Background: an optimization exercise with open tools, aiming at small area, a short achievable clock period and few clock cycles per item. Do not read the settings as production practice.
At most, simulation tests tie the RTL to the original design; equivalence was not proved.
Some runs may be left out. An edit can pass the tests and still lose a function that they never use.
Only the layout flow was run in runs 2 to 7, 11 and 12; the RTL was not checked for function there.
Power and IR drop assume default switching activity.

## flow/constraint.sdc

```tcl
create_clock -name core_clock -period 38.0 [get_ports {clk}]
set_input_delay 7.6000 -clock core_clock [delete_from_list [all_inputs] [get_ports {clk}]]
set_output_delay 7.6000 -clock core_clock [all_outputs]
set_load 0.01 [all_outputs]
```

## flow/design.v

```verilog
`timescale 1ns / 1ps
`default_nettype none
`timescale 1ns / 1ps
`default_nettype none
`timescale 1ns / 1ps
`default_nettype none
`timescale 1ns / 1ps
`default_nettype none
module lc4_fastadd #(parameter N = 16)
   (input  wire [N-1:0] a,
    input  wire [N-1:0] b,
    input  wire         ci,
    output wire [N-1:0] s,
    output wire         co);
   localparam L = 5;                          
   wire [N:0] g [0:L];
   wire [N:0] p [0:L];
   assign g[0] = {a & b, ci};
   assign p[0] = {a ^ b, 1'b0};
   genvar l, i;
   generate
      for (l = 0; l < L; l = l + 1) begin : lev
         for (i = 0; i <= N; i = i + 1) begin : bi
            if ((i >> l) & 1) begin : comb
               localparam integer J = ((i >> (l + 1)) << (l + 1)) + (1 << l) - 1;
               assign g[l + 1][i] = g[l][i] | (p[l][i] & g[l][J]);
               assign p[l + 1][i] = p[l][i] & p[l][J];
            end else begin : pass
               assign g[l + 1][i] = g[l][i];
               assign p[l + 1][i] = p[l][i];
            end
         end
      end
   endgenerate
   assign s  = p[0][N:1] ^ g[L][N-1:0];
   assign co = g[L][N];
endmodule
`timescale 1ns / 1ps
`default_nettype none
`timescale 1ns / 1ps
`default_nettype none
module lc4_processor(input wire         clk,
                     input wire         rst,
                     input wire         gwe,
                     output wire [15:0] o_cur_pc,
                     input wire [15:0]  i_cur_insn_A,
                     input wire [15:0]  i_cur_insn_B,
                     output wire [15:0] o_dmem_addr,
                     input wire [15:0]  i_cur_dmem_data,
                     output wire        o_dmem_we,
                     output wire [15:0] o_dmem_towrite,
                     output wire [ 1:0] test_stall_A,
                     output wire [ 1:0] test_stall_B,
                     output wire [15:0] test_cur_pc_A,
                     output wire [15:0] test_cur_pc_B,
                     output wire [15:0] test_cur_insn_A,
                     output wire [15:0] test_cur_insn_B,
                     output wire        test_regfile_we_A,
                     output wire        test_regfile_we_B,
                     output wire [ 2:0] test_regfile_wsel_A,
                     output wire [ 2:0] test_regfile_wsel_B,
                     output wire [15:0] test_regfile_data_A,
                     output wire [15:0] test_regfile_data_B,
                     output wire        test_nzp_we_A,
                     output wire        test_nzp_we_B,
                     output wire [ 2:0] test_nzp_new_bits_A,
                     output wire [ 2:0] test_nzp_new_bits_B,
                     output wire        test_dmem_we_A,
                     output wire        test_dmem_we_B,
                     output wire [15:0] test_dmem_addr_A,
                     output wire [15:0] test_dmem_addr_B,
                     output wire [15:0] test_dmem_data_A,
                     output wire [15:0] test_dmem_data_B,
                     input  wire [ 7:0] switch_data,
                     output wire [15:0] seven_segment_data,
                     output wire [ 7:0] led_data
                     );
   localparam S   = 2;                        
   localparam NCH = 16 / S;                   
   reg [15:0] pc;                             
   reg        d_valid;                        
   reg [15:0] d_insn;                         
   reg        m_valid;                        
   reg [15:0] m_pc, m_insn, m_res, m_sdata;
   reg        m_rwe, m_nzp_we, m_load, m_store_we;
   reg [2:0]  m_wsel;
   reg        w_stall;                        
   reg [15:0] w_pc, w_insn, w_data, w_addr;
   reg        w_rwe, w_nzp_we, w_dwe, w_mem;
   reg [2:0]  w_wsel, w_nzp;
   reg [15:0] rf [0:7];
   reg [2:0]  nzp;
   reg [15:0] dv_r;                           
   reg [15:0] dv_a;                           
   reg [15-S:0] dv_q;                         
   reg [2:0]  dv_cnt;                         
   wire [15:0] I  = d_insn;
   wire [3:0]  op = I[15:12];
   wire op_br   = op == 4'b0000;
   wire op_ar   = op == 4'b0001;
   wire op_cmp  = op == 4'b0010;
   wire op_jsr  = op == 4'b0100;
   wire op_log  = op == 4'b0101;
   wire op_ldr  = op == 4'b0110;
   wire op_str  = op == 4'b0111;
   wire op_rti  = op == 4'b1000;
   wire op_con  = op == 4'b1001;
   wire op_sh   = op == 4'b1010;
   wire op_jmp  = op == 4'b1100;
   wire op_hic  = op == 4'b1101;
   wire op_trap = op == 4'b1111;
   wire is_sub   = op_ar & ~I[5] & (I[4:3] == 2'b10);
   wire is_mul   = op_ar & ~I[5] & (I[4:3] == 2'b01);
   wire is_div   = op_ar & ~I[5] & (I[4:3] == 2'b11);
   wire is_mod   = op_sh & (I[5:4] == 2'b11);
   wire is_divmod = is_div | is_mod;
   wire [2:0] rs_sel = (op_cmp | op_hic) ? I[11:9] : op_rti ? 3'd7 : I[8:6];
   wire [2:0] rt_sel = op_str ? I[11:9] : I[2:0];
   wire rs_re = op_ar | op_cmp | (op_jsr & ~I[11]) | op_log | op_ldr | op_str |
                op_rti | op_sh | (op_jmp & ~I[11]) | op_hic;
   wire rt_re = (op_ar & ~I[5]) | (op_cmp & ~I[8]) |
                (op_log & ~I[5] & (I[4:3] != 2'b01)) | op_str | is_mod;
   wire x_rwe = op_ar | op_jsr | op_log | op_ldr | op_con | op_sh | op_hic | op_trap;
   wire [2:0] x_wsel = (op_jsr | op_trap) ? 3'd7 : I[11:9];
   wire x_nzp_we = x_rwe | op_cmp;
   wire m_fwd = m_valid & m_rwe & ~m_load;
   wire [15:0] rs_val = (m_fwd && m_wsel == rs_sel) ? m_res : rf[rs_sel];
   wire [15:0] rt_val = (m_fwd && m_wsel == rt_sel) ? m_res : rf[rt_sel];
   wire m_ld = m_valid & m_load;
   wire br_real = op_br & (I[11:9] != 3'b000);
   wire lu_stall = m_ld & (((m_wsel == rs_sel) & rs_re) | ((m_wsel == rt_sel) & rt_re) | br_real);
   wire div_stall;
   wire x_stall = d_valid & (lu_stall | div_stall);
   wire [15:0] a = rs_val;
   wire [15:0] b = rt_val;
   wire [15:0] imm5 = {{11{I[4]}}, I[4:0]};
   wire [15:0] imm6 = {{10{I[5]}}, I[5:0]};
   wire [15:0] imm7 = {{9{I[6] & ~I[7]}}, I[6:0]};   
   wire [15:0] imm9 = {{7{I[8]}}, I[8:0]};
   wire addsub_neg = is_sub | op_cmp;
   wire [15:0] add_bsrc = (op_ldr | op_str) ? imm6 :
                          (op_ar & I[5])    ? imm5 :
                          (op_cmp & I[8])   ? imm7 : b;
   wire cmp_signed = ~I[7];
   wire a_x = op_cmp & cmp_signed & a[15];
   wire b_x = op_cmp & cmp_signed & add_bsrc[15];
   wire [16:0] sum;
   lc4_fastadd #(17) u_add (.a({a_x, a}), .b({b_x, add_bsrc} ^ {17{addsub_neg}}), .ci(addsub_neg),
                            .s(sum), .co());
   wire cmp_eq = (sum[15:0] == 16'd0);
   wire [15:0] cmp_res = cmp_eq ? 16'h0000 : sum[16] ? 16'hFFFF : 16'h0001;
   wire [15:0] mul_res = a * b;
   wire [15:0] logic_res = (I[5] | I[4:3] == 2'b00) ? (a & (I[5] ? imm5 : b)) :
                           (I[4:3] == 2'b01)        ? ~a :
                           (I[4:3] == 2'b10)        ? (a | b) : (a ^ b);
   wire [15:0] shl = a << I[3:0];
   wire [31:0] shr_w = {{16{I[4] & a[15]}}, a} >> I[3:0];
   wire [15:0] shr = shr_w[15:0];
   wire dv_first = (dv_cnt == 3'd0);
   wire [15:0] dvr [0:S];
   wire [S-1:0] dvq;
   wire [15:0] dv_num = dv_first ? a : dv_a;
   assign dvr[0] = dv_first ? 16'd0 : dv_r;
   genvar k;
   generate for (k = 0; k < S; k = k + 1) begin : dstep
      wire [16:0] sh = {dvr[k], dv_num[15 - k]};
      wire [16:0] df;
      wire ge;
      lc4_fastadd #(17) u_sub (.a(sh), .b(~{1'b0, b}), .ci(1'b1), .s(df), .co(ge));
      assign dvq[S - 1 - k] = ge;
      assign dvr[k + 1] = ge ? df[15:0] : sh[15:0];
   end endgenerate
   wire [NCH:1] lz;
   generate for (k = 1; k <= NCH; k = k + 1) begin : dlz
      assign lz[k] = ({{(16 - S * k){1'b0}}, a[15:16 - S * k]} < b);
   end endgenerate
   reg [3:0] dv_z;                            
   integer kk;
   always @(*) begin
      dv_z = 4'd0;
      for (kk = 1; kk <= NCH; kk = kk + 1) if (lz[kk]) dv_z = kk;
   end
   wire b_zero = (b == 16'd0);
   wire dv_now  = dv_first & (b_zero | lz[NCH]);    
   wire dv_last = (dv_cnt == NCH - 1);
   assign div_stall = is_divmod & ~dv_now & ~dv_last;
   wire [15:0] div_res = dv_now ? 16'd0 : {dv_q, dvq};
   wire [15:0] mod_res = dv_now ? (b_zero ? 16'd0 : a) : dvr[S];
   wire [15:0] dv_r_n = (dv_first & dv_z != 4'd0) ? (a >> (16 - S * dv_z)) : dvr[S];
   wire [15-S:0] dv_q_n = (dv_first & dv_z != 4'd0) ? {(16-S){1'b0}} : {dv_q[15-2*S:0], dvq};
   wire [15:0] dv_a_n = (dv_first & dv_z != 4'd0) ? (a << (S * dv_z)) : (dv_num << S);
   wire [2:0] dv_cnt_n = dv_first ? ((dv_z != 4'd0) ? dv_z[2:0] : 3'd1) : dv_cnt + 3'd1;
   wire [15:0] pc1 = pc;                      
   wire [15:0] d_pc = pc - 16'd1;
   reg [15:0] x_res;
   always @(*) begin
      case (op)
        4'b0001: x_res = is_mul ? mul_res : is_div ? div_res : sum[15:0];
        4'b0010: x_res = cmp_res;
        4'b0101: x_res = logic_res;
        4'b0110, 4'b0111: x_res = sum[15:0];
        4'b1001: x_res = imm9;
        4'b1010: x_res = is_mod ? mod_res : (I[5:4] == 2'b00) ? shl : shr;
        4'b1101: x_res = {I[7:0], a[7:0]};
        default: x_res = pc1;    
      endcase
   end
   wire m_nzw = m_valid & m_nzp_we;
   wire [2:0] m_nzp_bits = {m_res[15], m_res == 16'd0, ~m_res[15] & (m_res != 16'd0)};
   wire [2:0] cur_nzp = m_nzw ? m_nzp_bits : (~w_stall & w_nzp_we) ? w_nzp : nzp;
   wire br_taken = op_br & ((I[11:9] & cur_nzp) != 3'b000) & (I[8:0] != 9'd0);
   wire jmp_rel  = op_jmp & I[11] & (I[10:0] != 11'd0);
   wire [15:0] rel_tgt;
   lc4_fastadd #(16) u_tgt (.a(pc1), .b(op_br ? imm9 : {{5{I[10]}}, I[10:0]}), .ci(1'b0),
                            .s(rel_tgt), .co());
   wire redirect = d_valid & (br_taken | jmp_rel | op_jsr | op_rti | (op_jmp & ~I[11]) | op_trap);
   wire [15:0] tgt = (op_br | op_jmp & I[11]) ? rel_tgt :
                     (op_jsr & I[11])          ? {d_pc[15], I[10:0], 4'b0000} :
                     op_trap                   ? {8'h80, I[7:0]} : a;
   wire [15:0] w_data_n = m_load ? i_cur_dmem_data : m_store_we ? m_sdata : m_res;
   wire m_mem = m_load | m_store_we;
   always @(posedge clk) begin
      if (gwe) begin
         if (rst) begin
            pc      <= 16'h8200;
            d_valid <= 1'b0;
            m_valid <= 1'b0;
            w_stall <= 1'b1;
            nzp     <= 3'b000;
            dv_cnt  <= 3'd0;
         end else begin
            if (!x_stall) begin
               pc      <= redirect ? tgt : pc + 16'd1;
               d_valid <= ~redirect;
               d_insn  <= i_cur_insn_A;
            end
            if (d_valid & is_divmod & ~lu_stall)
               dv_cnt <= div_stall ? dv_cnt_n : 3'd0;
            m_valid <= d_valid & ~x_stall;
            w_stall <= ~m_valid;
            if (~w_stall & w_nzp_we) nzp <= w_nzp;
         end
         dv_r <= dv_r_n;
         dv_q <= dv_q_n;
         dv_a <= dv_a_n;
         m_pc       <= d_pc;
         m_insn     <= d_insn;
         m_res      <= x_res;
         m_sdata    <= rt_val;
         m_rwe      <= x_rwe;
         m_nzp_we   <= x_nzp_we;
         m_wsel     <= x_wsel;
         m_load     <= op_ldr;
         m_store_we <= op_str & d_valid & ~x_stall & ~rst;
         w_pc     <= m_pc;
         w_insn   <= m_insn;
         w_data   <= w_data_n;
         w_addr   <= m_mem ? m_res : 16'd0;
         w_rwe    <= m_rwe;
         w_nzp_we <= m_nzp_we;
         w_wsel   <= m_wsel;
         w_dwe    <= m_store_we;
         w_mem    <= m_mem;
         w_nzp    <= {w_data_n[15], w_data_n == 16'd0, ~w_data_n[15] & (w_data_n != 16'd0)};
      end
   end
   genvar g;
   generate for (g = 0; g < 8; g = g + 1) begin : regs
      always @(posedge clk) begin
         if (gwe) begin
            if (rst) rf[g] <= 16'd0;
            else if (m_valid & m_rwe & (m_wsel == g)) rf[g] <= m_load ? i_cur_dmem_data : m_res;
         end
      end
   end endgenerate
   assign o_cur_pc       = pc;
   assign o_dmem_addr    = m_res;
   assign o_dmem_we      = m_store_we;
   assign o_dmem_towrite = m_sdata;
   assign test_stall_A        = {1'b0, w_stall};
   assign test_cur_pc_A       = w_pc;
   assign test_cur_insn_A     = w_insn;
   assign test_regfile_we_A   = w_rwe;
   assign test_regfile_wsel_A = w_wsel;
   assign test_regfile_data_A = w_data;
   assign test_nzp_we_A       = w_nzp_we;
   assign test_nzp_new_bits_A = w_nzp;
   assign test_dmem_we_A      = w_dwe;
   assign test_dmem_addr_A    = w_addr;
   assign test_dmem_data_A    = w_mem ? w_data : 16'd0;
   assign test_stall_B        = 2'd1;
   assign test_cur_pc_B       = 16'd0;
   assign test_cur_insn_B     = 16'd0;
   assign test_regfile_we_B   = 1'b0;
   assign test_regfile_wsel_B = 3'd0;
   assign test_regfile_data_B = 16'd0;
   assign test_nzp_we_B       = 1'b0;
   assign test_nzp_new_bits_B = 3'd0;
   assign test_dmem_we_B      = 1'b0;
   assign test_dmem_addr_B    = 16'd0;
   assign test_dmem_data_B    = 16'd0;
   assign seven_segment_data = 16'h0000;
   assign led_data = 8'h00;
endmodule
```

## flow/run.sh

```bash
#!/bin/bash
# synth_recipe.tcl (not shown) runs the flow's synth.tcl, then flattens the netlist and writes it again
# the make line also repeats each setting of config.mk as NAME=value (left out here)
make -C /OpenROAD-flow-scripts/flow DESIGN_CONFIG=/design/flow/config.mk WORK_HOME=/design/flow/orfs CLKGATE_MAP_FILE= SYNTH_SCRIPT=/design/flow/synth_recipe.tcl finish
```

## flow/config.mk

```make
export PLATFORM = sky130hd
export DESIGN_NAME = lc4_processor
export DESIGN_NICKNAME = lc4_processor
export VERILOG_FILES = /design/flow/design.v
export SDC_FILE = /design/flow/constraint.sdc
export NUM_CORES = 4
export LEC_CHECK = 0
export CAP_MARGIN = 20
export CORE_MARGIN = 2
export CORE_UTILIZATION = 40
export SLEW_MARGIN = 20
```

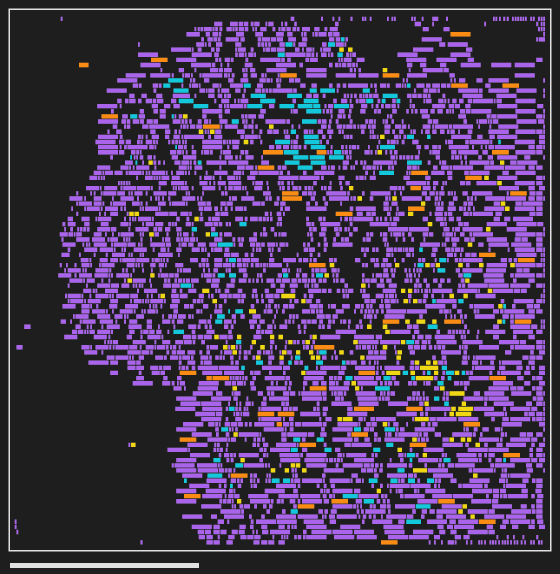
Fig. 1. Sizing map (run 1).
The bar under the picture is 100 um long.
- x1 and smaller: purple (cells 3163; share 91%)
- x2: cyan (cells 135; share 3.9%)
- x6 and larger: orange (cells 52; share 1.5%)
- x3 and x4: yellow (cells 135; share 3.9%)

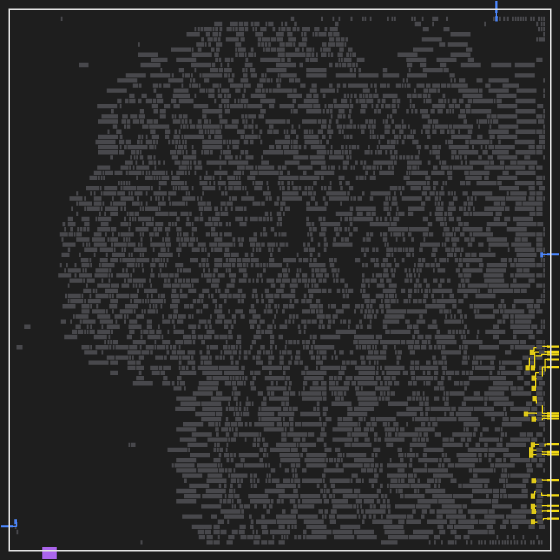
Fig. 2. Wires at chosen ports, followed through buffers (run 1).
- `switch_data`: purple (bits 8; direction input; edge south; end cells 0)
- `test_nzp_new_bits_B`: blue (bits 3; direction output; edge 1 west, 1 east, 1 north; end cells 3; wire 12.9 um)
- `test_dmem_data_A`: yellow (bits 16; direction output; edge east; end cells 16; wire 123 um)

==> results.py, run 1 <==
metrics = {
    "detailed_routing": {
        "first_iter_violations": 3565,
        "top_layer": "met5",
        "routed_via_density": 6.12,
        "wl_per_cell_um": 26.7,
        "vias": 27800,
        "drc": 0,
        "wirelength_um": 121000,
        "met2_length_um": 52800,
        "antenna_left": 0,
        "wl_met3_um": 14100,
        "first_pass_iters": 9,
    },
    "timing": {
        "finalClockSkew_ns": 0.0519,
        "holdWs_ns": 0.415,
        "slew_headroom": 0.123,
        "finalSetupTns_ns": 0,
        "fmax_mhz": 91.9,
        "worst_pin_slew_ns": 1.31,
        "rsz0062_at_grt": "false",
        "setup_viol": 0,
        "report.final.slew_viol_count": 0,
        "layout_min_cycle_time_ns": 10.88,
    },
    "worst_setup_path": {
        "critPathLaunchType": "flip-flop",
        "r2r_start": "d_insn[15]$_DFFE_PP_",
        "reg2reg_setup_slack_ns": 27.12,
        "max_stage_delay_ns": 0.82,
        "crit_type": "reg2reg",
        "reg2reg_to": "m_res[15]$_DFFE_PP_",
        "cp_slowest_cell": "clkinv_1",
        "r2r_cells": 32,
        "cp_common_cell": "fa_1",
        "crit_path_end": "m_res[15]$_DFFE_PP_",
        "crit_required_ns": 38.34,
        "cp.arrival_ns": 11.22,
    },
    "synthesis": {
        "synth_cell_types": 110,
        "synth-edff-count": 359,
        "synth_area_leader_cell": "edfxtp_1",
        "synthXorXnorAreaFrac": 0.0358,
        "synth_top_family_by_area": "compound AO/OA/AOI/OAI gates",
        "synth-seq-cells": 359,
        "synth_compound_gate_area_share": 0.181,
        "synth.top_cell.area_share": 0.338,
        "yosysMostFrequentCell": "edfxtp_1",
        "yosysSeqAreaShare": 0.338,
        "ys_warn_count": 4,
        "postSynthCellCount": 3343,
        "netlist_area_sq_mm": 0.0319,
        "synth_common_cells": "359 x edfxtp_1, 269 x nor2_1, 262 x nand2_1",
        "yosys.area_share.simple": 0.143,
        "synthAdderAreaFrac": 0.147,
    },
    "clocking": {
        "path_clk_slew_ns": 0.06,
        "clk_latency_ns": 0.61,
        "htree_levels": 2,
        "cts_inserted_buffers": 42,
        "post_cts_buffers": 0,
        "post_cts_resized": 0,
        "postCtsHoldBufs": 0,
        "cts_root_buf": "clkbuf_16",
        "cts_max_path_buffers": 3,
        "tritoncts": "built",
    },
    "layout": {
        "antenna_cells": 3,
        "seq_cells": 359,
        "inv_count": 207,
        "syn2layout_area_growth_pct": 12.5,
        "buffer_area_frac": 0.0733,
        "multi_input_cells": 2551,
        "regMostFlops": "rf",
        "final_common_cell": "edfxtp_1",
        "fin_area_sq_mm": 0.0358,
        "clkCellAreaFrac": 0.0381,
        "layout.cells.non_filler": 4538,
        "final-seq-area_sq_mm": 0.0108,
        "clkbuf_count": 48,
        "multi_input_area_share": 0.529,
        "largest_class": "multi-input combinational cells",
        "final_cell_mix": "359 x edfxtp_1, 269 x nor2_1, 262 x nand2_1",
    },
    "power_and_ir_drop": {
        "pwr-share-seq": 0.194,
        "comb-power_mw": 1.74,
        "switchingPower_mw": 1.30,
        "power_leader": "combinational cells",
        "p_clk_frac": 0.153,
        "powerClk_mw": 0.408,
        "p_seq_mw": 0.516,
        "internal_power_mw": 1.36,
        "pwr-share-comb": 0.653,
        "swShare": 0.488,
        "ir_drop_uv": 184,
        "power_density_mw_per_mm2": 74.4,
        "p_total_mw": 2.66,
    },
    "placed_design": {
        "numPortBuffers": 173,
        "place_ws_ns": 27.44,
        "placed_cells": 4457,
        "dp_hpwl_um": 84600,
        "gp_congestion": 0.988,
    },
    "floorplanning": {
        "tap_cells": 1050,
        "core_sq_mm": 0.0789,
        "die_x_um": 286,
        "io_pins": 314,
    },
    "grt": {
        "met3_usage": 0.0752,
        "grt_max_degree": 86,
        "grt_pass1_wl_um": 176000,
        "grtUsageMet1": 0.381,
        "grt_use_met2": 0.443,
        "track_usage": 0.289,
        "first_global_vias": 26100,
        "grt-ovfl-total": 0,
    },
    "hold_path": {
        "min-delay-start": "m_insn[4]$_DFFE_PP_",
        "whs_endpoint": "w_insn[4]$_DFFE_PP_",
        "holdPathStages": 0,
    },
    "status": {
        "status": "no timing/DRC/antenna violations",
    },
}
Testbench counts for the RTL of run 1, summed over its fixed seeds: cycles 73,275, instructions 64,000.
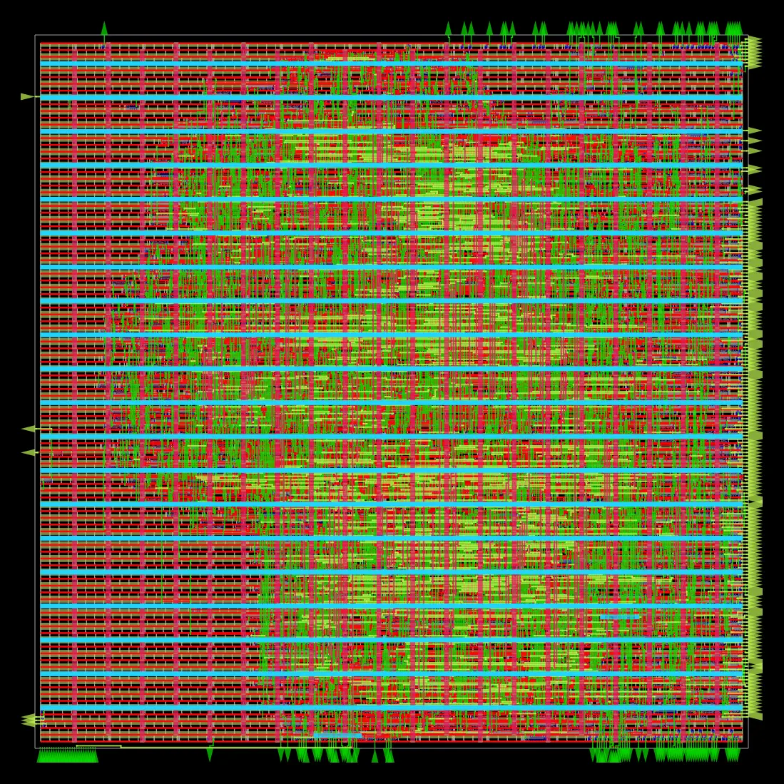
Fig. 3. Full-chip view from the flow's report step (run 1).
Die Y: 286 um
final core utilization: 0.454
Die ar.: 0.0819 sq mm

==> run 2, diff against run 1 <==
--- a/flow/design.v
+++ b/flow/design.v
@@ -84,2 +84,3 @@
    reg [15:0] m_pc, m_insn, m_res, m_sdata;
+   reg [15:0] m_addr;                         
    reg        m_rwe, m_nzp_we, m_load, m_store_we;
@@ -93,4 +94,3 @@
    reg [15:0] dv_r;                           
-   reg [15:0] dv_a;                           
-   reg [15-S:0] dv_q;                         
+   reg [15:0] dv_aq;                          
    reg [2:0]  dv_cnt;                         
@@ -126,4 +126,8 @@
    wire m_fwd = m_valid & m_rwe & ~m_load;
-   wire [15:0] rs_val = (m_fwd && m_wsel == rs_sel) ? m_res : rf[rs_sel];
-   wire [15:0] rt_val = (m_fwd && m_wsel == rt_sel) ? m_res : rf[rt_sel];
+   wire [15:0] r_86  = (m_fwd && m_wsel == I[8:6])  ? m_res : rf[I[8:6]];
+   wire [15:0] r_119 = (m_fwd && m_wsel == I[11:9]) ? m_res : rf[I[11:9]];
+   wire [15:0] r_20  = (m_fwd && m_wsel == I[2:0])  ? m_res : rf[I[2:0]];
+   wire [15:0] r_7   = (m_fwd && m_wsel == 3'd7)    ? m_res : rf[7];
+   wire [15:0] rs_val = (op_cmp | op_hic) ? r_119 : op_rti ? r_7 : r_86;
+   wire [15:0] rt_val = op_str ? r_119 : r_20;
    wire m_ld = m_valid & m_load;
@@ -139,3 +143,3 @@
    wire [15:0] imm9 = {{7{I[8]}}, I[8:0]};
-   wire addsub_neg = is_sub | op_cmp;
+   wire addsub_neg = is_sub | op_cmp | is_divmod;
    wire [15:0] add_bsrc = (op_ldr | op_str) ? imm6 :
@@ -161,3 +165,3 @@
    wire [S-1:0] dvq;
-   wire [15:0] dv_num = dv_first ? a : dv_a;
+   wire [15:0] dv_aq_in = dv_first ? a : dv_aq;
    assign dvr[0] = dv_first ? 16'd0 : dv_r;
@@ -165,3 +169,3 @@
    generate for (k = 0; k < S; k = k + 1) begin : dstep
-      wire [16:0] sh = {dvr[k], dv_num[15 - k]};
+      wire [16:0] sh = {dvr[k], dv_aq_in[15 - k]};
       wire [16:0] df;
@@ -172,22 +176,17 @@
    end endgenerate
-   wire [NCH:1] lz;
-   generate for (k = 1; k <= NCH; k = k + 1) begin : dlz
-      assign lz[k] = ({{(16 - S * k){1'b0}}, a[15:16 - S * k]} < b);
-   end endgenerate
-   reg [3:0] dv_z;                            
-   integer kk;
-   always @(*) begin
-      dv_z = 4'd0;
-      for (kk = 1; kk <= NCH; kk = kk + 1) if (lz[kk]) dv_z = kk;
-   end
+   wire [15:0] dv_aq_step = {dv_aq_in[15-S:0], dvq};
    wire b_zero = (b == 16'd0);
-   wire dv_now  = dv_first & (b_zero | lz[NCH]);    
+   wire lz16 = sum[16];                       
+   wire lz8  = ({8'd0, a[15:8]} < b);         
+   wire lz4  = ({4'd0, a[15:4]} < b);         
+   wire dv_now  = dv_first & (b_zero | lz16);
    wire dv_last = (dv_cnt == NCH - 1);
    assign div_stall = is_divmod & ~dv_now & ~dv_last;
-   wire [15:0] div_res = dv_now ? 16'd0 : {dv_q, dvq};
+   wire [15:0] div_res = dv_now ? 16'd0 : dv_aq_step;
    wire [15:0] mod_res = dv_now ? (b_zero ? 16'd0 : a) : dvr[S];
-   wire [15:0] dv_r_n = (dv_first & dv_z != 4'd0) ? (a >> (16 - S * dv_z)) : dvr[S];
-   wire [15-S:0] dv_q_n = (dv_first & dv_z != 4'd0) ? {(16-S){1'b0}} : {dv_q[15-2*S:0], dvq};
-   wire [15:0] dv_a_n = (dv_first & dv_z != 4'd0) ? (a << (S * dv_z)) : (dv_num << S);
-   wire [2:0] dv_cnt_n = dv_first ? ((dv_z != 4'd0) ? dv_z[2:0] : 3'd1) : dv_cnt + 3'd1;
+   wire sk4 = dv_first & lz4;
+   wire sk8 = dv_first & lz8 & ~lz4;
+   wire [15:0] dv_r_n  = sk4 ? {4'd0, a[15:4]} : sk8 ? {8'd0, a[15:8]} : dvr[S];
+   wire [15:0] dv_aq_n = sk4 ? {a[3:0], 12'd0} : sk8 ? {a[7:0], 8'd0} : dv_aq_step;
+   wire [2:0] dv_cnt_n = sk4 ? 3'd6 : sk8 ? 3'd4 : dv_cnt + 3'd1;
    wire [15:0] pc1 = pc;                      
@@ -242,5 +241,4 @@
          end
-         dv_r <= dv_r_n;
-         dv_q <= dv_q_n;
-         dv_a <= dv_a_n;
+         dv_r  <= dv_r_n;
+         dv_aq <= dv_aq_n;
          m_pc       <= d_pc;
@@ -248,2 +246,3 @@
          m_res      <= x_res;
+         m_addr     <= sum[15:0];
          m_sdata    <= rt_val;
@@ -257,3 +256,3 @@
          w_data   <= w_data_n;
-         w_addr   <= m_mem ? m_res : 16'd0;
+         w_addr   <= m_mem ? m_addr : 16'd0;
          w_rwe    <= m_rwe;
@@ -276,3 +275,3 @@
    assign o_cur_pc       = pc;
-   assign o_dmem_addr    = m_res;
+   assign o_dmem_addr    = m_addr;
    assign o_dmem_we      = m_store_we;
==> results.py, run 2 <==
metrics = {
    "power_and_ir_drop": {
        "power_density_mw_per_mm2": 67.4,
        "switchingPower_mw": 1.06,
        "p_total_mw": 2.33,
        "comb-power_mw": 1.42,
        "internal_power_mw": 1.26,
        "swShare": 0.457,
        "p_clk_frac": 0.164,
        "pwr-share-seq": 0.228,
        "ir_drop_uv": 75.3,
        "power_leader": "combinational cells",
        "pwr-share-comb": 0.608,
    },
    "grt": {
        "grt_use_met2": 0.461,
        "track_usage": 0.299,
        "grt_pass1_wl_um": 174000,
        "grt-ovfl-total": 0,
        "grt_max_degree": 82,
        "grtUsageMet1": 0.394,
    },
    "worst_setup_path": {
        "crit_required_ns": 38.33,
        "critPathLaunchType": "flip-flop",
        "crit_path_end": "m_res[6]$_DFFE_PP_",
        "reg2reg_setup_slack_ns": 27.38,
        "max_stage_delay_ns": 0.74,
        "r2r_start": "d_insn[10]$_DFFE_PP_",
        "cp_slowest_cell": "nand2_1",
        "crit_type": "reg2reg",
        "cp.arrival_ns": 10.95,
    },
    "timing": {
        "setup_viol": 0,
        "fmax_mhz": 94.1,
        "worst_pin_slew_ns": 1.19,
        "finalClockSkew_ns": 0.0476,
        "finalSetupTns_ns": 0,
        "report.final.slew_viol_count": 0,
    },
    "detailed_routing": {
        "wl_per_cell_um": 27.5,
        "first_pass_iters": 7,
        "routed_via_density": 6.12,
        "first_iter_violations": 3466,
        "wirelength_um": 121000,
        "wl_met3_um": 13200,
        "vias": 27000,
    },
    "synthesis": {
        "yosysMostFrequentCell": "edfxtp_1",
        "synth_area_leader_cell": "edfxtp_1",
        "synth_common_cells": "361 x edfxtp_1, 322 x nor2_1, 240 x nand2_1",
        "synthAdderAreaFrac": 0.127,
        "synth_compound_gate_area_share": 0.183,
        "synth-edff-count": 361,
        "yosys.area_share.simple": 0.140,
        "postSynthCellCount": 3265,
        "synth_top_family_by_area": "compound AO/OA/AOI/OAI gates",
        "ys_warn_count": 4,
        "synth-seq-cells": 361,
        "synth_cell_types": 99,
        "yosysSeqAreaShare": 0.351,
    },
    "placed_design": {
        "gp_congestion": 1.03,
        "dp_hpwl_um": 85600,
        "placed_cells": 4337,
        "numPortBuffers": 173,
    },
    "layout": {
        "largest_class": "multi-input combinational cells",
        "utilization": 0.454,
        "regMostFlops": "rf",
        "clkCellAreaFrac": 0.0365,
        "buffer_area_frac": 0.0704,
        "fin_area_sq_mm": 0.0345,
        "clkbuf_count": 48,
        "final_cell_mix": "361 x edfxtp_1, 320 x nor2_1, 240 x nand2_1",
        "final_common_cell": "edfxtp_1",
        "antenna_cells": 1,
    },
    "clocking": {
        "tritoncts": "built",
        "cts_inserted_buffers": 41,
        "htree_levels": 2,
        "postCtsHoldBufs": 0,
        "post_cts_buffers": 0,
    },
    "hold_path": {
        "holdPathStages": 0,
        "min-delay-start": "m_pc[5]$_DFFE_PP_",
        "whs_endpoint": "w_pc[5]$_DFFE_PP_",
    },
    "floorplanning": {
        "core_sq_mm": 0.0761,
    },
    "status": {
        "status": "no timing/DRC/antenna violations",
    },
}
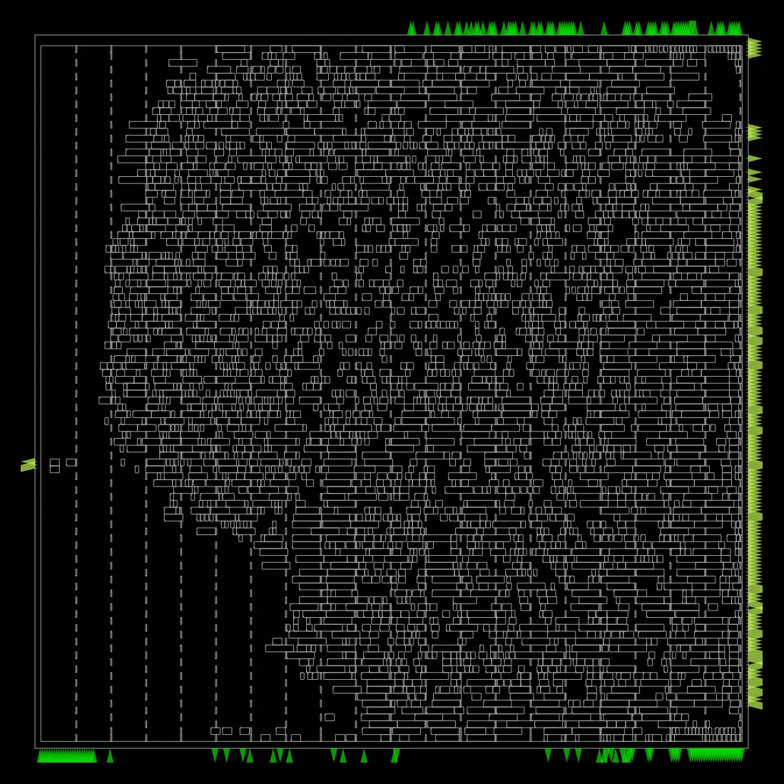
Fig. 4. Cell placement (run 2).
seq_cells: 361
Non-Filler Instances: 4408

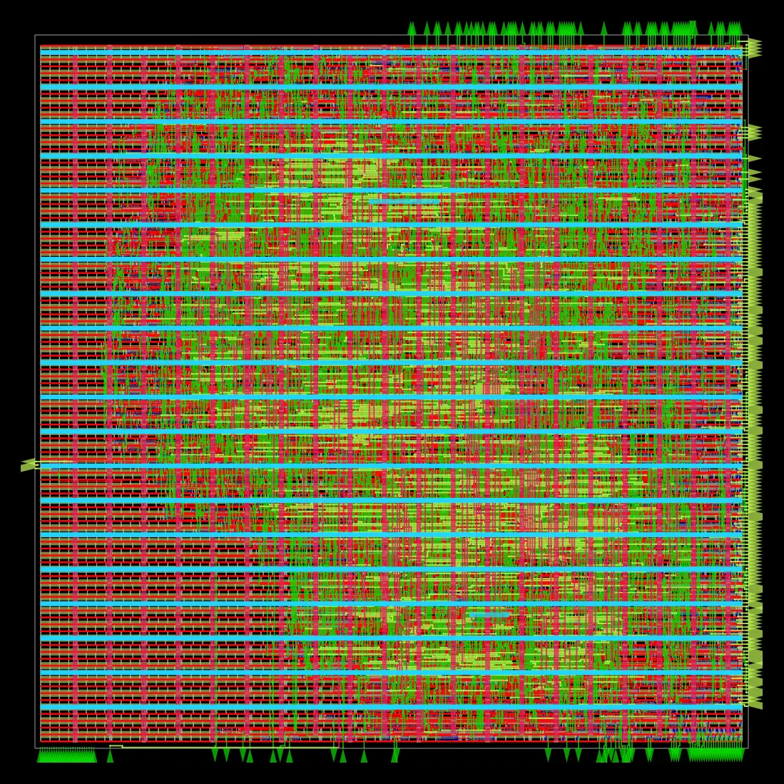
Fig. 5. Full-chip view from the flow's report step (run 2).
Die Y: 282 um
IO Count: 314

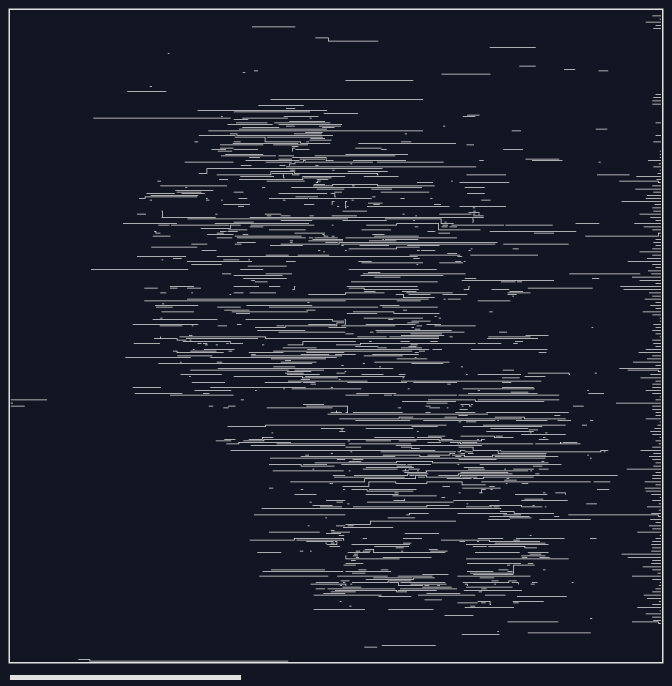
Fig. 6. Metal 3 (run 2).
The bar under the picture is 100 um long.
- wire length on this layer: 13200 um
- longest straight run: 119 um

==> run 3, diff against run 2 <==
--- a/flow/config.mk
+++ b/flow/config.mk
@@ -7,5 +7,5 @@
 export LEC_CHECK = 0
-export CAP_MARGIN = 20
+export CAP_MARGIN = 50
 export CORE_MARGIN = 2
 export CORE_UTILIZATION = 40
-export SLEW_MARGIN = 20
+export SLEW_MARGIN = 70
==> results.py, run 3 <==
metrics = {
    "status": {
        "status": "no timing/DRC/antenna violations",
    },
    "worst_setup_path": {
        "max_stage_delay_ns": 0.81,
        "r2r_start": "d_insn[15]$_DFFE_PP_",
        "cp.arrival_ns": 9.85,
        "critPathLaunchType": "flip-flop",
        "crit_required_ns": 38.36,
        "reg2reg_setup_slack_ns": 28.50,
    },
    "power_and_ir_drop": {
        "switchingPower_mw": 1.10,
        "p_total_mw": 2.41,
        "p_clk_frac": 0.158,
        "power_leader": "combinational cells",
        "power_density_mw_per_mm2": 67.2,
        "pwr-share-seq": 0.218,
        "comb-power_mw": 1.50,
        "internal_power_mw": 1.31,
        "pwr-share-comb": 0.623,
    },
    "layout": {
        "seq_cells": 361,
        "clkbuf_count": 46,
        "buffer_area_frac": 0.0843,
        "final_cell_mix": "361 x edfxtp_1, 306 x nor2_1, 233 x nand2_1",
        "inv_count": 223,
        "largest_class": "multi-input combinational cells",
        "clkCellAreaFrac": 0.0352,
        "final_common_cell": "edfxtp_1",
        "multi_input_cells": 2457,
    },
    "grt": {
        "grt_pass1_wl_um": 176000,
        "grt-ovfl-total": 0,
        "track_usage": 0.303,
        "grt_use_met2": 0.459,
        "grt_max_degree": 66,
        "grtUsageMet1": 0.401,
    },
    "detailed_routing": {
        "first_pass_iters": 8,
        "routed_via_density": 6.10,
        "vias": 27200,
        "wirelength_um": 122000,
        "first_iter_violations": 3794,
        "wl_met3_um": 14400,
    },
    "synthesis": {
        "synth_area_leader_cell": "edfxtp_1",
        "yosys.area_share.simple": 0.140,
        "synth_cell_types": 99,
        "postSynthCellCount": 3265,
        "synth-edff-count": 361,
        "synth_top_family_by_area": "compound AO/OA/AOI/OAI gates",
        "synthAdderAreaFrac": 0.127,
        "yosysMostFrequentCell": "edfxtp_1",
        "synth-seq-cells": 361,
        "synth_compound_gate_area_share": 0.183,
    },
    "timing": {
        "setup_viol": 0,
        "finalSetupTns_ns": 0,
        "report.final.slew_viol_count": 0,
        "fmax_mhz": 105,
        "fin_ws_ns": 28.50,
        "finalClockSkew_ns": 0.0400,
        "worst_pin_slew_ns": 0.500,
        "finalHoldViolations": 0,
    },
    "placed_design": {
        "placed_cells": 4379,
        "gp_congestion": 1.03,
        "dp_hpwl_um": 87400,
    },
    "floorplanning": {
        "die_h_um": 282,
        "io_pins": 314,
    },
    "clocking": {
        "htree_levels": 2,
        "post_cts_buffers": 0,
        "tritoncts": "built",
        "postCtsHoldBufs": 0,
    },
    "hold_path": {
        "min-delay-start": "m_pc[5]$_DFFE_PP_",
        "whs_endpoint": "w_pc[5]$_DFFE_PP_",
        "hold_path.class": "reg2reg",
    },
}
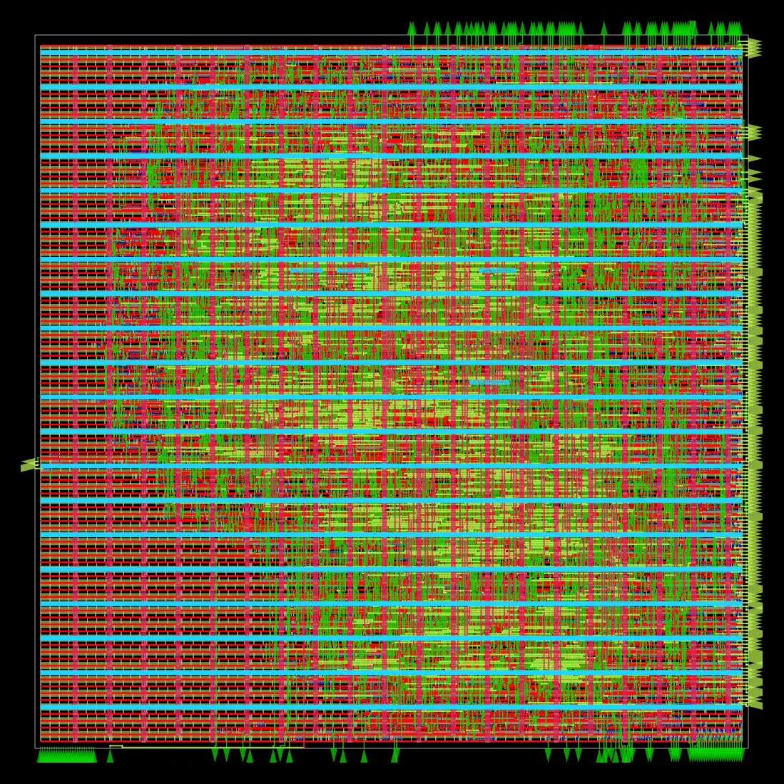
Fig. 7. Full-chip view from the flow's report step (run 3).
design area: 0.0358 sq mm
final core utilization: 0.471

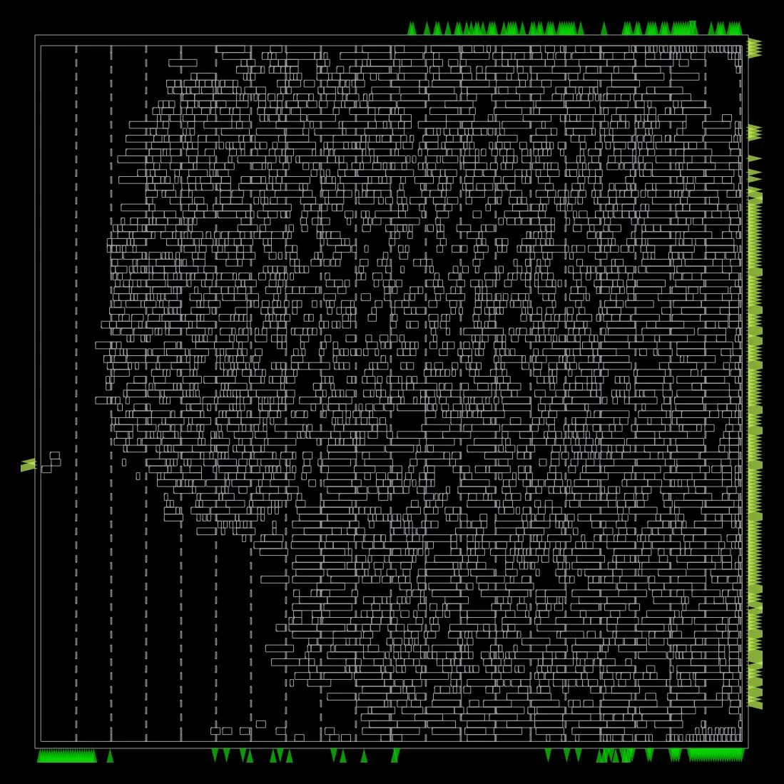
Fig. 8. Cell placement (run 3).
Seq area share: 0.303
Non-Filler Instances: 4465
Tap Count: 1030
FILL cells: 7172
Core ar.: 0.0761 sq mm

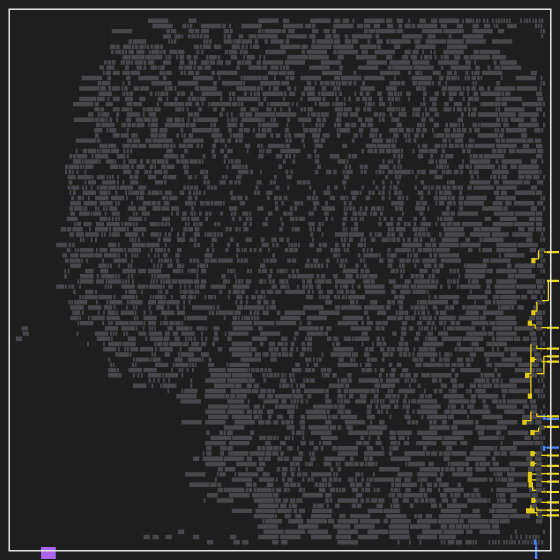
Fig. 9. Wires at chosen ports, followed through buffers (run 3).
PortBufs: 173

==> run 4, diff against run 3 <==
--- a/flow/design.v
+++ b/flow/design.v
@@ -155,3 +155,3 @@
    wire [15:0] cmp_res = cmp_eq ? 16'h0000 : sum[16] ? 16'hFFFF : 16'h0001;
-   wire [15:0] mul_res = a * b;
+   wire [15:0] mul_res = r_86 * r_20;       
    wire [15:0] logic_res = (I[5] | I[4:3] == 2'b00) ? (a & (I[5] ? imm5 : b)) :
@@ -162,2 +162,4 @@
    wire [15:0] shr = shr_w[15:0];
+   wire [15:0] da = r_86;                     
+   wire [15:0] db = r_20;
    wire dv_first = (dv_cnt == 3'd0);
@@ -165,3 +167,3 @@
    wire [S-1:0] dvq;
-   wire [15:0] dv_aq_in = dv_first ? a : dv_aq;
+   wire [15:0] dv_aq_in = dv_first ? da : dv_aq;
    assign dvr[0] = dv_first ? 16'd0 : dv_r;
@@ -172,3 +174,3 @@
       wire ge;
-      lc4_fastadd #(17) u_sub (.a(sh), .b(~{1'b0, b}), .ci(1'b1), .s(df), .co(ge));
+      lc4_fastadd #(17) u_sub (.a(sh), .b(~{1'b0, db}), .ci(1'b1), .s(df), .co(ge));
       assign dvq[S - 1 - k] = ge;
@@ -177,6 +179,6 @@
    wire [15:0] dv_aq_step = {dv_aq_in[15-S:0], dvq};
-   wire b_zero = (b == 16'd0);
+   wire b_zero = (db == 16'd0);
    wire lz16 = sum[16];                       
-   wire lz8  = ({8'd0, a[15:8]} < b);         
-   wire lz4  = ({4'd0, a[15:4]} < b);         
+   wire lz8  = ({8'd0, da[15:8]} < db);         
+   wire lz4  = ({4'd0, da[15:4]} < db);         
    wire dv_now  = dv_first & (b_zero | lz16);
@@ -185,7 +187,7 @@
    wire [15:0] div_res = dv_now ? 16'd0 : dv_aq_step;
-   wire [15:0] mod_res = dv_now ? (b_zero ? 16'd0 : a) : dvr[S];
+   wire [15:0] mod_res = dv_now ? (b_zero ? 16'd0 : da) : dvr[S];
    wire sk4 = dv_first & lz4;
    wire sk8 = dv_first & lz8 & ~lz4;
-   wire [15:0] dv_r_n  = sk4 ? {4'd0, a[15:4]} : sk8 ? {8'd0, a[15:8]} : dvr[S];
-   wire [15:0] dv_aq_n = sk4 ? {a[3:0], 12'd0} : sk8 ? {a[7:0], 8'd0} : dv_aq_step;
+   wire [15:0] dv_r_n  = sk4 ? {4'd0, da[15:4]} : sk8 ? {8'd0, da[15:8]} : dvr[S];
+   wire [15:0] dv_aq_n = sk4 ? {da[3:0], 12'd0} : sk8 ? {da[7:0], 8'd0} : dv_aq_step;
    wire [2:0] dv_cnt_n = sk4 ? 3'd6 : sk8 ? 3'd4 : dv_cnt + 3'd1;
==> results.py, run 4 <==
metrics = {
    "floorplanning": {
        "die_h_um": 284,
        "io_pins": 314,
        "placementRows": 102,
        "tap_cells": 1040,
        "core_sq_mm": 0.0775,
    },
    "synthesis": {
        "postSynthCellCount": 3333,
        "synth_cell_types": 107,
        "synth-seq-cells": 361,
        "yosys.area_share.simple": 0.143,
        "synthXorXnorAreaFrac": 0.0369,
        "synth_top_family_by_area": "compound AO/OA/AOI/OAI gates",
        "yosysMostFrequentCell": "edfxtp_1",
        "synthAdderAreaFrac": 0.122,
        "synth-edff-count": 361,
        "synth_compound_gate_area_share": 0.185,
        "synth_area_leader_cell": "edfxtp_1",
    },
    "worst_setup_path": {
        "reg2reg_setup_slack_ns": 28.59,
        "crit_required_ns": 30.40,
        "r2r_start": "d_insn[1]$_DFFE_PP_",
        "critPathLaunchType": "flip-flop",
        "max_stage_delay_ns": 0.62,
        "cp.arrival_ns": 1.94,
    },
    "layout": {
        "fin_area_sq_mm": 0.0366,
        "drive_above_1_share": 0.138,
        "seq_share": 0.296,
        "buffer_area_frac": 0.0867,
        "final_cell_mix": "361 x edfxtp_1, 300 x nor2_1, 264 x nand2_1",
        "seq_cells": 361,
        "nFillCells": 7397,
        "multi_input_cells": 2515,
        "inv_count": 239,
        "utilization": 0.472,
        "final_common_cell": "edfxtp_1",
        "layout.cells.non_filler": 4568,
        "clkbuf_count": 46,
        "regMostFlops": "rf",
        "largest_class": "multi-input combinational cells",
        "clkCellAreaFrac": 0.0363,
    },
    "power_and_ir_drop": {
        "internal_power_mw": 1.20,
        "p_total_mw": 2.14,
        "pwr-share-comb": 0.567,
        "p_clk_frac": 0.187,
        "power_leader": "combinational cells",
        "switchingPower_mw": 0.945,
        "pwr-share-seq": 0.246,
        "power_density_mw_per_mm2": 58.5,
        "comb-power_mw": 1.21,
    },
    "placed_design": {
        "gp_congestion": 1.04,
        "placed_cells": 4478,
        "dp_hpwl_um": 91200,
        "numPortBuffers": 173,
    },
    "timing": {
        "fmax_mhz": 105,
        "finalHoldViolations": 0,
        "finalClockSkew_ns": 0.0463,
        "fin_ws_ns": 28.46,
        "report.final.slew_viol_count": 0,
        "finalSetupTns_ns": 0,
        "worst_pin_slew_ns": 0.522,
        "setup_viol": 0,
    },
    "grt": {
        "grt-ovfl-total": 0,
        "grt_pass1_wl_um": 180000,
        "grt_max_degree": 53,
        "track_usage": 0.301,
        "grtUsageMet1": 0.412,
        "grt_use_met2": 0.443,
    },
    "detailed_routing": {
        "first_iter_violations": 3918,
        "first_pass_iters": 8,
        "wl_met3_um": 13700,
        "routed_via_density": 6.04,
        "wl_per_cell_um": 27.2,
    },
    "status": {
        "status": "no timing/DRC/antenna violations",
    },
    "clocking": {
        "cts_root_buf": "clkbuf_16",
        "tritoncts": "built",
        "postCtsHoldBufs": 0,
        "htree_levels": 2,
        "post_cts_resized": 0,
        "post_cts_buffers": 0,
    },
    "hold_path": {
        "whs_endpoint": "w_pc[15]$_DFFE_PP_",
        "min-delay-start": "m_pc[15]$_DFFE_PP_",
        "hold_path.class": "reg2reg",
    },
}
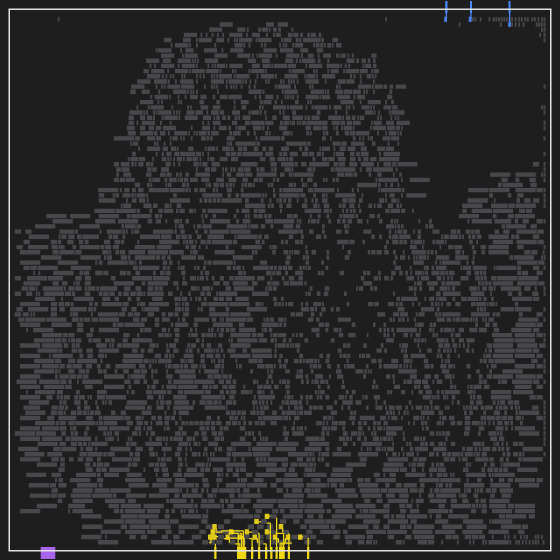
Fig. 10. Wires at chosen ports, followed through buffers (run 4).

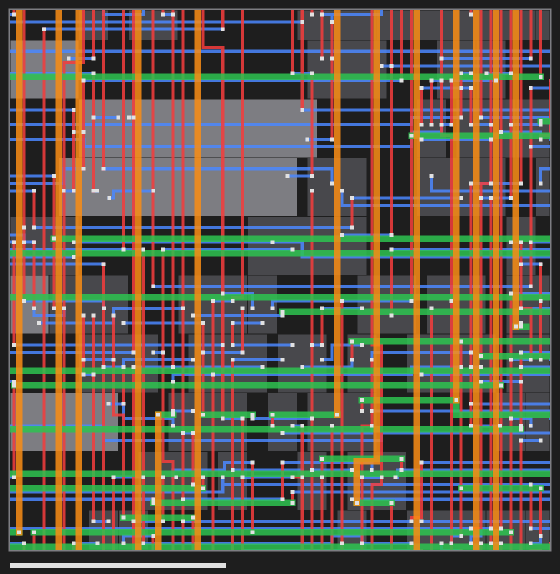
Fig. 11. Layout detail (run 4).
The bar under the picture is 10 um long. Window x 58 to 83, y 58 to 83 um. Cells in grey, sequential cells in the stronger grey; small squares are vias.
- M3: green
- M2: red
- M4: orange
- M1: blue
- cells with their middle in the window: 42
- sequential cells in the window: 2
- most frequent: nor2_1 (7), mux2i_1 (5), nand2_1 (4)
- netlist names of flops here include: `rf` (2)

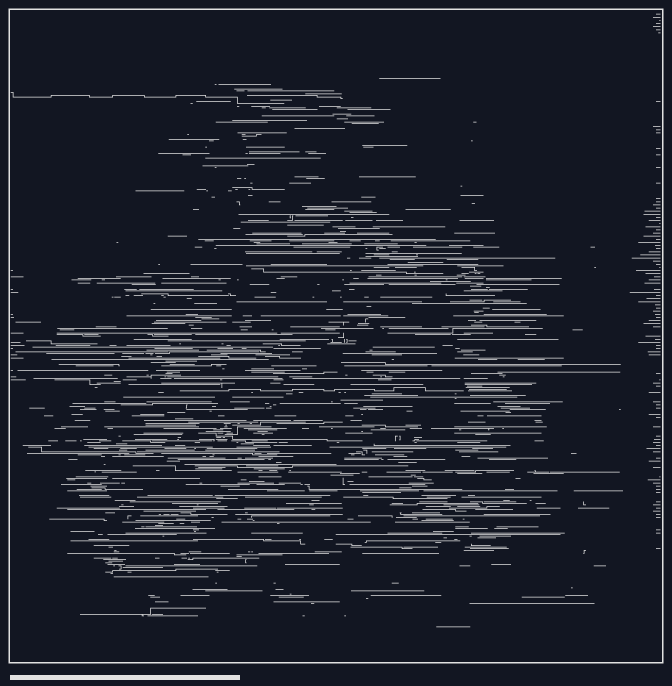
Fig. 12. Metal 3 (run 4).
The bar under the picture is 100 um long.
GR Util met3: 0.0666
vias: 27600
wirelength, routed: 124000 um

==> run 5, diff against run 4 <==
==> flow/flow/run.sh (new file) <==
#!/bin/bash
set -euo pipefail
cat >> config.mk <<'EOC'
export BUFFER_PORTS_ARGS = -buffer_cell sky130_fd_sc_hd__buf_4
EOC
bash standard.sh > flow.log 2>&1
==> flow/standard.sh (new file) <==
#!/bin/bash
# synth_recipe.tcl (not shown) runs the flow's synth.tcl, then flattens the netlist and writes it again
# the make line also repeats each setting of config.mk as NAME=value (left out here)
make -C /OpenROAD-flow-scripts/flow DESIGN_CONFIG=/design/flow/config.mk WORK_HOME=/design/flow/orfs CLKGATE_MAP_FILE= SYNTH_SCRIPT=/design/flow/synth_recipe.tcl "${@:-finish}"
--- a/flow/config.mk
+++ b/flow/config.mk
@@ -11 +11,2 @@
 export SLEW_MARGIN = 70
+export BUFFER_PORTS_ARGS = -buffer_cell sky130_fd_sc_hd__buf_4
removed: flow/run.sh
==> results.py, run 5 <==
metrics = {
    "synthesis": {
        "yosysMostFrequentCell": "edfxtp_1",
        "synthAdderAreaFrac": 0.122,
        "yosys.area_share.simple": 0.143,
        "synth_compound_gate_area_share": 0.185,
        "synth-edff-count": 361,
        "synth-seq-cells": 361,
        "synth_top_family_by_area": "compound AO/OA/AOI/OAI gates",
    },
    "detailed_routing": {
        "first_pass_iters": 6,
        "vias": 27600,
        "wl_per_cell_um": 26.7,
        "wl_met3_um": 13400,
        "wirelength_um": 122000,
    },
    "hold_path": {
        "min-delay-start": "m_pc[9]$_DFFE_PP_",
        "hold_path.class": "reg2reg",
    },
    "power_and_ir_drop": {
        "power_density_mw_per_mm2": 60.0,
        "comb-power_mw": 1.24,
        "p_clk_frac": 0.183,
    },
    "floorplanning": {
        "die_h_um": 284,
        "tap_cells": 1040,
        "io_pins": 314,
    },
    "grt": {
        "grtUsageMet1": 0.405,
        "met3_usage": 0.0630,
    },
    "clocking": {
        "tritoncts": "built",
        "cts_root_buf": "clkbuf_16",
    },
    "status": {
        "status": "no timing/DRC/antenna violations",
    },
    "timing": {
        "report.final.slew_viol_count": 0,
        "fin_ws_ns": 28.37,
        "fmax_mhz": 104,
    },
    "layout": {
        "clkbuf_count": 42,
        "layout.cells.non_filler": 4554,
        "drive_above_1_share": 0.182,
        "nFillCells": 7412,
        "regMostFlops": "rf",
        "seq_cells": 361,
        "clkCellAreaFrac": 0.0357,
    },
    "worst_setup_path": {
        "r2r_start": "d_insn[8]$_DFFE_PP_",
        "max_stage_delay_ns": 0.50,
    },
    "placed_design": {
        "dp_hpwl_um": 89500,
        "gp_congestion": 1.08,
        "numPortBuffers": 173,
    },
}
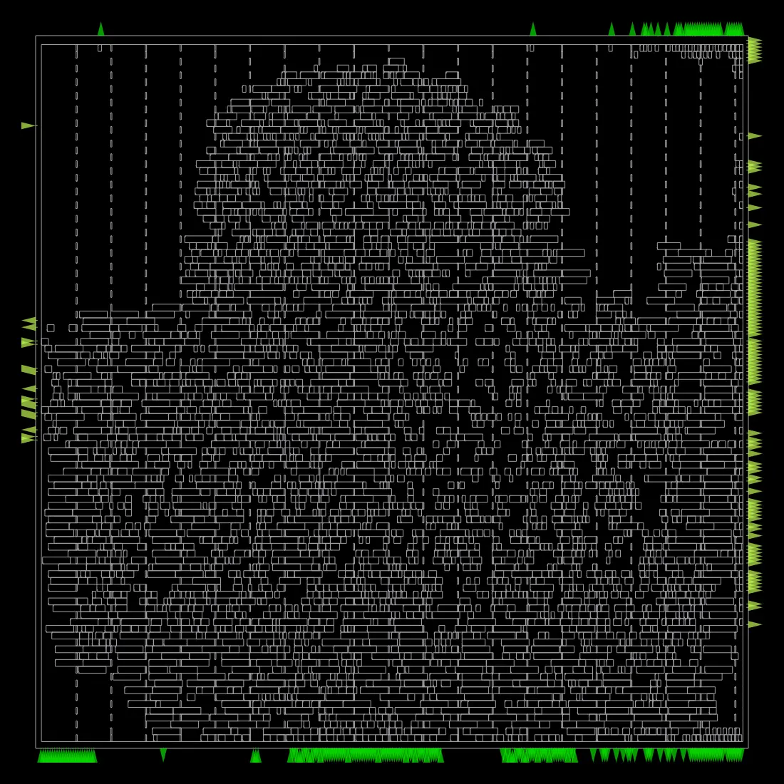
Fig. 13. Cell placement (run 5).
Core ar.: 0.0775 sq mm
Cell Rows: 102

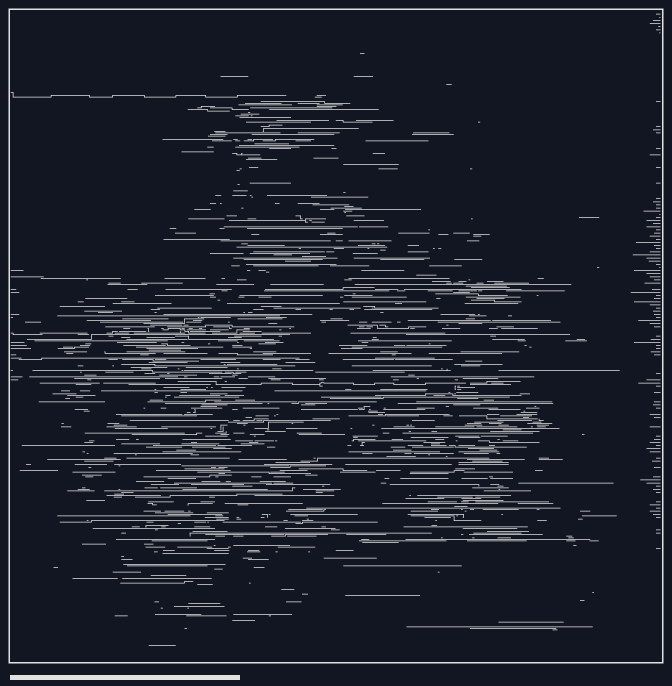
Fig. 14. Metal 3 (run 5).
The bar under the picture is 100 um long.
- main direction: horizontal
- nets with wire on the layer: 562
- wire length on this layer: 13400 um
- longest straight run: 112 um

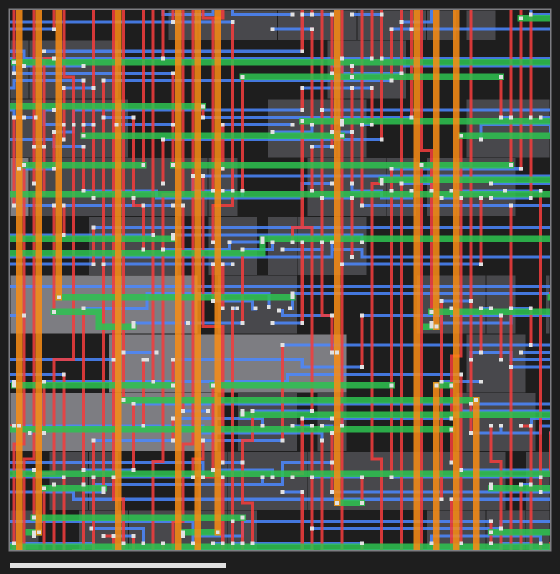
Fig. 15. Layout detail (run 5).
The bar under the picture is 10 um long. Window x 58 to 83, y 58 to 83 um. Cells in grey, sequential cells in the stronger grey; small squares are vias.
- M4: orange
- M1: blue
- M2: red
- M3: green
- cells with their middle in the window: 44
- sequential cells in the window: 3
- most frequent: nor2_1 (6), nand2_1 (6)
- netlist names of flops here include: `rf` (3)

==> run 6, diff against run 5 <==
--- a/flow/design.v
+++ b/flow/design.v
@@ -80,2 +80,3 @@
    reg [15:0] pc;                             
+   reg [15:0] pc_o;                           
    reg        d_valid;                        
@@ -198,3 +199,3 @@
       case (op)
-        4'b0001: x_res = is_mul ? mul_res : is_div ? div_res : sum[15:0];
+        4'b0001: x_res = is_mul ? mul_res : sum[15:0];
         4'b0010: x_res = cmp_res;
@@ -203,3 +204,3 @@
         4'b1001: x_res = imm9;
-        4'b1010: x_res = is_mod ? mod_res : (I[5:4] == 2'b00) ? shl : shr;
+        4'b1010: x_res = (I[5:4] == 2'b00) ? shl : shr;
         4'b1101: x_res = {I[7:0], a[7:0]};
@@ -226,2 +227,3 @@
             pc      <= 16'h8200;
+            pc_o    <= 16'h8200;
             d_valid <= 1'b0;
@@ -234,2 +236,3 @@
                pc      <= redirect ? tgt : pc + 16'd1;
+               pc_o    <= redirect ? tgt : pc_o + 16'd1;
                d_valid <= ~redirect;
@@ -247,3 +250,3 @@
          m_insn     <= d_insn;
-         m_res      <= x_res;
+         m_res      <= is_divmod ? (is_div ? div_res : mod_res) : x_res;    
          m_addr     <= sum[15:0];
@@ -276,3 +279,3 @@
    end endgenerate
-   assign o_cur_pc       = pc;
+   assign o_cur_pc       = pc_o;
    assign o_dmem_addr    = m_addr;
==> results.py, run 6 <==
metrics = {
    "status": {
        "status": "no timing/DRC/antenna violations",
    },
    "floorplanning": {
        "io_pins": 314,
        "tap_cells": 1050,
        "core_sq_mm": 0.0789,
        "die_x_um": 286,
        "die_h_um": 286,
        "placementRows": 103,
        "initial_core_util": 0.404,
    },
    "power_and_ir_drop": {
        "comb-power_mw": 1.34,
        "ir_drop_uv": 88.7,
        "power_density_mw_per_mm2": 63.1,
        "p_clk_frac": 0.191,
        "pwr-share-comb": 0.573,
        "power_leader": "combinational cells",
        "switchingPower_mw": 1.02,
    },
    "grt": {
        "grtUsageMet1": 0.389,
        "grt-ovfl-total": 0,
        "grt_pass1_wl_um": 179000,
        "grt_antenna_before_repair": 2,
        "met3_usage": 0.0763,
    },
    "worst_setup_path": {
        "cp.arrival_ns": 9.59,
        "cp_slowest_cell": "a2111oi_4",
        "crit_type": "reg2reg",
        "r2r_cells": 33,
        "cp_num_buf_inv": 8,
        "max_stage_delay_ns": 0.42,
        "r2r_start": "d_insn[0]$_DFFE_PP_",
        "startpoint": "d_insn[0]$_DFFE_PP_",
    },
    "synthesis": {
        "yosys.area_share.simple": 0.144,
        "ys_warn_count": 4,
        "synth.top_cell.area_share": 0.356,
        "synthAdderAreaFrac": 0.121,
        "synth_compound_gate_area_share": 0.182,
        "synth-seq-cells": 377,
        "synth-async-reset-ratio": 0,
        "postSynthCellCount": 3343,
        "synth-edff-count": 377,
        "synth_top_family_by_area": "compound AO/OA/AOI/OAI gates",
        "yosysMostFrequentCell": "edfxtp_1",
    },
    "timing": {
        "finalClockSkew_ns": 0.0285,
        "report.final.slew_viol_count": 0,
        "slew_headroom": 0.655,
        "fmax_mhz": 108,
        "fin_ws_ns": 28.74,
        "finalSetupTns_ns": 0,
        "layout_min_cycle_time_ns": 9.26,
        "period_share": 0.244,
    },
    "detailed_routing": {
        "wirelength_um": 123000,
        "first_iter_violations": 3473,
        "met2_length_um": 54100,
        "wl_per_cell_um": 26.7,
        "vias": 28000,
        "first_pass_iters": 5,
        "wl_met3_um": 13400,
    },
    "placed_design": {
        "dp_hpwl_um": 91300,
        "gp_congestion": 1.02,
        "numPortBuffers": 173,
    },
    "layout": {
        "largest_class": "multi-input combinational cells",
        "largest_register_ff_count": 128,
        "clkbuf_count": 54,
        "clkCellAreaFrac": 0.0412,
        "antenna_cells": 2,
        "drive_above_1_share": 0.190,
        "layout.cells.non_filler": 4616,
        "multi_input_area_share": 0.521,
        "regMostFlops": "rf",
        "n_all_buffers": 336,
    },
    "clocking": {
        "tritoncts": "built",
        "cts_root_buf": "clkbuf_16",
        "post_cts_buffers": 0,
        "cts_sinks": 377,
        "postCtsHoldBufs": 0,
    },
    "hold_path": {
        "min-delay-start": "m_pc[10]$_DFFE_PP_",
        "holdPathStages": 0,
        "hold_path.class": "reg2reg",
    },
}
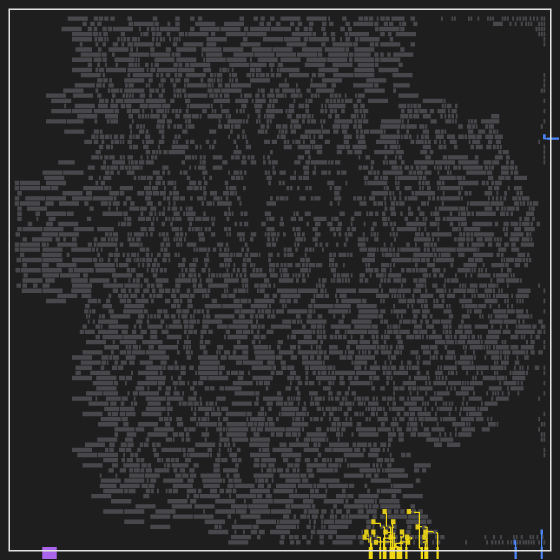
Fig. 16. Wires at chosen ports, followed through buffers (run 6).

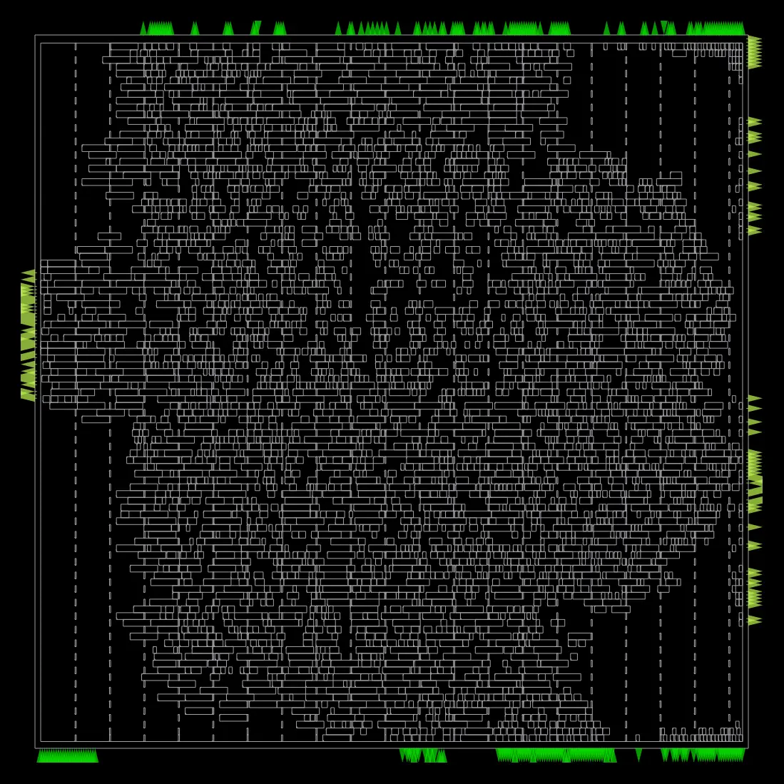
Fig. 17. Cell placement (run 6).
FILL cells: 7461
Seq area share: 0.306
seq_cells: 377

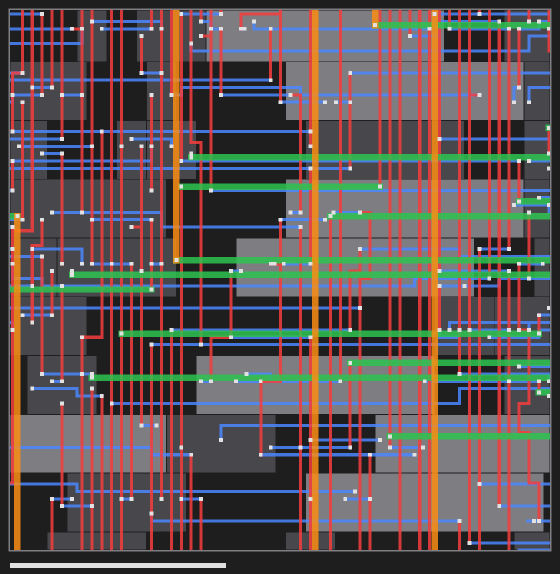
Fig. 18. Layout detail (run 6).
The bar under the picture is 10 um long. Window x 59 to 84, y 59 to 84 um. Cells in grey, sequential cells in the stronger grey; small squares are vias.

==> run 7, diff against run 6 <==
==> flow/run.sh (new file) <==
#!/bin/bash
# synth_recipe.tcl (not shown) runs the flow's synth.tcl, then flattens the netlist and writes it again
# the make line also repeats each setting of config.mk as NAME=value (left out here)
make -C /OpenROAD-flow-scripts/flow DESIGN_CONFIG=/design/flow/config.mk WORK_HOME=/design/flow/orfs CLKGATE_MAP_FILE= SYNTH_SCRIPT=/design/flow/synth_recipe.tcl finish
--- a/flow/config.mk
+++ b/flow/config.mk
@@ -11,2 +11 @@
 export SLEW_MARGIN = 70
-export BUFFER_PORTS_ARGS = -buffer_cell sky130_fd_sc_hd__buf_4
removed: flow/flow/run.sh
removed: flow/standard.sh
==> results.py, run 7 <==
metrics = {
    "placed_design": {
        "place_area_sq_mm": 0.0356,
        "numPortBuffers": 173,
        "gp_congestion": 1.02,
        "dp_hpwl_um": 91100,
    },
    "layout": {
        "utilization": 0.474,
        "clkbuf_count": 50,
        "final_cell_mix": "377 x edfxtp_1, 261 x nor2_1, 259 x nand2_1",
        "multi_input_area_sq_mm": 0.0193,
        "largest_class": "multi-input combinational cells",
        "seq_cells": 377,
        "clkCellAreaFrac": 0.0408,
        "regMostFlops": "rf",
        "drive_above_1_share": 0.142,
        "n_all_buffers": 336,
        "multi_input_area_share": 0.516,
        "seq_share": 0.303,
        "antenna_cells": 0,
        "largest_register_ff_count": 128,
        "layout.cells.non_filler": 4607,
    },
    "synthesis": {
        "synth_area_leader_cell": "edfxtp_1",
        "synthAdderAreaFrac": 0.121,
        "yosysSeqAreaShare": 0.356,
        "synth-seq-cells": 377,
        "yosys.area_share.simple": 0.144,
        "ys_warn_count": 4,
        "postSynthCellCount": 3343,
        "synth-async-reset-ratio": 0,
        "synth_common_cells": "377 x edfxtp_1, 272 x nor2_1, 265 x nand2_1",
        "yosysMostFrequentCell": "edfxtp_1",
        "synth.top_cell.area_share": 0.356,
        "synth_area_per_cell_sq_um": 9.52,
        "synth_top_family_by_area": "compound AO/OA/AOI/OAI gates",
        "synth_compound_gate_area_share": 0.182,
        "synth.area.mux_share": 0.0741,
        "synth-edff-count": 377,
    },
    "worst_setup_path": {
        "reg2reg_setup_slack_ns": 29.10,
        "cp.arrival_ns": 1.92,
        "cp_slowest_cell": "edfxtp_1",
        "startpoint": "w_mem$_DFFE_PP_",
        "crit_required_ns": 30.40,
        "max_stage_delay_ns": 0.58,
        "crit_family": "flip-flops",
        "r2r_start": "d_insn[2]$_DFFE_PP_",
        "crit_type": "reg2out",
        "r2r_cells": 32,
        "cp_num_buf_inv": 1,
        "path_max_fanout": 16,
        "reg2reg_to": "m_res[7]$_DFFE_PP_",
    },
    "power_and_ir_drop": {
        "switchingPower_mw": 1.03,
        "p_clk_frac": 0.193,
        "power_leader": "combinational cells",
        "swShare": 0.435,
        "pwr-share-comb": 0.574,
        "comb-power_mw": 1.36,
        "powerClk_mw": 0.455,
        "ir_drop_uv": 86.9,
        "pwr-share-seq": 0.233,
        "power_density_mw_per_mm2": 63.2,
        "leakage_nw": 14.7,
    },
    "detailed_routing": {
        "top_layer": "met5",
        "drc": 0,
        "antenna_left": 0,
        "first_iter_violations": 3268,
        "wl_met3_um": 12900,
        "met2_length_um": 54500,
        "first_pass_iters": 8,
        "wl_per_cell_um": 26.8,
    },
    "floorplanning": {
        "io_pins": 314,
        "tap_cells": 1050,
        "die_h_um": 286,
        "die_x_um": 286,
        "core_sq_mm": 0.0789,
        "initial_core_util": 0.404,
    },
    "clocking": {
        "cts_sinks": 377,
        "post_cts_buffers": 0,
        "postCtsHoldBufs": 0,
        "tritoncts": "built",
        "cts_inserted_buffers": 45,
        "post_cts_resized": 0,
        "cts_max_path_buffers": 3,
        "cts_root_buf": "clkbuf_16",
    },
    "grt": {
        "grt_antenna_before_repair": 2,
        "first_global_vias": 26200,
        "grt_pass1_wl_um": 179000,
        "grtUsageMet1": 0.393,
        "grt-ovfl-total": 0,
        "track_usage": 0.294,
    },
    "hold_path": {
        "holdPathStages": 0,
        "hold_path.class": "reg2reg",
        "min-delay-start": "m_insn[7]$_DFFE_PP_",
    },
    "timing": {
        "fin_ws_ns": 28.48,
        "rsz0062_at_grt": "false",
        "report.final.slew_viol_count": 0,
        "finalSetupTns_ns": 0,
        "fmax_mhz": 105,
        "finalClockSkew_ns": 0.0418,
        "layout_min_cycle_time_ns": 9.52,
        "period_share": 0.251,
    },
    "status": {
        "status": "no timing/DRC/antenna violations",
    },
}
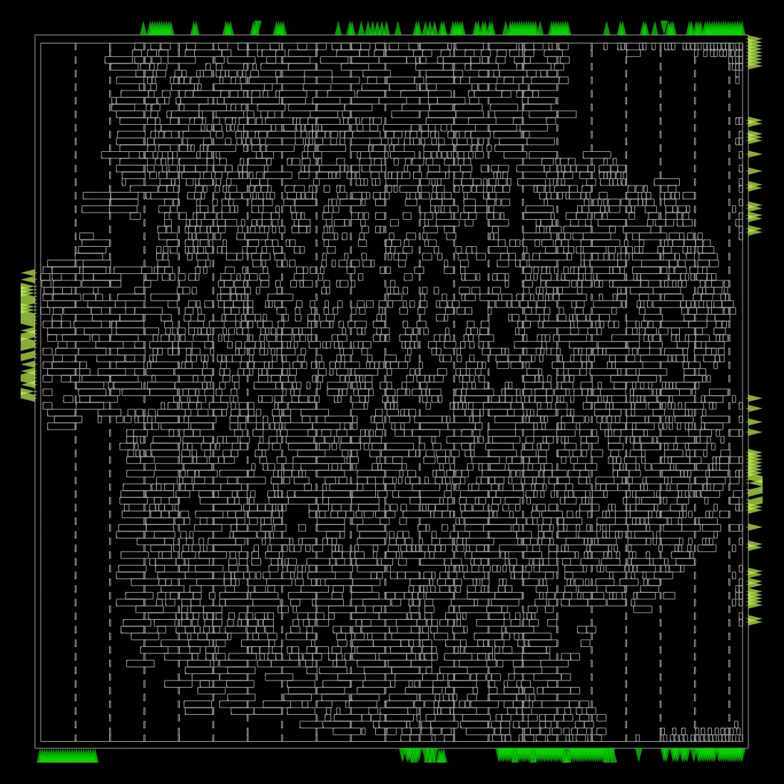
Fig. 19. Cell placement (run 7).
Cell Rows: 103
FILL cells: 7454

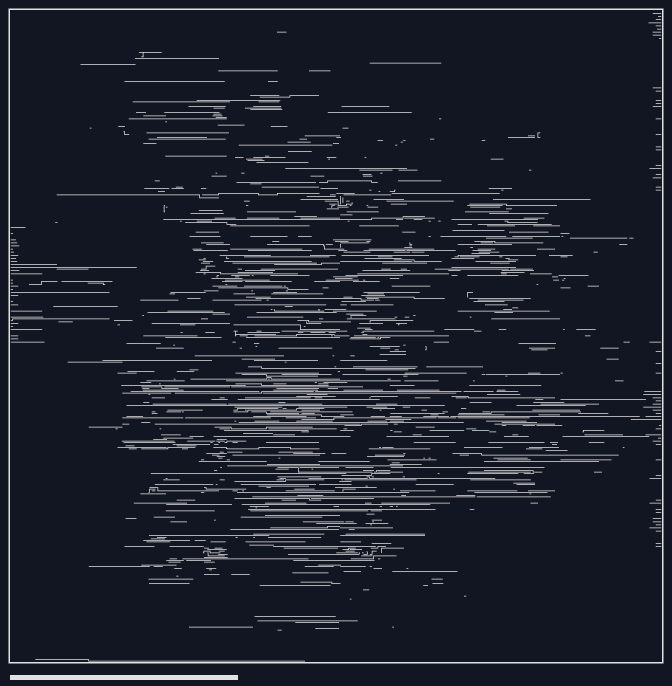
Fig. 20. Metal 3 (run 7).
The bar under the picture is 100 um long.
wirelength, routed: 123000 um
vias: 28000
GR Util met3: 0.0624

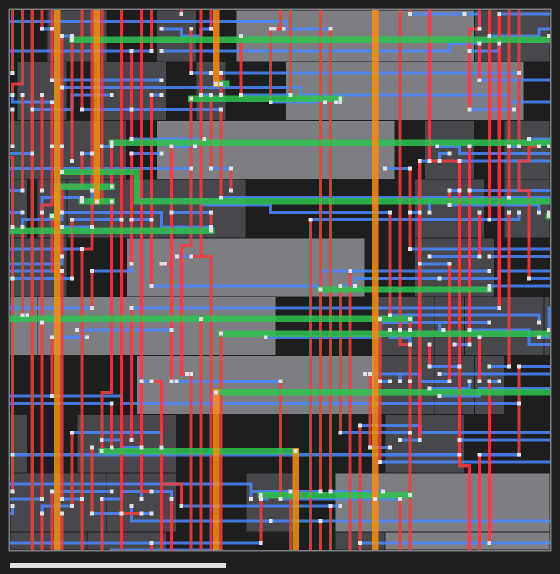
Fig. 21. Layout detail (run 7).
The bar under the picture is 10 um long. Window x 59 to 84, y 59 to 84 um. Cells in grey, sequential cells in the stronger grey; small squares are vias.

==> run 8, diff against run 7 <==
--- a/flow/design.v
+++ b/flow/design.v
@@ -82,2 +82,3 @@
    reg        d_valid;                        
+   reg [2:0]  d_rs, d_rt;                     
    reg [15:0] d_insn;                         
@@ -97,2 +98,7 @@
    reg [2:0]  dv_cnt;                         
+   wire [3:0] f_op = i_cur_insn_A[15:12];
+   wire [2:0] f_rs = (f_op == 4'b0010 || f_op == 4'b1101) ? i_cur_insn_A[11:9] :    
+                     (f_op == 4'b1000)                    ? 3'd7 :                  
+                                                            i_cur_insn_A[8:6];
+   wire [2:0] f_rt = (f_op == 4'b0111) ? i_cur_insn_A[11:9] : i_cur_insn_A[2:0];   
    wire [15:0] I  = d_insn;
@@ -117,4 +123,4 @@
    wire is_divmod = is_div | is_mod;
-   wire [2:0] rs_sel = (op_cmp | op_hic) ? I[11:9] : op_rti ? 3'd7 : I[8:6];
-   wire [2:0] rt_sel = op_str ? I[11:9] : I[2:0];
+   wire [2:0] rs_sel = d_rs;                  
+   wire [2:0] rt_sel = d_rt;
    wire rs_re = op_ar | op_cmp | (op_jsr & ~I[11]) | op_log | op_ldr | op_str |
@@ -127,8 +133,4 @@
    wire m_fwd = m_valid & m_rwe & ~m_load;
-   wire [15:0] r_86  = (m_fwd && m_wsel == I[8:6])  ? m_res : rf[I[8:6]];
-   wire [15:0] r_119 = (m_fwd && m_wsel == I[11:9]) ? m_res : rf[I[11:9]];
-   wire [15:0] r_20  = (m_fwd && m_wsel == I[2:0])  ? m_res : rf[I[2:0]];
-   wire [15:0] r_7   = (m_fwd && m_wsel == 3'd7)    ? m_res : rf[7];
-   wire [15:0] rs_val = (op_cmp | op_hic) ? r_119 : op_rti ? r_7 : r_86;
-   wire [15:0] rt_val = op_str ? r_119 : r_20;
+   wire [15:0] rs_val = (m_fwd && m_wsel == rs_sel) ? m_res : rf[rs_sel];
+   wire [15:0] rt_val = (m_fwd && m_wsel == rt_sel) ? m_res : rf[rt_sel];
    wire m_ld = m_valid & m_load;
@@ -156,3 +158,3 @@
    wire [15:0] cmp_res = cmp_eq ? 16'h0000 : sum[16] ? 16'hFFFF : 16'h0001;
-   wire [15:0] mul_res = r_86 * r_20;       
+   wire [15:0] mul_res = a * b;
    wire [15:0] logic_res = (I[5] | I[4:3] == 2'b00) ? (a & (I[5] ? imm5 : b)) :
@@ -163,4 +165,4 @@
    wire [15:0] shr = shr_w[15:0];
-   wire [15:0] da = r_86;                     
-   wire [15:0] db = r_20;
+   wire [15:0] da = a;
+   wire [15:0] db = b;
    wire dv_first = (dv_cnt == 3'd0);
@@ -239,2 +241,4 @@
                d_insn  <= i_cur_insn_A;
+               d_rs    <= f_rs;
+               d_rt    <= f_rt;
             end
==> flow/flow/run.sh (new file) <==
#!/bin/bash
set -euo pipefail
cat >> config.mk <<'EOC'
export BUFFER_PORTS_ARGS = -buffer_cell sky130_fd_sc_hd__buf_4
EOC
bash standard.sh > flow.log 2>&1
==> flow/standard.sh (new file) <==
#!/bin/bash
# synth_recipe.tcl (not shown) runs the flow's synth.tcl, then flattens the netlist and writes it again
# the make line also repeats each setting of config.mk as NAME=value (left out here)
make -C /OpenROAD-flow-scripts/flow DESIGN_CONFIG=/design/flow/config.mk WORK_HOME=/design/flow/orfs CLKGATE_MAP_FILE= SYNTH_SCRIPT=/design/flow/synth_recipe.tcl "${@:-finish}"
--- a/flow/config.mk
+++ b/flow/config.mk
@@ -11 +11,2 @@
 export SLEW_MARGIN = 70
+export BUFFER_PORTS_ARGS = -buffer_cell sky130_fd_sc_hd__buf_4
removed: flow/run.sh
==> results.py, run 8 <==
metrics = {
    "timing": {
        "rsz0062_at_grt": "false",
        "report.final.slew_viol_count": 0,
        "finalClockSkew_ns": 0.0446,
        "period_share": 0.246,
        "finalSetupTns_ns": 0,
        "fmax_mhz": 107,
        "layout_min_cycle_time_ns": 9.36,
    },
    "worst_setup_path": {
        "crit_required_ns": 30.40,
        "crit_family": "buffers and inverters",
        "cp_num_buf_inv": 3,
        "reg2reg_setup_slack_ns": 29.62,
        "crit_type": "reg2out",
        "path_max_fanout": 8,
        "r2r_cells": 27,
        "cp_slowest_cell": "edfxtp_1",
        "startpoint": "w_mem$_DFFE_PP_",
    },
    "detailed_routing": {
        "wirelength_um": 103000,
        "drc": 0,
        "top_layer": "met5",
        "met2_length_um": 46100,
        "first_iter_violations": 2558,
        "antenna_left": 0,
    },
    "layout": {
        "clkbuf_count": 43,
        "largest_class": "multi-input combinational cells",
        "drive_above_1_share": 0.175,
        "seq_share": 0.334,
        "n_all_buffers": 299,
        "antenna_cells": 2,
    },
    "power_and_ir_drop": {
        "comb-power_mw": 1.36,
        "p_clk_frac": 0.170,
        "switchingPower_mw": 1.02,
        "pwr-share-seq": 0.240,
        "power_leader": "combinational cells",
    },
    "synthesis": {
        "yosysSeqAreaShare": 0.380,
        "synth.top_cell.area_share": 0.380,
        "synth_top_family_by_area": "compound AO/OA/AOI/OAI gates",
        "yosysMostFrequentCell": "edfxtp_1",
        "postSynthCellCount": 3093,
        "synthAdderAreaFrac": 0.130,
        "synth-async-reset-ratio": 0,
        "synth-seq-cells": 383,
        "yosys.area_share.simple": 0.136,
    },
    "grt": {
        "met3_usage": 0.0544,
        "track_usage": 0.260,
        "first_global_vias": 23600,
        "grt-ovfl-total": 0,
    },
    "status": {
        "status": "no timing/DRC/antenna violations",
    },
    "placed_design": {
        "place_area_sq_mm": 0.0329,
    },
    "hold_path": {
        "min-delay-start": "m_pc[12]$_DFFE_PP_",
    },
    "floorplanning": {
        "io_pins": 314,
    },
    "clocking": {
        "cts_sinks": 383,
        "cts_root_buf": "clkbuf_16",
        "cts_max_path_buffers": 3,
    },
}
Testbench counts for the RTL of run 8, summed over its fixed seeds: cycles 73,510, instructions 64,000.
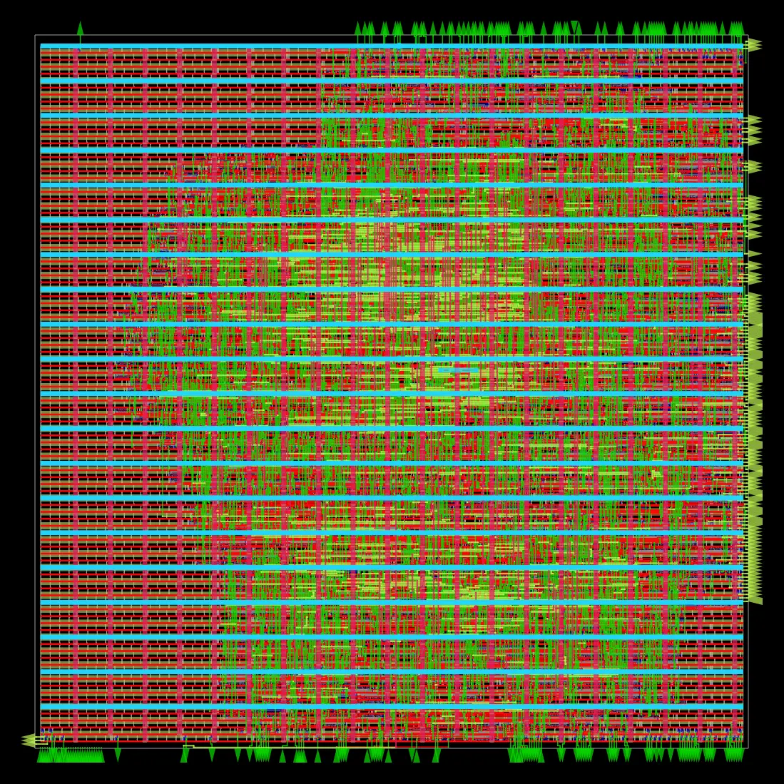
Fig. 22. Full-chip view from the flow's report step (run 8).
Non-Filler Instances: 4240
Die W: 279 um
design area: 0.0344 sq mm

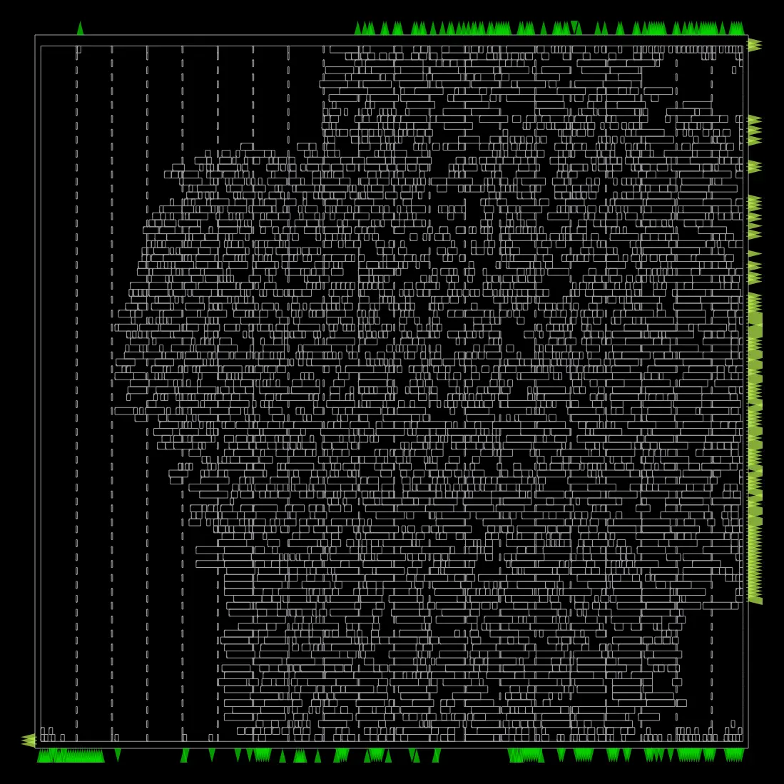
Fig. 23. Cell placement (run 8).
seq_cells: 383
Tap Count: 969
FILL cells: 7021
final core utilization: 0.461
Cell Rows: 100

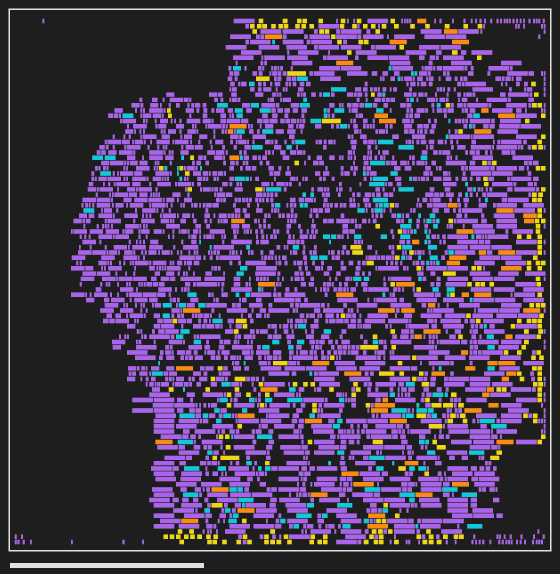
Fig. 24. Sizing map (run 8).
The bar under the picture is 100 um long.
- x6 and larger: orange (cells 73; share 2.2%)
- x1 and smaller: purple (cells 2697; share 83%)
- x3 and x4: yellow (cells 278; share 8.5%)
- x2: cyan (cells 221; share 6.8%)

==> run 9, diff against run 8 <==
--- a/flow/config.mk
+++ b/flow/config.mk
@@ -7,6 +7,6 @@
 export LEC_CHECK = 0
-export CAP_MARGIN = 50
+export CAP_MARGIN = 20
 export CORE_MARGIN = 2
 export CORE_UTILIZATION = 40
-export SLEW_MARGIN = 70
+export SLEW_MARGIN = 20
 export BUFFER_PORTS_ARGS = -buffer_cell sky130_fd_sc_hd__buf_4
==> results.py, run 9 <==
metrics = {
    "status": {
        "status": "no timing/DRC/antenna violations",
    },
    "layout": {
        "largest_register_ff_count": 128,
        "nFillCells": 7177,
        "syn2layout_area_growth_pct": 10.5,
        "regMostFlops": "rf",
        "clkCellAreaFrac": 0.0383,
        "layout.cells.non_filler": 4188,
        "n_all_buffers": 246,
        "largest_class": "multi-input combinational cells",
        "seq_cells": 383,
        "drive_above_1_share": 0.129,
        "final-seq-area_sq_mm": 0.0115,
        "multi_input_cells": 2290,
        "clkbuf_count": 49,
        "fin_area_sq_mm": 0.0334,
        "seq_share": 0.344,
        "utilization": 0.448,
        "antenna_cells": 1,
        "buffer_area_frac": 0.0559,
    },
    "worst_setup_path": {
        "reg2reg_setup_slack_ns": 28.78,
        "crit_path_end": "rf[1][3]$_SDFFCE_PP0P_",
        "cp_num_buf_inv": 2,
        "path_max_fanout": 92,
        "r2r_cells": 26,
        "cp_slowest_cell": "and2_1",
        "worst_setup_path_end_kind": "flip-flop",
        "startpoint": "gwe",
        "crit_family": "buffers and inverters",
        "max_stage_delay_ns": 0.96,
        "crit_required_ns": 38.20,
        "reg2reg_to": "m_res[15]$_DFFE_PP_",
        "crit_type": "in2reg",
        "crit_path_cell_trace": "buf_8 > buf_4 > and2_1",
        "r2r_start": "d_rs[0]$_DFFE_PP_",
    },
    "timing": {
        "holdWs_ns": 0.418,
        "fmax_mhz": 103,
        "rsz0062_at_grt": "false",
        "report.final.slew_viol_count": 0,
        "worst_pin_slew_ns": 1.17,
        "finalSetupTns_ns": 0,
        "layout_min_cycle_time_ns": 9.72,
        "fin_ws_ns": 28.28,
        "setup_viol": 0,
        "period_share": 0.256,
        "finalClockSkew_ns": 0.0389,
    },
    "power_and_ir_drop": {
        "power_density_mw_per_mm2": 67.3,
        "pwr-share-seq": 0.249,
        "power_leader": "combinational cells",
        "swShare": 0.441,
        "switchingPower_mw": 0.994,
        "p_clk_frac": 0.174,
        "comb-power_mw": 1.30,
        "pwr-share-comb": 0.578,
    },
    "synthesis": {
        "synth_top_family_by_area": "compound AO/OA/AOI/OAI gates",
        "postSynthCellCount": 3093,
        "yosysMostFrequentCell": "edfxtp_1",
        "synth-async-reset-ratio": 0,
        "synth_common_cells": "383 x edfxtp_1, 285 x nor2_1, 227 x nand2_1",
        "synth-seq-cells": 383,
        "synth_cell_types": 99,
        "synth.area.mux_share": 0.0685,
        "synth.top_cell.area_share": 0.380,
        "ys_warn_count": 4,
        "yosysSeqAreaShare": 0.380,
        "synthAdderAreaFrac": 0.130,
        "yosys.area_share.simple": 0.136,
    },
    "clocking": {
        "cts_sinks": 383,
        "cts_max_path_buffers": 3,
        "path_clk_slew_ns": 0.06,
        "cts_root_buf": "clkbuf_16",
        "tritoncts": "built",
        "htree_levels": 2,
        "post_cts_buffers": 0,
        "clk_latency_ns": 0.59,
        "postCtsHoldBufs": 0,
    },
    "detailed_routing": {
        "drc": 0,
        "wirelength_met1_um": 41900,
        "first_iter_violations": 2565,
        "first_pass_iters": 6,
        "top_layer": "met4",
        "antenna_left": 0,
        "vias": 24700,
        "wirelength_um": 103000,
        "wl_met3_um": 9920,
        "met2_length_um": 46100,
    },
    "grt": {
        "grt_antenna_before_repair": 0,
        "grtUsageMet1": 0.353,
        "first_global_vias": 23500,
        "grt.busiest_layer": "met2",
        "met3_usage": 0.0459,
        "grt-ovfl-total": 0,
        "track_usage": 0.259,
        "grt_use_met2": 0.405,
    },
    "hold_path": {
        "hold_path.class": "reg2reg",
        "min-delay-start": "m_pc[8]$_DFFE_PP_",
        "whs_endpoint": "w_pc[8]$_DFFE_PP_",
    },
    "job": {
        "drv_cap": 0,
    },
    "placed_design": {
        "place_area_sq_mm": 0.0321,
        "placed_cells": 4113,
        "numPortBuffers": 173,
        "place_ws_ns": 27.60,
    },
    "floorplanning": {
        "die_x_um": 279,
        "tap_cells": 969,
        "placementRows": 100,
        "die_h_um": 279,
        "dieArea_sq_mm": 0.0778,
        "core_sq_mm": 0.0747,
        "io_pins": 314,
    },
}
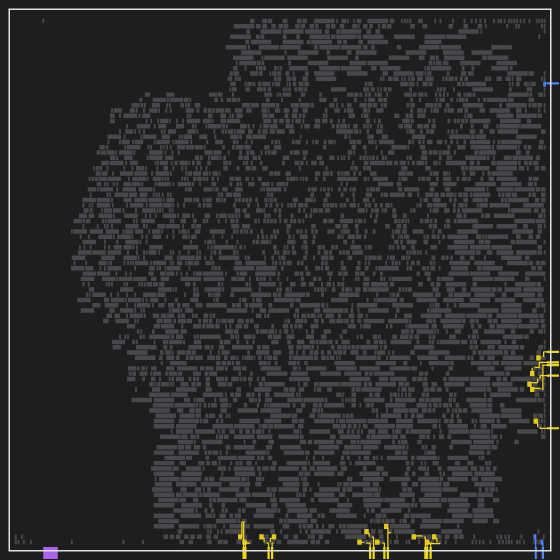
Fig. 25. Wires at chosen ports, followed through buffers (run 9).
- `test_nzp_new_bits_B`: blue (bits 3; direction output; edge 2 south, 1 east; end cells 3; wire 11.0 um)
- `switch_data`: purple (bits 8; direction input; edge south; end cells 0)
- `test_dmem_data_A`: yellow (bits 16; direction output; edge 11 south, 5 east; end cells 16; wire 159 um)

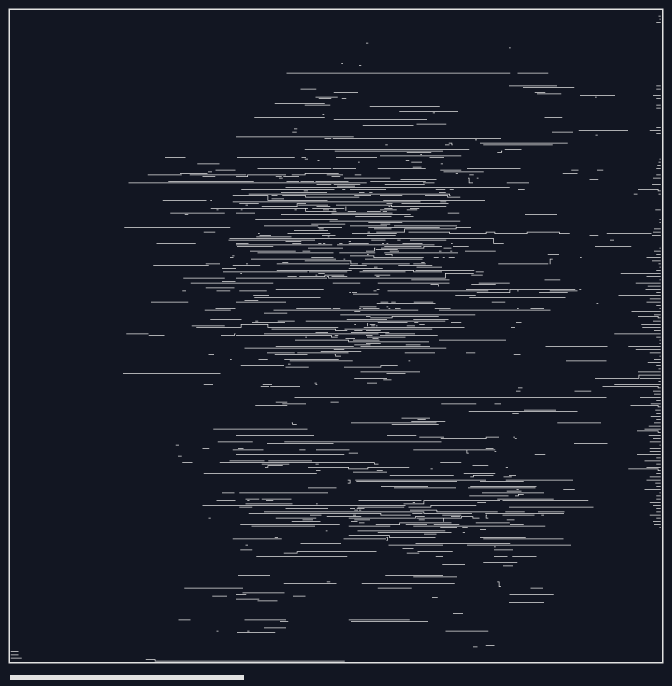
Fig. 26. Metal 3 (run 9).
The bar under the picture is 100 um long.
- longest straight run: 133 um
- share of all routed wire: 9.7%

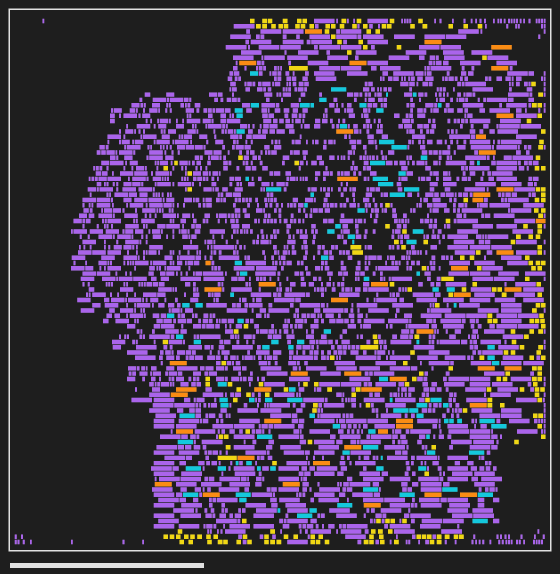
Fig. 27. Sizing map (run 9).
The bar under the picture is 100 um long.
- x3 and x4: yellow (cells 252; share 7.8%)
- x6 and larger: orange (cells 50; share 1.6%)
- x2: cyan (cells 112; share 3.5%)
- x1 and smaller: purple (cells 2804; share 87%)

==> run 10, diff against run 9 <==
--- a/flow/config.mk
+++ b/flow/config.mk
@@ -7,6 +7,6 @@
 export LEC_CHECK = 0
-export CAP_MARGIN = 20
+export CAP_MARGIN = 30
 export CORE_MARGIN = 2
 export CORE_UTILIZATION = 40
-export SLEW_MARGIN = 20
+export SLEW_MARGIN = 50
 export BUFFER_PORTS_ARGS = -buffer_cell sky130_fd_sc_hd__buf_4
==> results.py, run 10 <==
metrics = {
    "timing": {
        "layout_min_cycle_time_ns": 9.42,
        "finalClockSkew_ns": 0.0457,
        "holdWs_ns": 0.413,
        "worst_pin_slew_ns": 0.768,
        "rsz0062_at_grt": "false",
        "report.final.slew_viol_count": 0,
        "finalSetupTns_ns": 0,
        "period_share": 0.248,
    },
    "power_and_ir_drop": {
        "power_leader": "combinational cells",
        "pwr-share-comb": 0.569,
        "comb-power_mw": 1.31,
        "swShare": 0.437,
        "switchingPower_mw": 1.00,
        "p_total_mw": 2.30,
        "power_density_mw_per_mm2": 68.1,
        "p_clk_frac": 0.187,
    },
    "detailed_routing": {
        "antenna_left": 0,
        "first_iter_violations": 2777,
        "met2_length_um": 46200,
        "wirelength_met1_um": 41800,
        "wl_met3_um": 10300,
        "drc": 0,
        "top_layer": "met4",
        "first_pass_iters": 6,
    },
    "synthesis": {
        "yosysSeqAreaShare": 0.380,
        "ys_warn_count": 4,
        "synth_cell_types": 99,
        "postSynthCellCount": 3093,
        "synth-async-reset-ratio": 0,
        "synth_common_cells": "383 x edfxtp_1, 285 x nor2_1, 227 x nand2_1",
        "yosysMostFrequentCell": "edfxtp_1",
        "synth-seq-cells": 383,
        "yosys.area_share.simple": 0.136,
        "synthAdderAreaFrac": 0.130,
        "synth.top_cell.area_share": 0.380,
        "synth_top_family_by_area": "compound AO/OA/AOI/OAI gates",
    },
    "worst_setup_path": {
        "reg2reg_setup_slack_ns": 28.98,
        "crit_family": "buffers and inverters",
        "crit_required_ns": 38.44,
        "crit_type": "in2reg",
        "worst_setup_path_end_kind": "flip-flop",
        "reg2reg_to": "m_res[15]$_DFFE_PP_",
        "cp_slowest_cell": "nand2_1",
        "r2r_cells": 25,
        "max_stage_delay_ns": 0.44,
        "r2r_start": "d_rs[2]$_DFFE_PP_",
        "startpoint": "rst",
        "path_max_fanout": 32,
        "cp_num_buf_inv": 3,
        "crit_path_cell_trace": "buf_4 > inv_1 > nand2_1 > inv_1 > or3_1 > mux2i_1 > or3_1",
        "crit_path_end": "pc[15]$_SDFFCE_PP1P_",
    },
    "floorplanning": {
        "io_pins": 314,
        "die_h_um": 279,
        "placementRows": 100,
        "core_sq_mm": 0.0747,
        "die_x_um": 279,
        "tap_cells": 969,
    },
    "hold_path": {
        "whs_endpoint": "w_insn[5]$_DFFE_PP_",
        "hold_path.class": "reg2reg",
        "min-delay-start": "m_insn[5]$_DFFE_PP_",
    },
    "clocking": {
        "post_cts_buffers": 0,
        "cts_root_buf": "clkbuf_16",
        "cts_sinks": 383,
        "clk_latency_ns": 0.60,
        "post_cts_resized": 0,
        "htree_levels": 2,
        "tritoncts": "built",
        "path_clk_slew_ns": 0.06,
        "postCtsHoldBufs": 0,
    },
    "layout": {
        "largest_class": "multi-input combinational cells",
        "regMostFlops": "rf",
        "fin_area_sq_mm": 0.0337,
        "drive_above_1_share": 0.137,
        "largest_register_ff_count": 128,
        "multi_input_cells": 2290,
        "seq_share": 0.341,
        "seq_cells": 383,
        "antenna_cells": 0,
        "multi_input_area_share": 0.498,
        "buffer_area_frac": 0.0571,
        "nFillCells": 7062,
        "clkbuf_count": 45,
        "final-seq-area_sq_mm": 0.0115,
        "inv_count": 227,
        "syn2layout_area_growth_pct": 11.4,
        "clkCellAreaFrac": 0.0424,
    },
    "grt": {
        "track_usage": 0.258,
        "grt_antenna_before_repair": 0,
        "grtUsageMet1": 0.349,
        "grt.busiest_layer": "met2",
        "first_global_vias": 23400,
        "grt-ovfl-total": 0,
        "met3_usage": 0.0536,
        "grt_use_met2": 0.404,
    },
    "placed_design": {
        "placed_cells": 4115,
        "numPortBuffers": 173,
        "place_area_sq_mm": 0.0322,
        "place_ws_ns": 28.02,
    },
    "status": {
        "status": "no timing/DRC/antenna violations",
    },
}
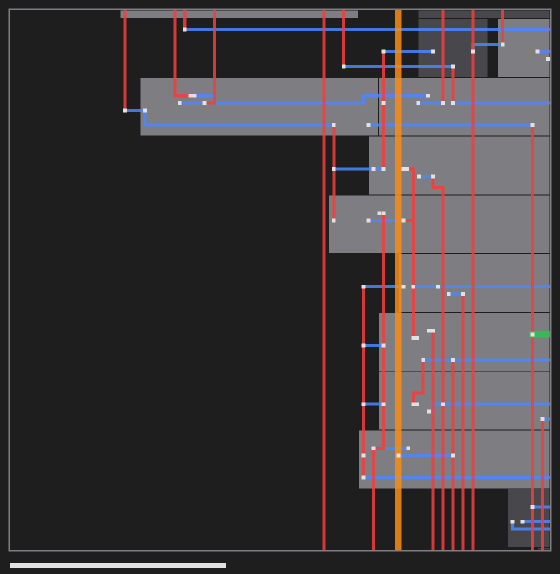
Fig. 28. Layout detail (run 10).
The bar under the picture is 10 um long. Window x 57 to 82, y 57 to 82 um. Cells in grey, sequential cells in the stronger grey; small squares are vias.
- M3: green
- M1: blue
- M2: red
- M4: orange
- cells with their middle in the window: 10
- sequential cells in the window: 8
- netlist names of flops here include: `rf` (6), `m_sdata` (2)
- most frequent: edfxtp_1 (8), mux2i_1 (1), clkinv_4 (1)

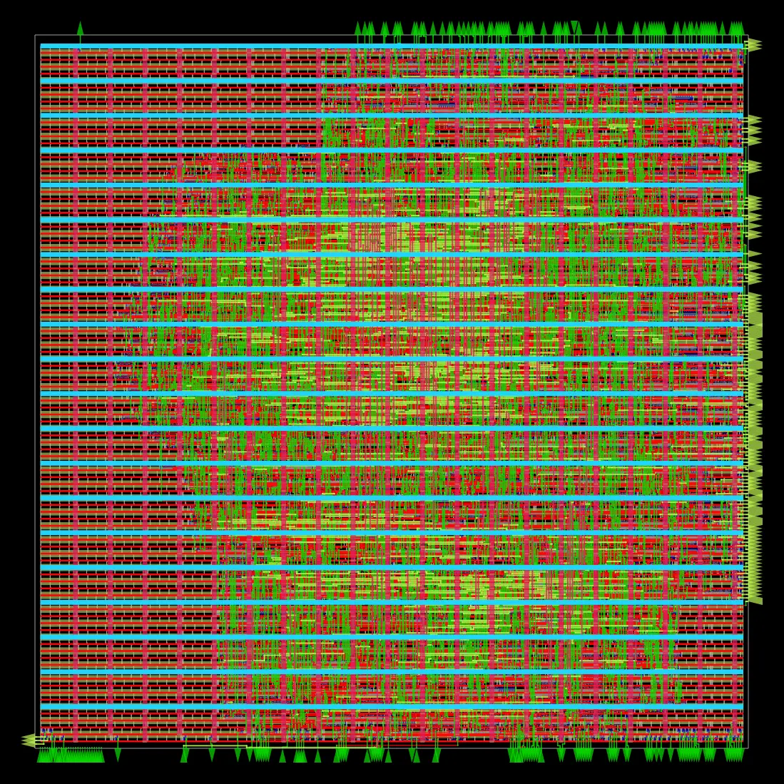
Fig. 29. Full-chip view from the flow's report step (run 10).
wirelength, routed: 103000 um
Die ar.: 0.0778 sq mm
final core utilization: 0.451
Non-Filler Instances: 4191

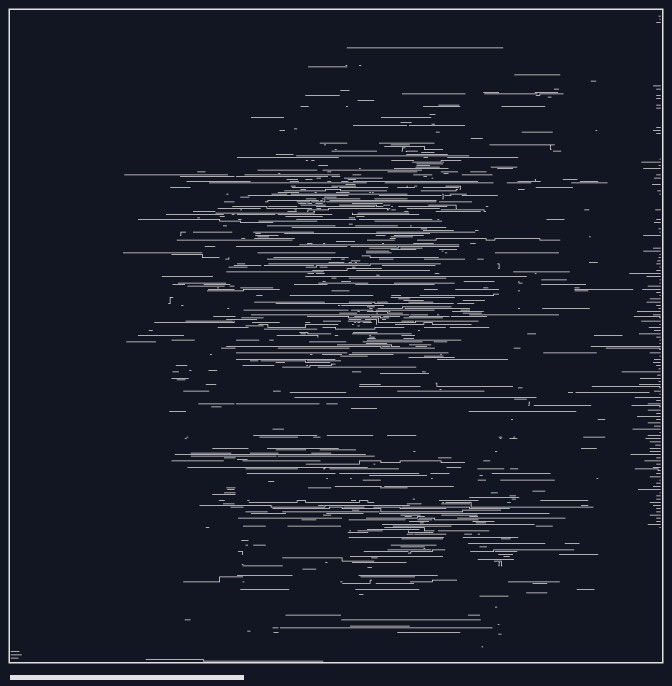
Fig. 30. Metal 3 (run 10).
The bar under the picture is 100 um long.
- wire length on this layer: 10300 um
- longest straight run: 103 um

==> run 11, diff against run 10 <==
--- a/flow/design.v
+++ b/flow/design.v
@@ -91,3 +91,3 @@
    reg [15:0] w_pc, w_insn, w_data, w_addr;
-   reg        w_rwe, w_nzp_we, w_dwe, w_mem;
+   reg        w_rwe, w_nzp_we, w_dwe, w_mem, w_mem_hi;    
    reg [2:0]  w_wsel, w_nzp;
@@ -95,4 +95,4 @@
    reg [2:0]  nzp;
-   reg [15:0] dv_r;                           
-   reg [15:0] dv_aq;                          
+   wire [15:0] dv_r  = m_addr;
+   wire [15:0] dv_aq = m_sdata;
    reg [2:0]  dv_cnt;                         
@@ -189,2 +189,3 @@
    assign div_stall = is_divmod & ~dv_now & ~dv_last;
+   wire dv_busy = d_valid & div_stall & ~lu_stall;    
    wire [15:0] div_res = dv_now ? 16'd0 : dv_aq_step;
@@ -250,4 +251,2 @@
          end
-         dv_r  <= dv_r_n;
-         dv_aq <= dv_aq_n;
          m_pc       <= d_pc;
@@ -255,4 +254,4 @@
          m_res      <= is_divmod ? (is_div ? div_res : mod_res) : x_res;    
-         m_addr     <= sum[15:0];
-         m_sdata    <= rt_val;
+         m_addr     <= dv_busy ? dv_r_n  : sum[15:0];
+         m_sdata    <= dv_busy ? dv_aq_n : rt_val;
          m_rwe      <= x_rwe;
@@ -271,2 +270,3 @@
          w_mem    <= m_mem;
+         w_mem_hi <= m_insn[15:13] == 3'b011;        
          w_nzp    <= {w_data_n[15], w_data_n == 16'd0, ~w_data_n[15] & (w_data_n != 16'd0)};
@@ -297,3 +297,3 @@
    assign test_dmem_addr_A    = w_addr;
-   assign test_dmem_data_A    = w_mem ? w_data : 16'd0;
+   assign test_dmem_data_A    = {w_mem_hi ? w_data[15:8] : 8'd0, w_mem ? w_data[7:0] : 8'd0};
    assign test_stall_B        = 2'd1;
==> results.py, run 11 <==
metrics = {
    "worst_setup_path": {
        "r2r_start": "d_rs[1]$_DFFE_PP_",
        "reg2reg_to": "m_res[14]$_DFFE_PP_",
        "crit_required_ns": 38.31,
        "cp_slowest_cell": "a211oi_1",
        "worst_setup_path_end_kind": "flip-flop",
        "crit_type": "reg2reg",
        "crit_path_end": "m_res[14]$_DFFE_PP_",
        "crit_family": "compound AO/OA/AOI/OAI gates",
    },
    "power_and_ir_drop": {
        "comb-power_mw": 1.12,
        "p_total_mw": 1.99,
        "p_clk_frac": 0.189,
    },
    "synthesis": {
        "synth_top_family_by_area": "compound AO/OA/AOI/OAI gates",
        "yosys.area_share.simple": 0.142,
        "synth-seq-cells": 352,
        "synthAdderAreaFrac": 0.133,
        "yosysMostFrequentCell": "edfxtp_1",
        "yosysSeqAreaShare": 0.357,
        "synth-async-reset-ratio": 0,
        "postSynthCellCount": 3124,
    },
    "detailed_routing": {
        "drc": 0,
        "first_iter_violations": 3225,
    },
    "clocking": {
        "clk_latency_ns": 0.60,
        "tritoncts": "built",
        "cts_root_buf": "clkbuf_16",
        "htree_levels": 2,
    },
    "floorplanning": {
        "core_sq_mm": 0.0731,
        "tap_cells": 959,
        "dieArea_sq_mm": 0.0761,
    },
    "placed_design": {
        "place_area_sq_mm": 0.0316,
        "placed_cells": 4150,
        "place_ws_ns": 28.29,
    },
    "layout": {
        "regMostFlops": "rf",
        "buffer_area_frac": 0.0596,
        "fin_area_sq_mm": 0.0329,
        "drive_above_1_share": 0.135,
        "inv_count": 223,
        "multi_input_cells": 2358,
        "clkCellAreaFrac": 0.0380,
        "clkbuf_count": 51,
        "seq_share": 0.321,
        "multi_input_area_share": 0.520,
        "largest_register_ff_count": 128,
    },
    "timing": {
        "worst_pin_slew_ns": 0.787,
        "period_share": 0.257,
        "layout_min_cycle_time_ns": 9.77,
    },
    "grt": {
        "grt_use_met2": 0.419,
        "grtUsageMet1": 0.389,
        "grt_antenna_before_repair": 3,
    },
    "status": {
        "status": "no timing/DRC/antenna violations",
    },
    "hold_path": {
        "whs_endpoint": "w_insn[5]$_DFFE_PP_",
        "hold_path.class": "reg2reg",
    },
}
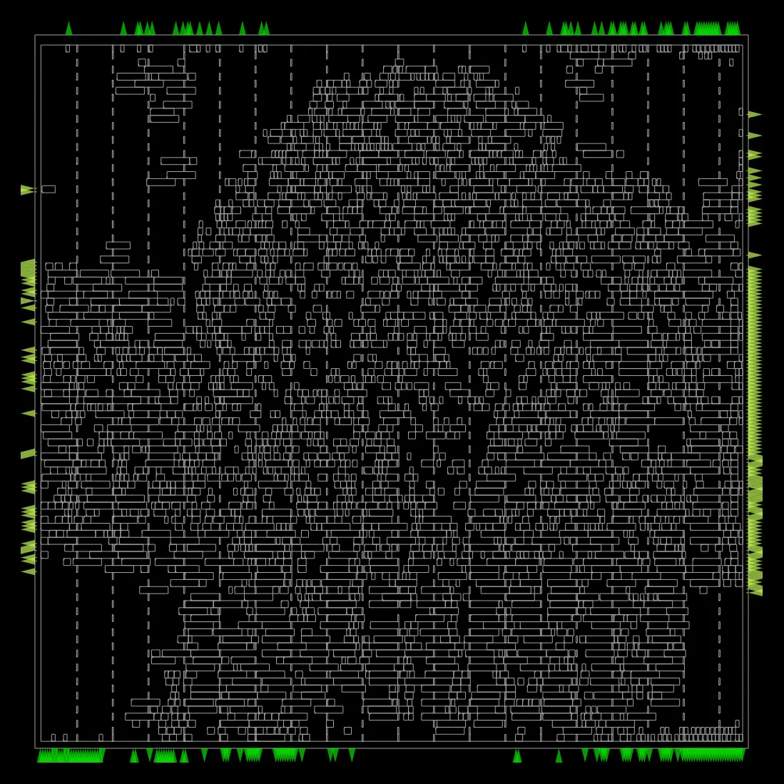
Fig. 31. Cell placement (run 11).
Cell Rows: 99
FILL cells: 7075

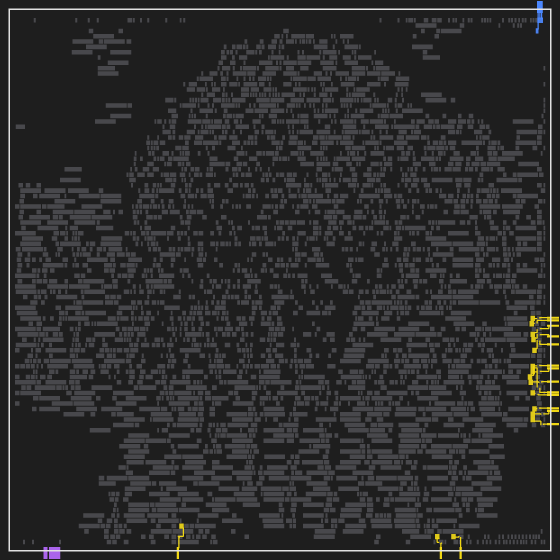
Fig. 32. Wires at chosen ports, followed through buffers (run 11).
- `switch_data`: purple (bits 8; direction input; edge south; end cells 0)
- `test_dmem_data_A`: yellow (bits 16; direction output; edge 13 east, 3 south; end cells 16; wire 150 um)
- `test_nzp_new_bits_B`: blue (bits 3; direction output; edge north; end cells 3; wire 18.4 um)

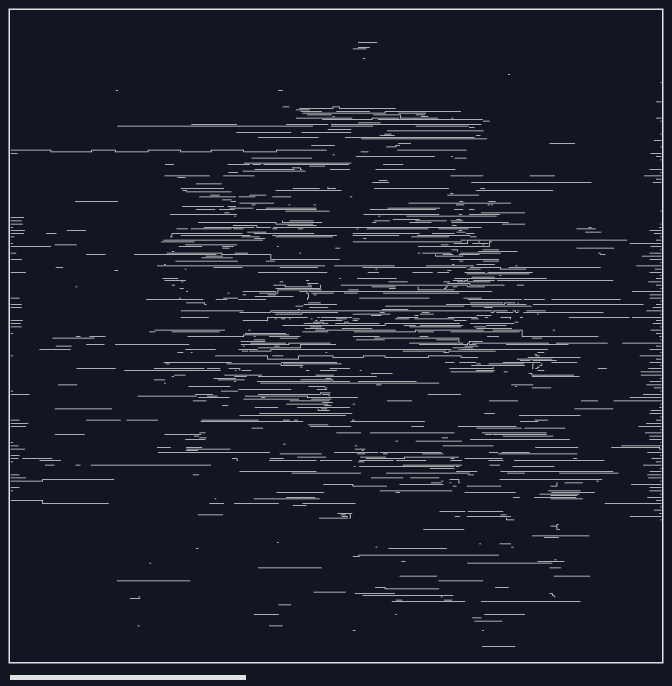
Fig. 33. Metal 3 (run 11).
The bar under the picture is 100 um long.
- longest straight run: 93.6 um
- main direction: horizontal
- nets with wire on the layer: 499

==> run 12, diff against run 11 <==
--- a/flow/design.v
+++ b/flow/design.v
@@ -80,3 +80,2 @@
    reg [15:0] pc;                             
-   reg [15:0] pc_o;                           
    reg        d_valid;                        
@@ -230,3 +229,2 @@
             pc      <= 16'h8200;
-            pc_o    <= 16'h8200;
             d_valid <= 1'b0;
@@ -239,3 +237,2 @@
                pc      <= redirect ? tgt : pc + 16'd1;
-               pc_o    <= redirect ? tgt : pc_o + 16'd1;
                d_valid <= ~redirect;
@@ -283,3 +280,3 @@
    end endgenerate
-   assign o_cur_pc       = pc_o;
+   assign o_cur_pc       = pc;
    assign o_dmem_addr    = m_addr;
==> results.py, run 12 <==
metrics = {
    "layout": {
        "largest_register_ff_count": 128,
        "inv_count": 213,
        "clkCellAreaFrac": 0.0388,
        "multi_input_cells": 2278,
        "regMostFlops": "rf",
        "drive_above_1_share": 0.142,
        "nFillCells": 6840,
        "clkbuf_count": 42,
        "buffer_area_frac": 0.0629,
        "seq_share": 0.314,
        "multi_input_area_share": 0.522,
        "largest_class": "multi-input combinational cells",
        "final_cell_mix": "336 x edfxtp_1, 256 x buf_4, 250 x nand2_1",
    },
    "synthesis": {
        "synthAdderAreaFrac": 0.137,
        "synth_cell_types": 94,
        "synth-seq-cells": 336,
        "postSynthCellCount": 3024,
        "synth-async-reset-ratio": 0,
        "yosys.area_share.simple": 0.141,
        "synth-edff-count": 336,
        "synth.top_cell.area_share": 0.351,
        "synth_top_family_by_area": "compound AO/OA/AOI/OAI gates",
        "synth_compound_gate_area_share": 0.174,
        "yosysMostFrequentCell": "edfxtp_1",
        "yosysSeqAreaShare": 0.351,
        "ys_warn_count": 4,
    },
    "worst_setup_path": {
        "cp_num_buf_inv": 6,
        "worst_setup_path_end_kind": "flip-flop",
        "crit_family": "compound AO/OA/AOI/OAI gates",
        "crit_type": "reg2reg",
        "reg2reg_to": "m_res[7]$_DFFE_PP_",
        "cp_slowest_cell": "o21ba_2",
        "r2r_start": "d_rs[0]$_DFFE_PP_",
        "reg2reg_setup_slack_ns": 28.13,
        "crit_required_ns": 38.24,
        "crit_path_end": "m_res[7]$_DFFE_PP_",
    },
    "timing": {
        "period_share": 0.260,
        "slew_headroom": 0.475,
        "layout_min_cycle_time_ns": 9.87,
        "worst_pin_slew_ns": 0.777,
    },
    "detailed_routing": {
        "drc": 0,
        "first_iter_violations": 2763,
        "routed_via_density": 5.95,
        "vias": 24400,
    },
    "clocking": {
        "cts_root_buf": "clkbuf_16",
        "htree_levels": 2,
        "tritoncts": "built",
        "clk_latency_ns": 0.58,
        "path_clk_slew_ns": 0.06,
    },
    "grt": {
        "grt_antenna_before_repair": 5,
        "grt_max_degree": 69,
        "grt_use_met2": 0.436,
        "track_usage": 0.283,
        "grtUsageMet1": 0.387,
    },
    "floorplanning": {
        "dieArea_sq_mm": 0.0740,
        "tap_cells": 950,
        "placementRows": 98,
        "core_sq_mm": 0.0714,
        "io_pins": 314,
    },
    "hold_path": {
        "hold_path.class": "reg2reg",
        "whs_endpoint": "w_pc[15]$_DFFE_PP_",
    },
    "placed_design": {
        "dp_hpwl_um": 76400,
        "placed_cells": 4037,
        "place_ws_ns": 28.21,
        "place_area_sq_mm": 0.0308,
    },
    "job": {
        "drv_cap": 0,
    },
    "status": {
        "status": "no timing/DRC/antenna violations",
    },
    "power_and_ir_drop": {
        "comb-power_mw": 1.17,
        "switchingPower_mw": 0.908,
        "power_density_mw_per_mm2": 63.0,
        "p_total_mw": 2.02,
        "p_clk_frac": 0.185,
    },
}
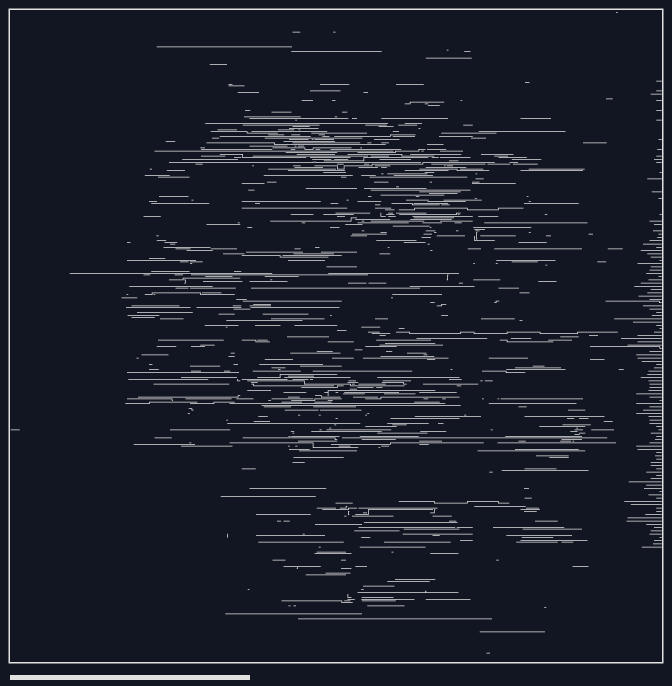
Fig. 34. Metal 3 (run 12).
The bar under the picture is 100 um long.
- longest straight run: 110 um
- nets with wire on the layer: 429
- main direction: horizontal
- wire length on this layer: 9510 um
- share of all routed wire: 9.0%

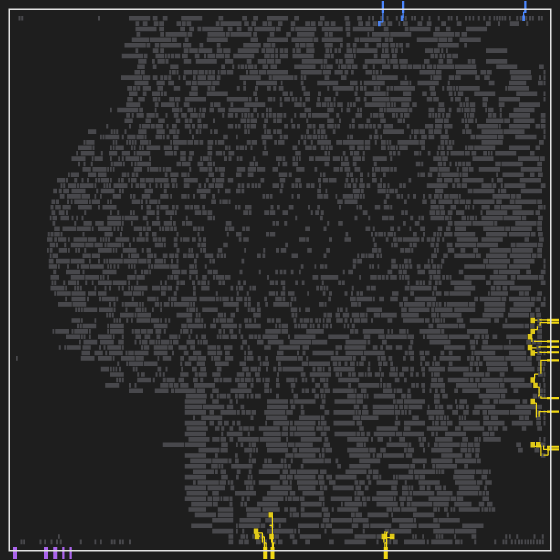
Fig. 35. Wires at chosen ports, followed through buffers (run 12).

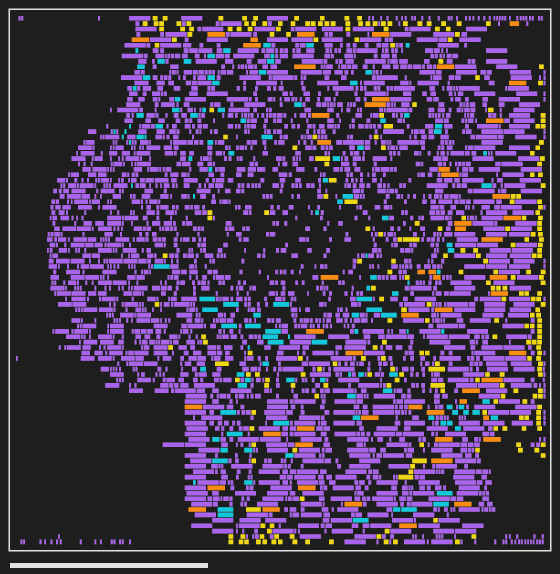
Fig. 36. Sizing map (run 12).
The bar under the picture is 100 um long.
worst setup margin: 28.13 ns
design area: 0.0321 sq mm
Non-clk bufs: 264
area delta synth->final: 11.6%

==> run 13, diff against run 12 <==
--- a/flow/design.v
+++ b/flow/design.v
@@ -82,2 +82,3 @@
    reg [2:0]  d_rs, d_rt;                     
+   reg        d_byp_s, d_byp_t;               
    reg [15:0] d_insn;                         
@@ -131,5 +132,5 @@
    wire x_nzp_we = x_rwe | op_cmp;
-   wire m_fwd = m_valid & m_rwe & ~m_load;
-   wire [15:0] rs_val = (m_fwd && m_wsel == rs_sel) ? m_res : rf[rs_sel];
-   wire [15:0] rt_val = (m_fwd && m_wsel == rt_sel) ? m_res : rf[rt_sel];
+   wire [15:0] rs_val = d_byp_s ? m_res : rf[rs_sel];
+   wire [15:0] rt_val = d_byp_t ? m_res : rf[rt_sel];
+   wire x_fwd = d_valid & x_rwe & ~op_ldr;    
    wire m_ld = m_valid & m_load;
@@ -230,2 +231,4 @@
             d_valid <= 1'b0;
+            d_byp_s <= 1'b0;
+            d_byp_t <= 1'b0;
             m_valid <= 1'b0;
@@ -242,2 +245,9 @@
             end
+            if (x_stall) begin                   
+               d_byp_s <= 1'b0;
+               d_byp_t <= 1'b0;
+            end else begin
+               d_byp_s <= x_fwd & (f_rs == x_wsel);
+               d_byp_t <= x_fwd & (f_rt == x_wsel);
+            end
             if (d_valid & is_divmod & ~lu_stall)
--- a/flow/config.mk
+++ b/flow/config.mk
@@ -9,3 +9,3 @@
 export CORE_MARGIN = 2
-export CORE_UTILIZATION = 40
+export CORE_UTILIZATION = 55
 export SLEW_MARGIN = 50
==> results.py, run 13 <==
metrics = {
    "status": {
        "status": "no timing/DRC/antenna violations",
    },
    "layout": {
        "buffer_area_frac": 0.0611,
        "syn2layout_area_growth_pct": 10.3,
        "largest_class": "multi-input combinational cells",
        "clkbuf_count": 48,
        "seq_share": 0.315,
        "regMostFlops": "rf",
        "fin_area_sq_mm": 0.0322,
        "n_all_buffers": 260,
        "clkCellAreaFrac": 0.0409,
        "final_cell_mix": "338 x edfxtp_1, 257 x nand2_1, 254 x buf_4",
        "largest_register_ff_count": 128,
        "inv_count": 220,
        "multi_input_area_share": 0.530,
        "drive_above_1_share": 0.148,
    },
    "synthesis": {
        "synth-async-reset-ratio": 0,
        "ys_warn_count": 4,
        "synth_top_family_by_area": "compound AO/OA/AOI/OAI gates",
        "synth_compound_gate_area_share": 0.174,
        "synthAdderAreaFrac": 0.135,
        "synth-seq-cells": 338,
        "synth-edff-count": 338,
        "synth.top_cell.area_share": 0.348,
        "yosys.area_share.simple": 0.144,
        "yosysSeqAreaShare": 0.348,
        "yosysMostFrequentCell": "edfxtp_1",
    },
    "placed_design": {
        "dp_hpwl_um": 77400,
        "place_area_sq_mm": 0.0308,
        "placed_cells": 3816,
        "place_ws_ns": 27.99,
    },
    "timing": {
        "slew_headroom": 0.470,
        "layout_min_cycle_time_ns": 9.74,
        "worst_pin_slew_ns": 0.794,
        "fin_ws_ns": 28.26,
    },
    "floorplanning": {
        "dieArea_sq_mm": 0.0549,
        "io_pins": 314,
        "tap_cells": 688,
        "placementRows": 84,
    },
    "power_and_ir_drop": {
        "power_density_mw_per_mm2": 68.1,
        "p_total_mw": 2.19,
        "switchingPower_mw": 1.00,
        "comb-power_mw": 1.32,
        "p_clk_frac": 0.179,
    },
    "detailed_routing": {
        "drc": 0,
        "routed_via_density": 6.61,
        "vias": 25700,
    },
    "grt": {
        "grt_use_met2": 0.582,
        "grt_max_degree": 73,
        "grtUsageMet1": 0.518,
        "grt_antenna_before_repair": 5,
    },
    "worst_setup_path": {
        "reg2reg_setup_slack_ns": 28.26,
        "crit_family": "adder cells",
        "cp_num_buf_inv": 7,
        "crit_required_ns": 38.32,
        "reg2reg_to": "m_res[15]$_DFFE_PP_",
        "cp_slowest_cell": "a2111oi_1",
        "worst_setup_path_end_kind": "flip-flop",
    },
    "clocking": {
        "tritoncts": "built",
        "clk_latency_ns": 0.59,
        "path_clk_slew_ns": 0.06,
        "htree_levels": 2,
    },
    "job": {
        "drv_cap": 0,
    },
    "hold_path": {
        "whs_endpoint": "w_pc[13]$_DFFE_PP_",
    },
}
Testbench counts for the RTL of run 13, summed over its fixed seeds: cycles 73,510, instructions 64,000.
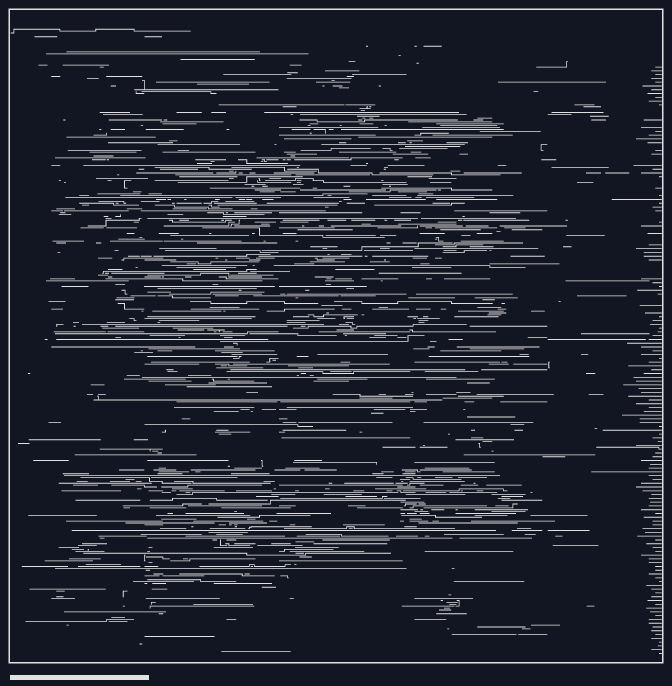
Fig. 37. Metal 3 (run 13).
The bar under the picture is 50 um long.
- longest straight run: 156 um
- main direction: horizontal
- share of all routed wire: 13%
- nets with wire on the layer: 574

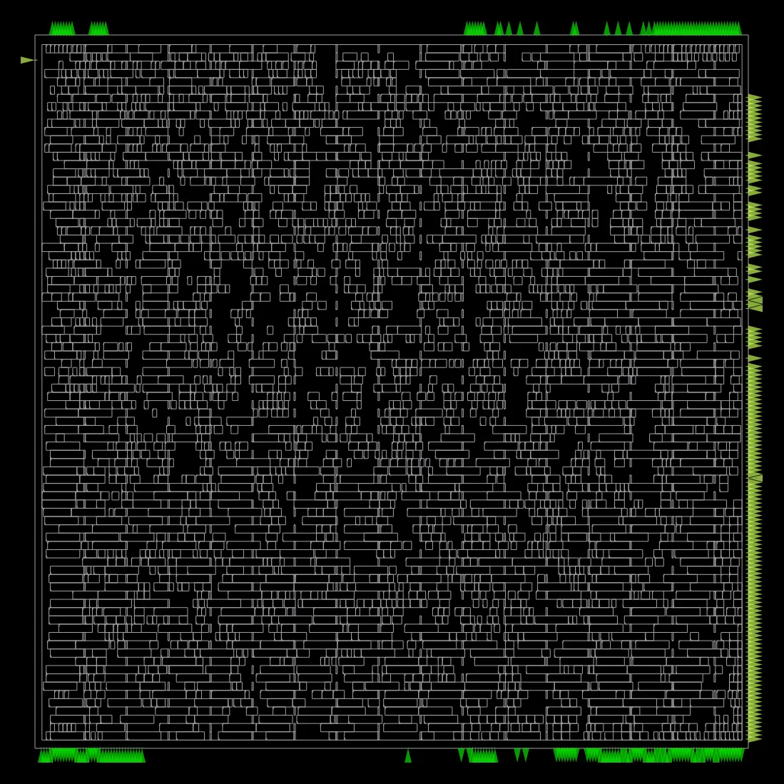
Fig. 38. Cell placement (run 13).
Core ar.: 0.0526 sq mm
FILL cells: 4408
seq_cells: 338

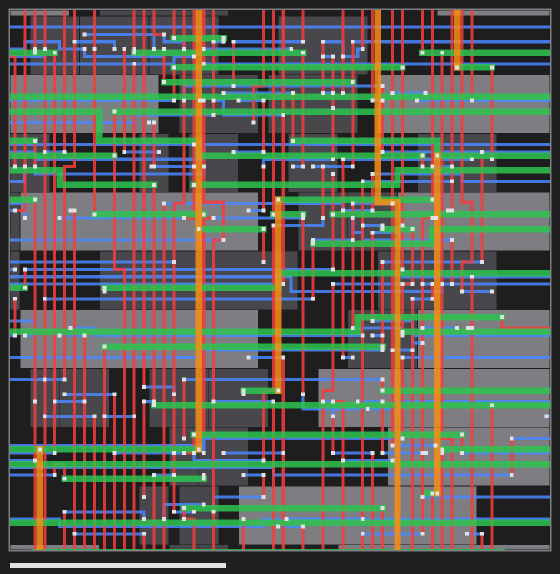
Fig. 39. Layout detail (run 13).
The bar under the picture is 10 um long. Window x 46 to 71, y 46 to 71 um. Cells in grey, sequential cells in the stronger grey; small squares are vias.
- M3: green
- M2: red
- M1: blue
- M4: orange
- sequential cells in the window: 9
- cells with their middle in the window: 33
- netlist names of flops here include: `rf` (9)
- most frequent: edfxtp_1 (9)

## port drivers added, routing unchanged
How much do the figures lean on ideal ports? The routed layouts below were timed once more, with nothing changed but the port constraints.
Step 1 (the two cells are an assumption about what drives the block):
set clk [get_ports {clk}]
set_driving_cell -lib_cell sky130_fd_sc_hd__clkbuf_16 $clk
set_driving_cell -lib_cell sky130_fd_sc_hd__buf_2 [delete_from_list [all_inputs] $clk]
Step 2 also shifts input and output timing later by t, the mid clock arrival at the registers, as if the neighbouring blocks saw the same clock.
a / b / c = no drivers / after step 1 / after step 2; a / b = the first two.
run | t, ns | setup slack, ns | worst data-port slew with drivers (ns) | pins driven straight from the clock port
run 1 | 0.653 | 27.119 / 27.119 / 27.119 | 0.07 | 1
run 2 | 0.651 | 27.375 / 27.375 / 27.375 | 0.06 | 1
run 3 | 0.645 | 28.504 / 28.469 / 28.448 | 0.05 | 1
run 4 | 0.657 | 28.460 / 28.393 / 28.588 | 0.05 | 1
run 5 | 0.647 | 28.368 / 28.368 / 28.368 | 0.06 | 1
run 6 | 0.646 | 28.740 / 28.740 / 28.208 | 0.07 | 1
run 7 | 0.637 | 28.479 / 28.417 / 28.533 | 0.06 | 1
run 8 | 0.640 | 28.644 / 28.582 / 28.298 | 0.06 | 1
run 9 | 0.629 | 28.279 / 28.292 / 27.663 | 0.05 | 1
run 10 | 0.643 | 28.580 / 28.620 / 27.978 | 0.06 | 1
run 11 | 0.641 | 28.234 / 28.234 / 28.234 | 0.05 | 1
run 12 | 0.627 | 28.130 / 28.130 / 28.130 | 0.05 | 1
run 13 | 0.639 | 28.257 / 28.257 / 28.099 | 0.08 | 1
After both steps every run listed still meets setup and hold. The setup slack of run 9, which loses most, moves by +0.013 ns with the drivers and by -0.616 ns with both steps.
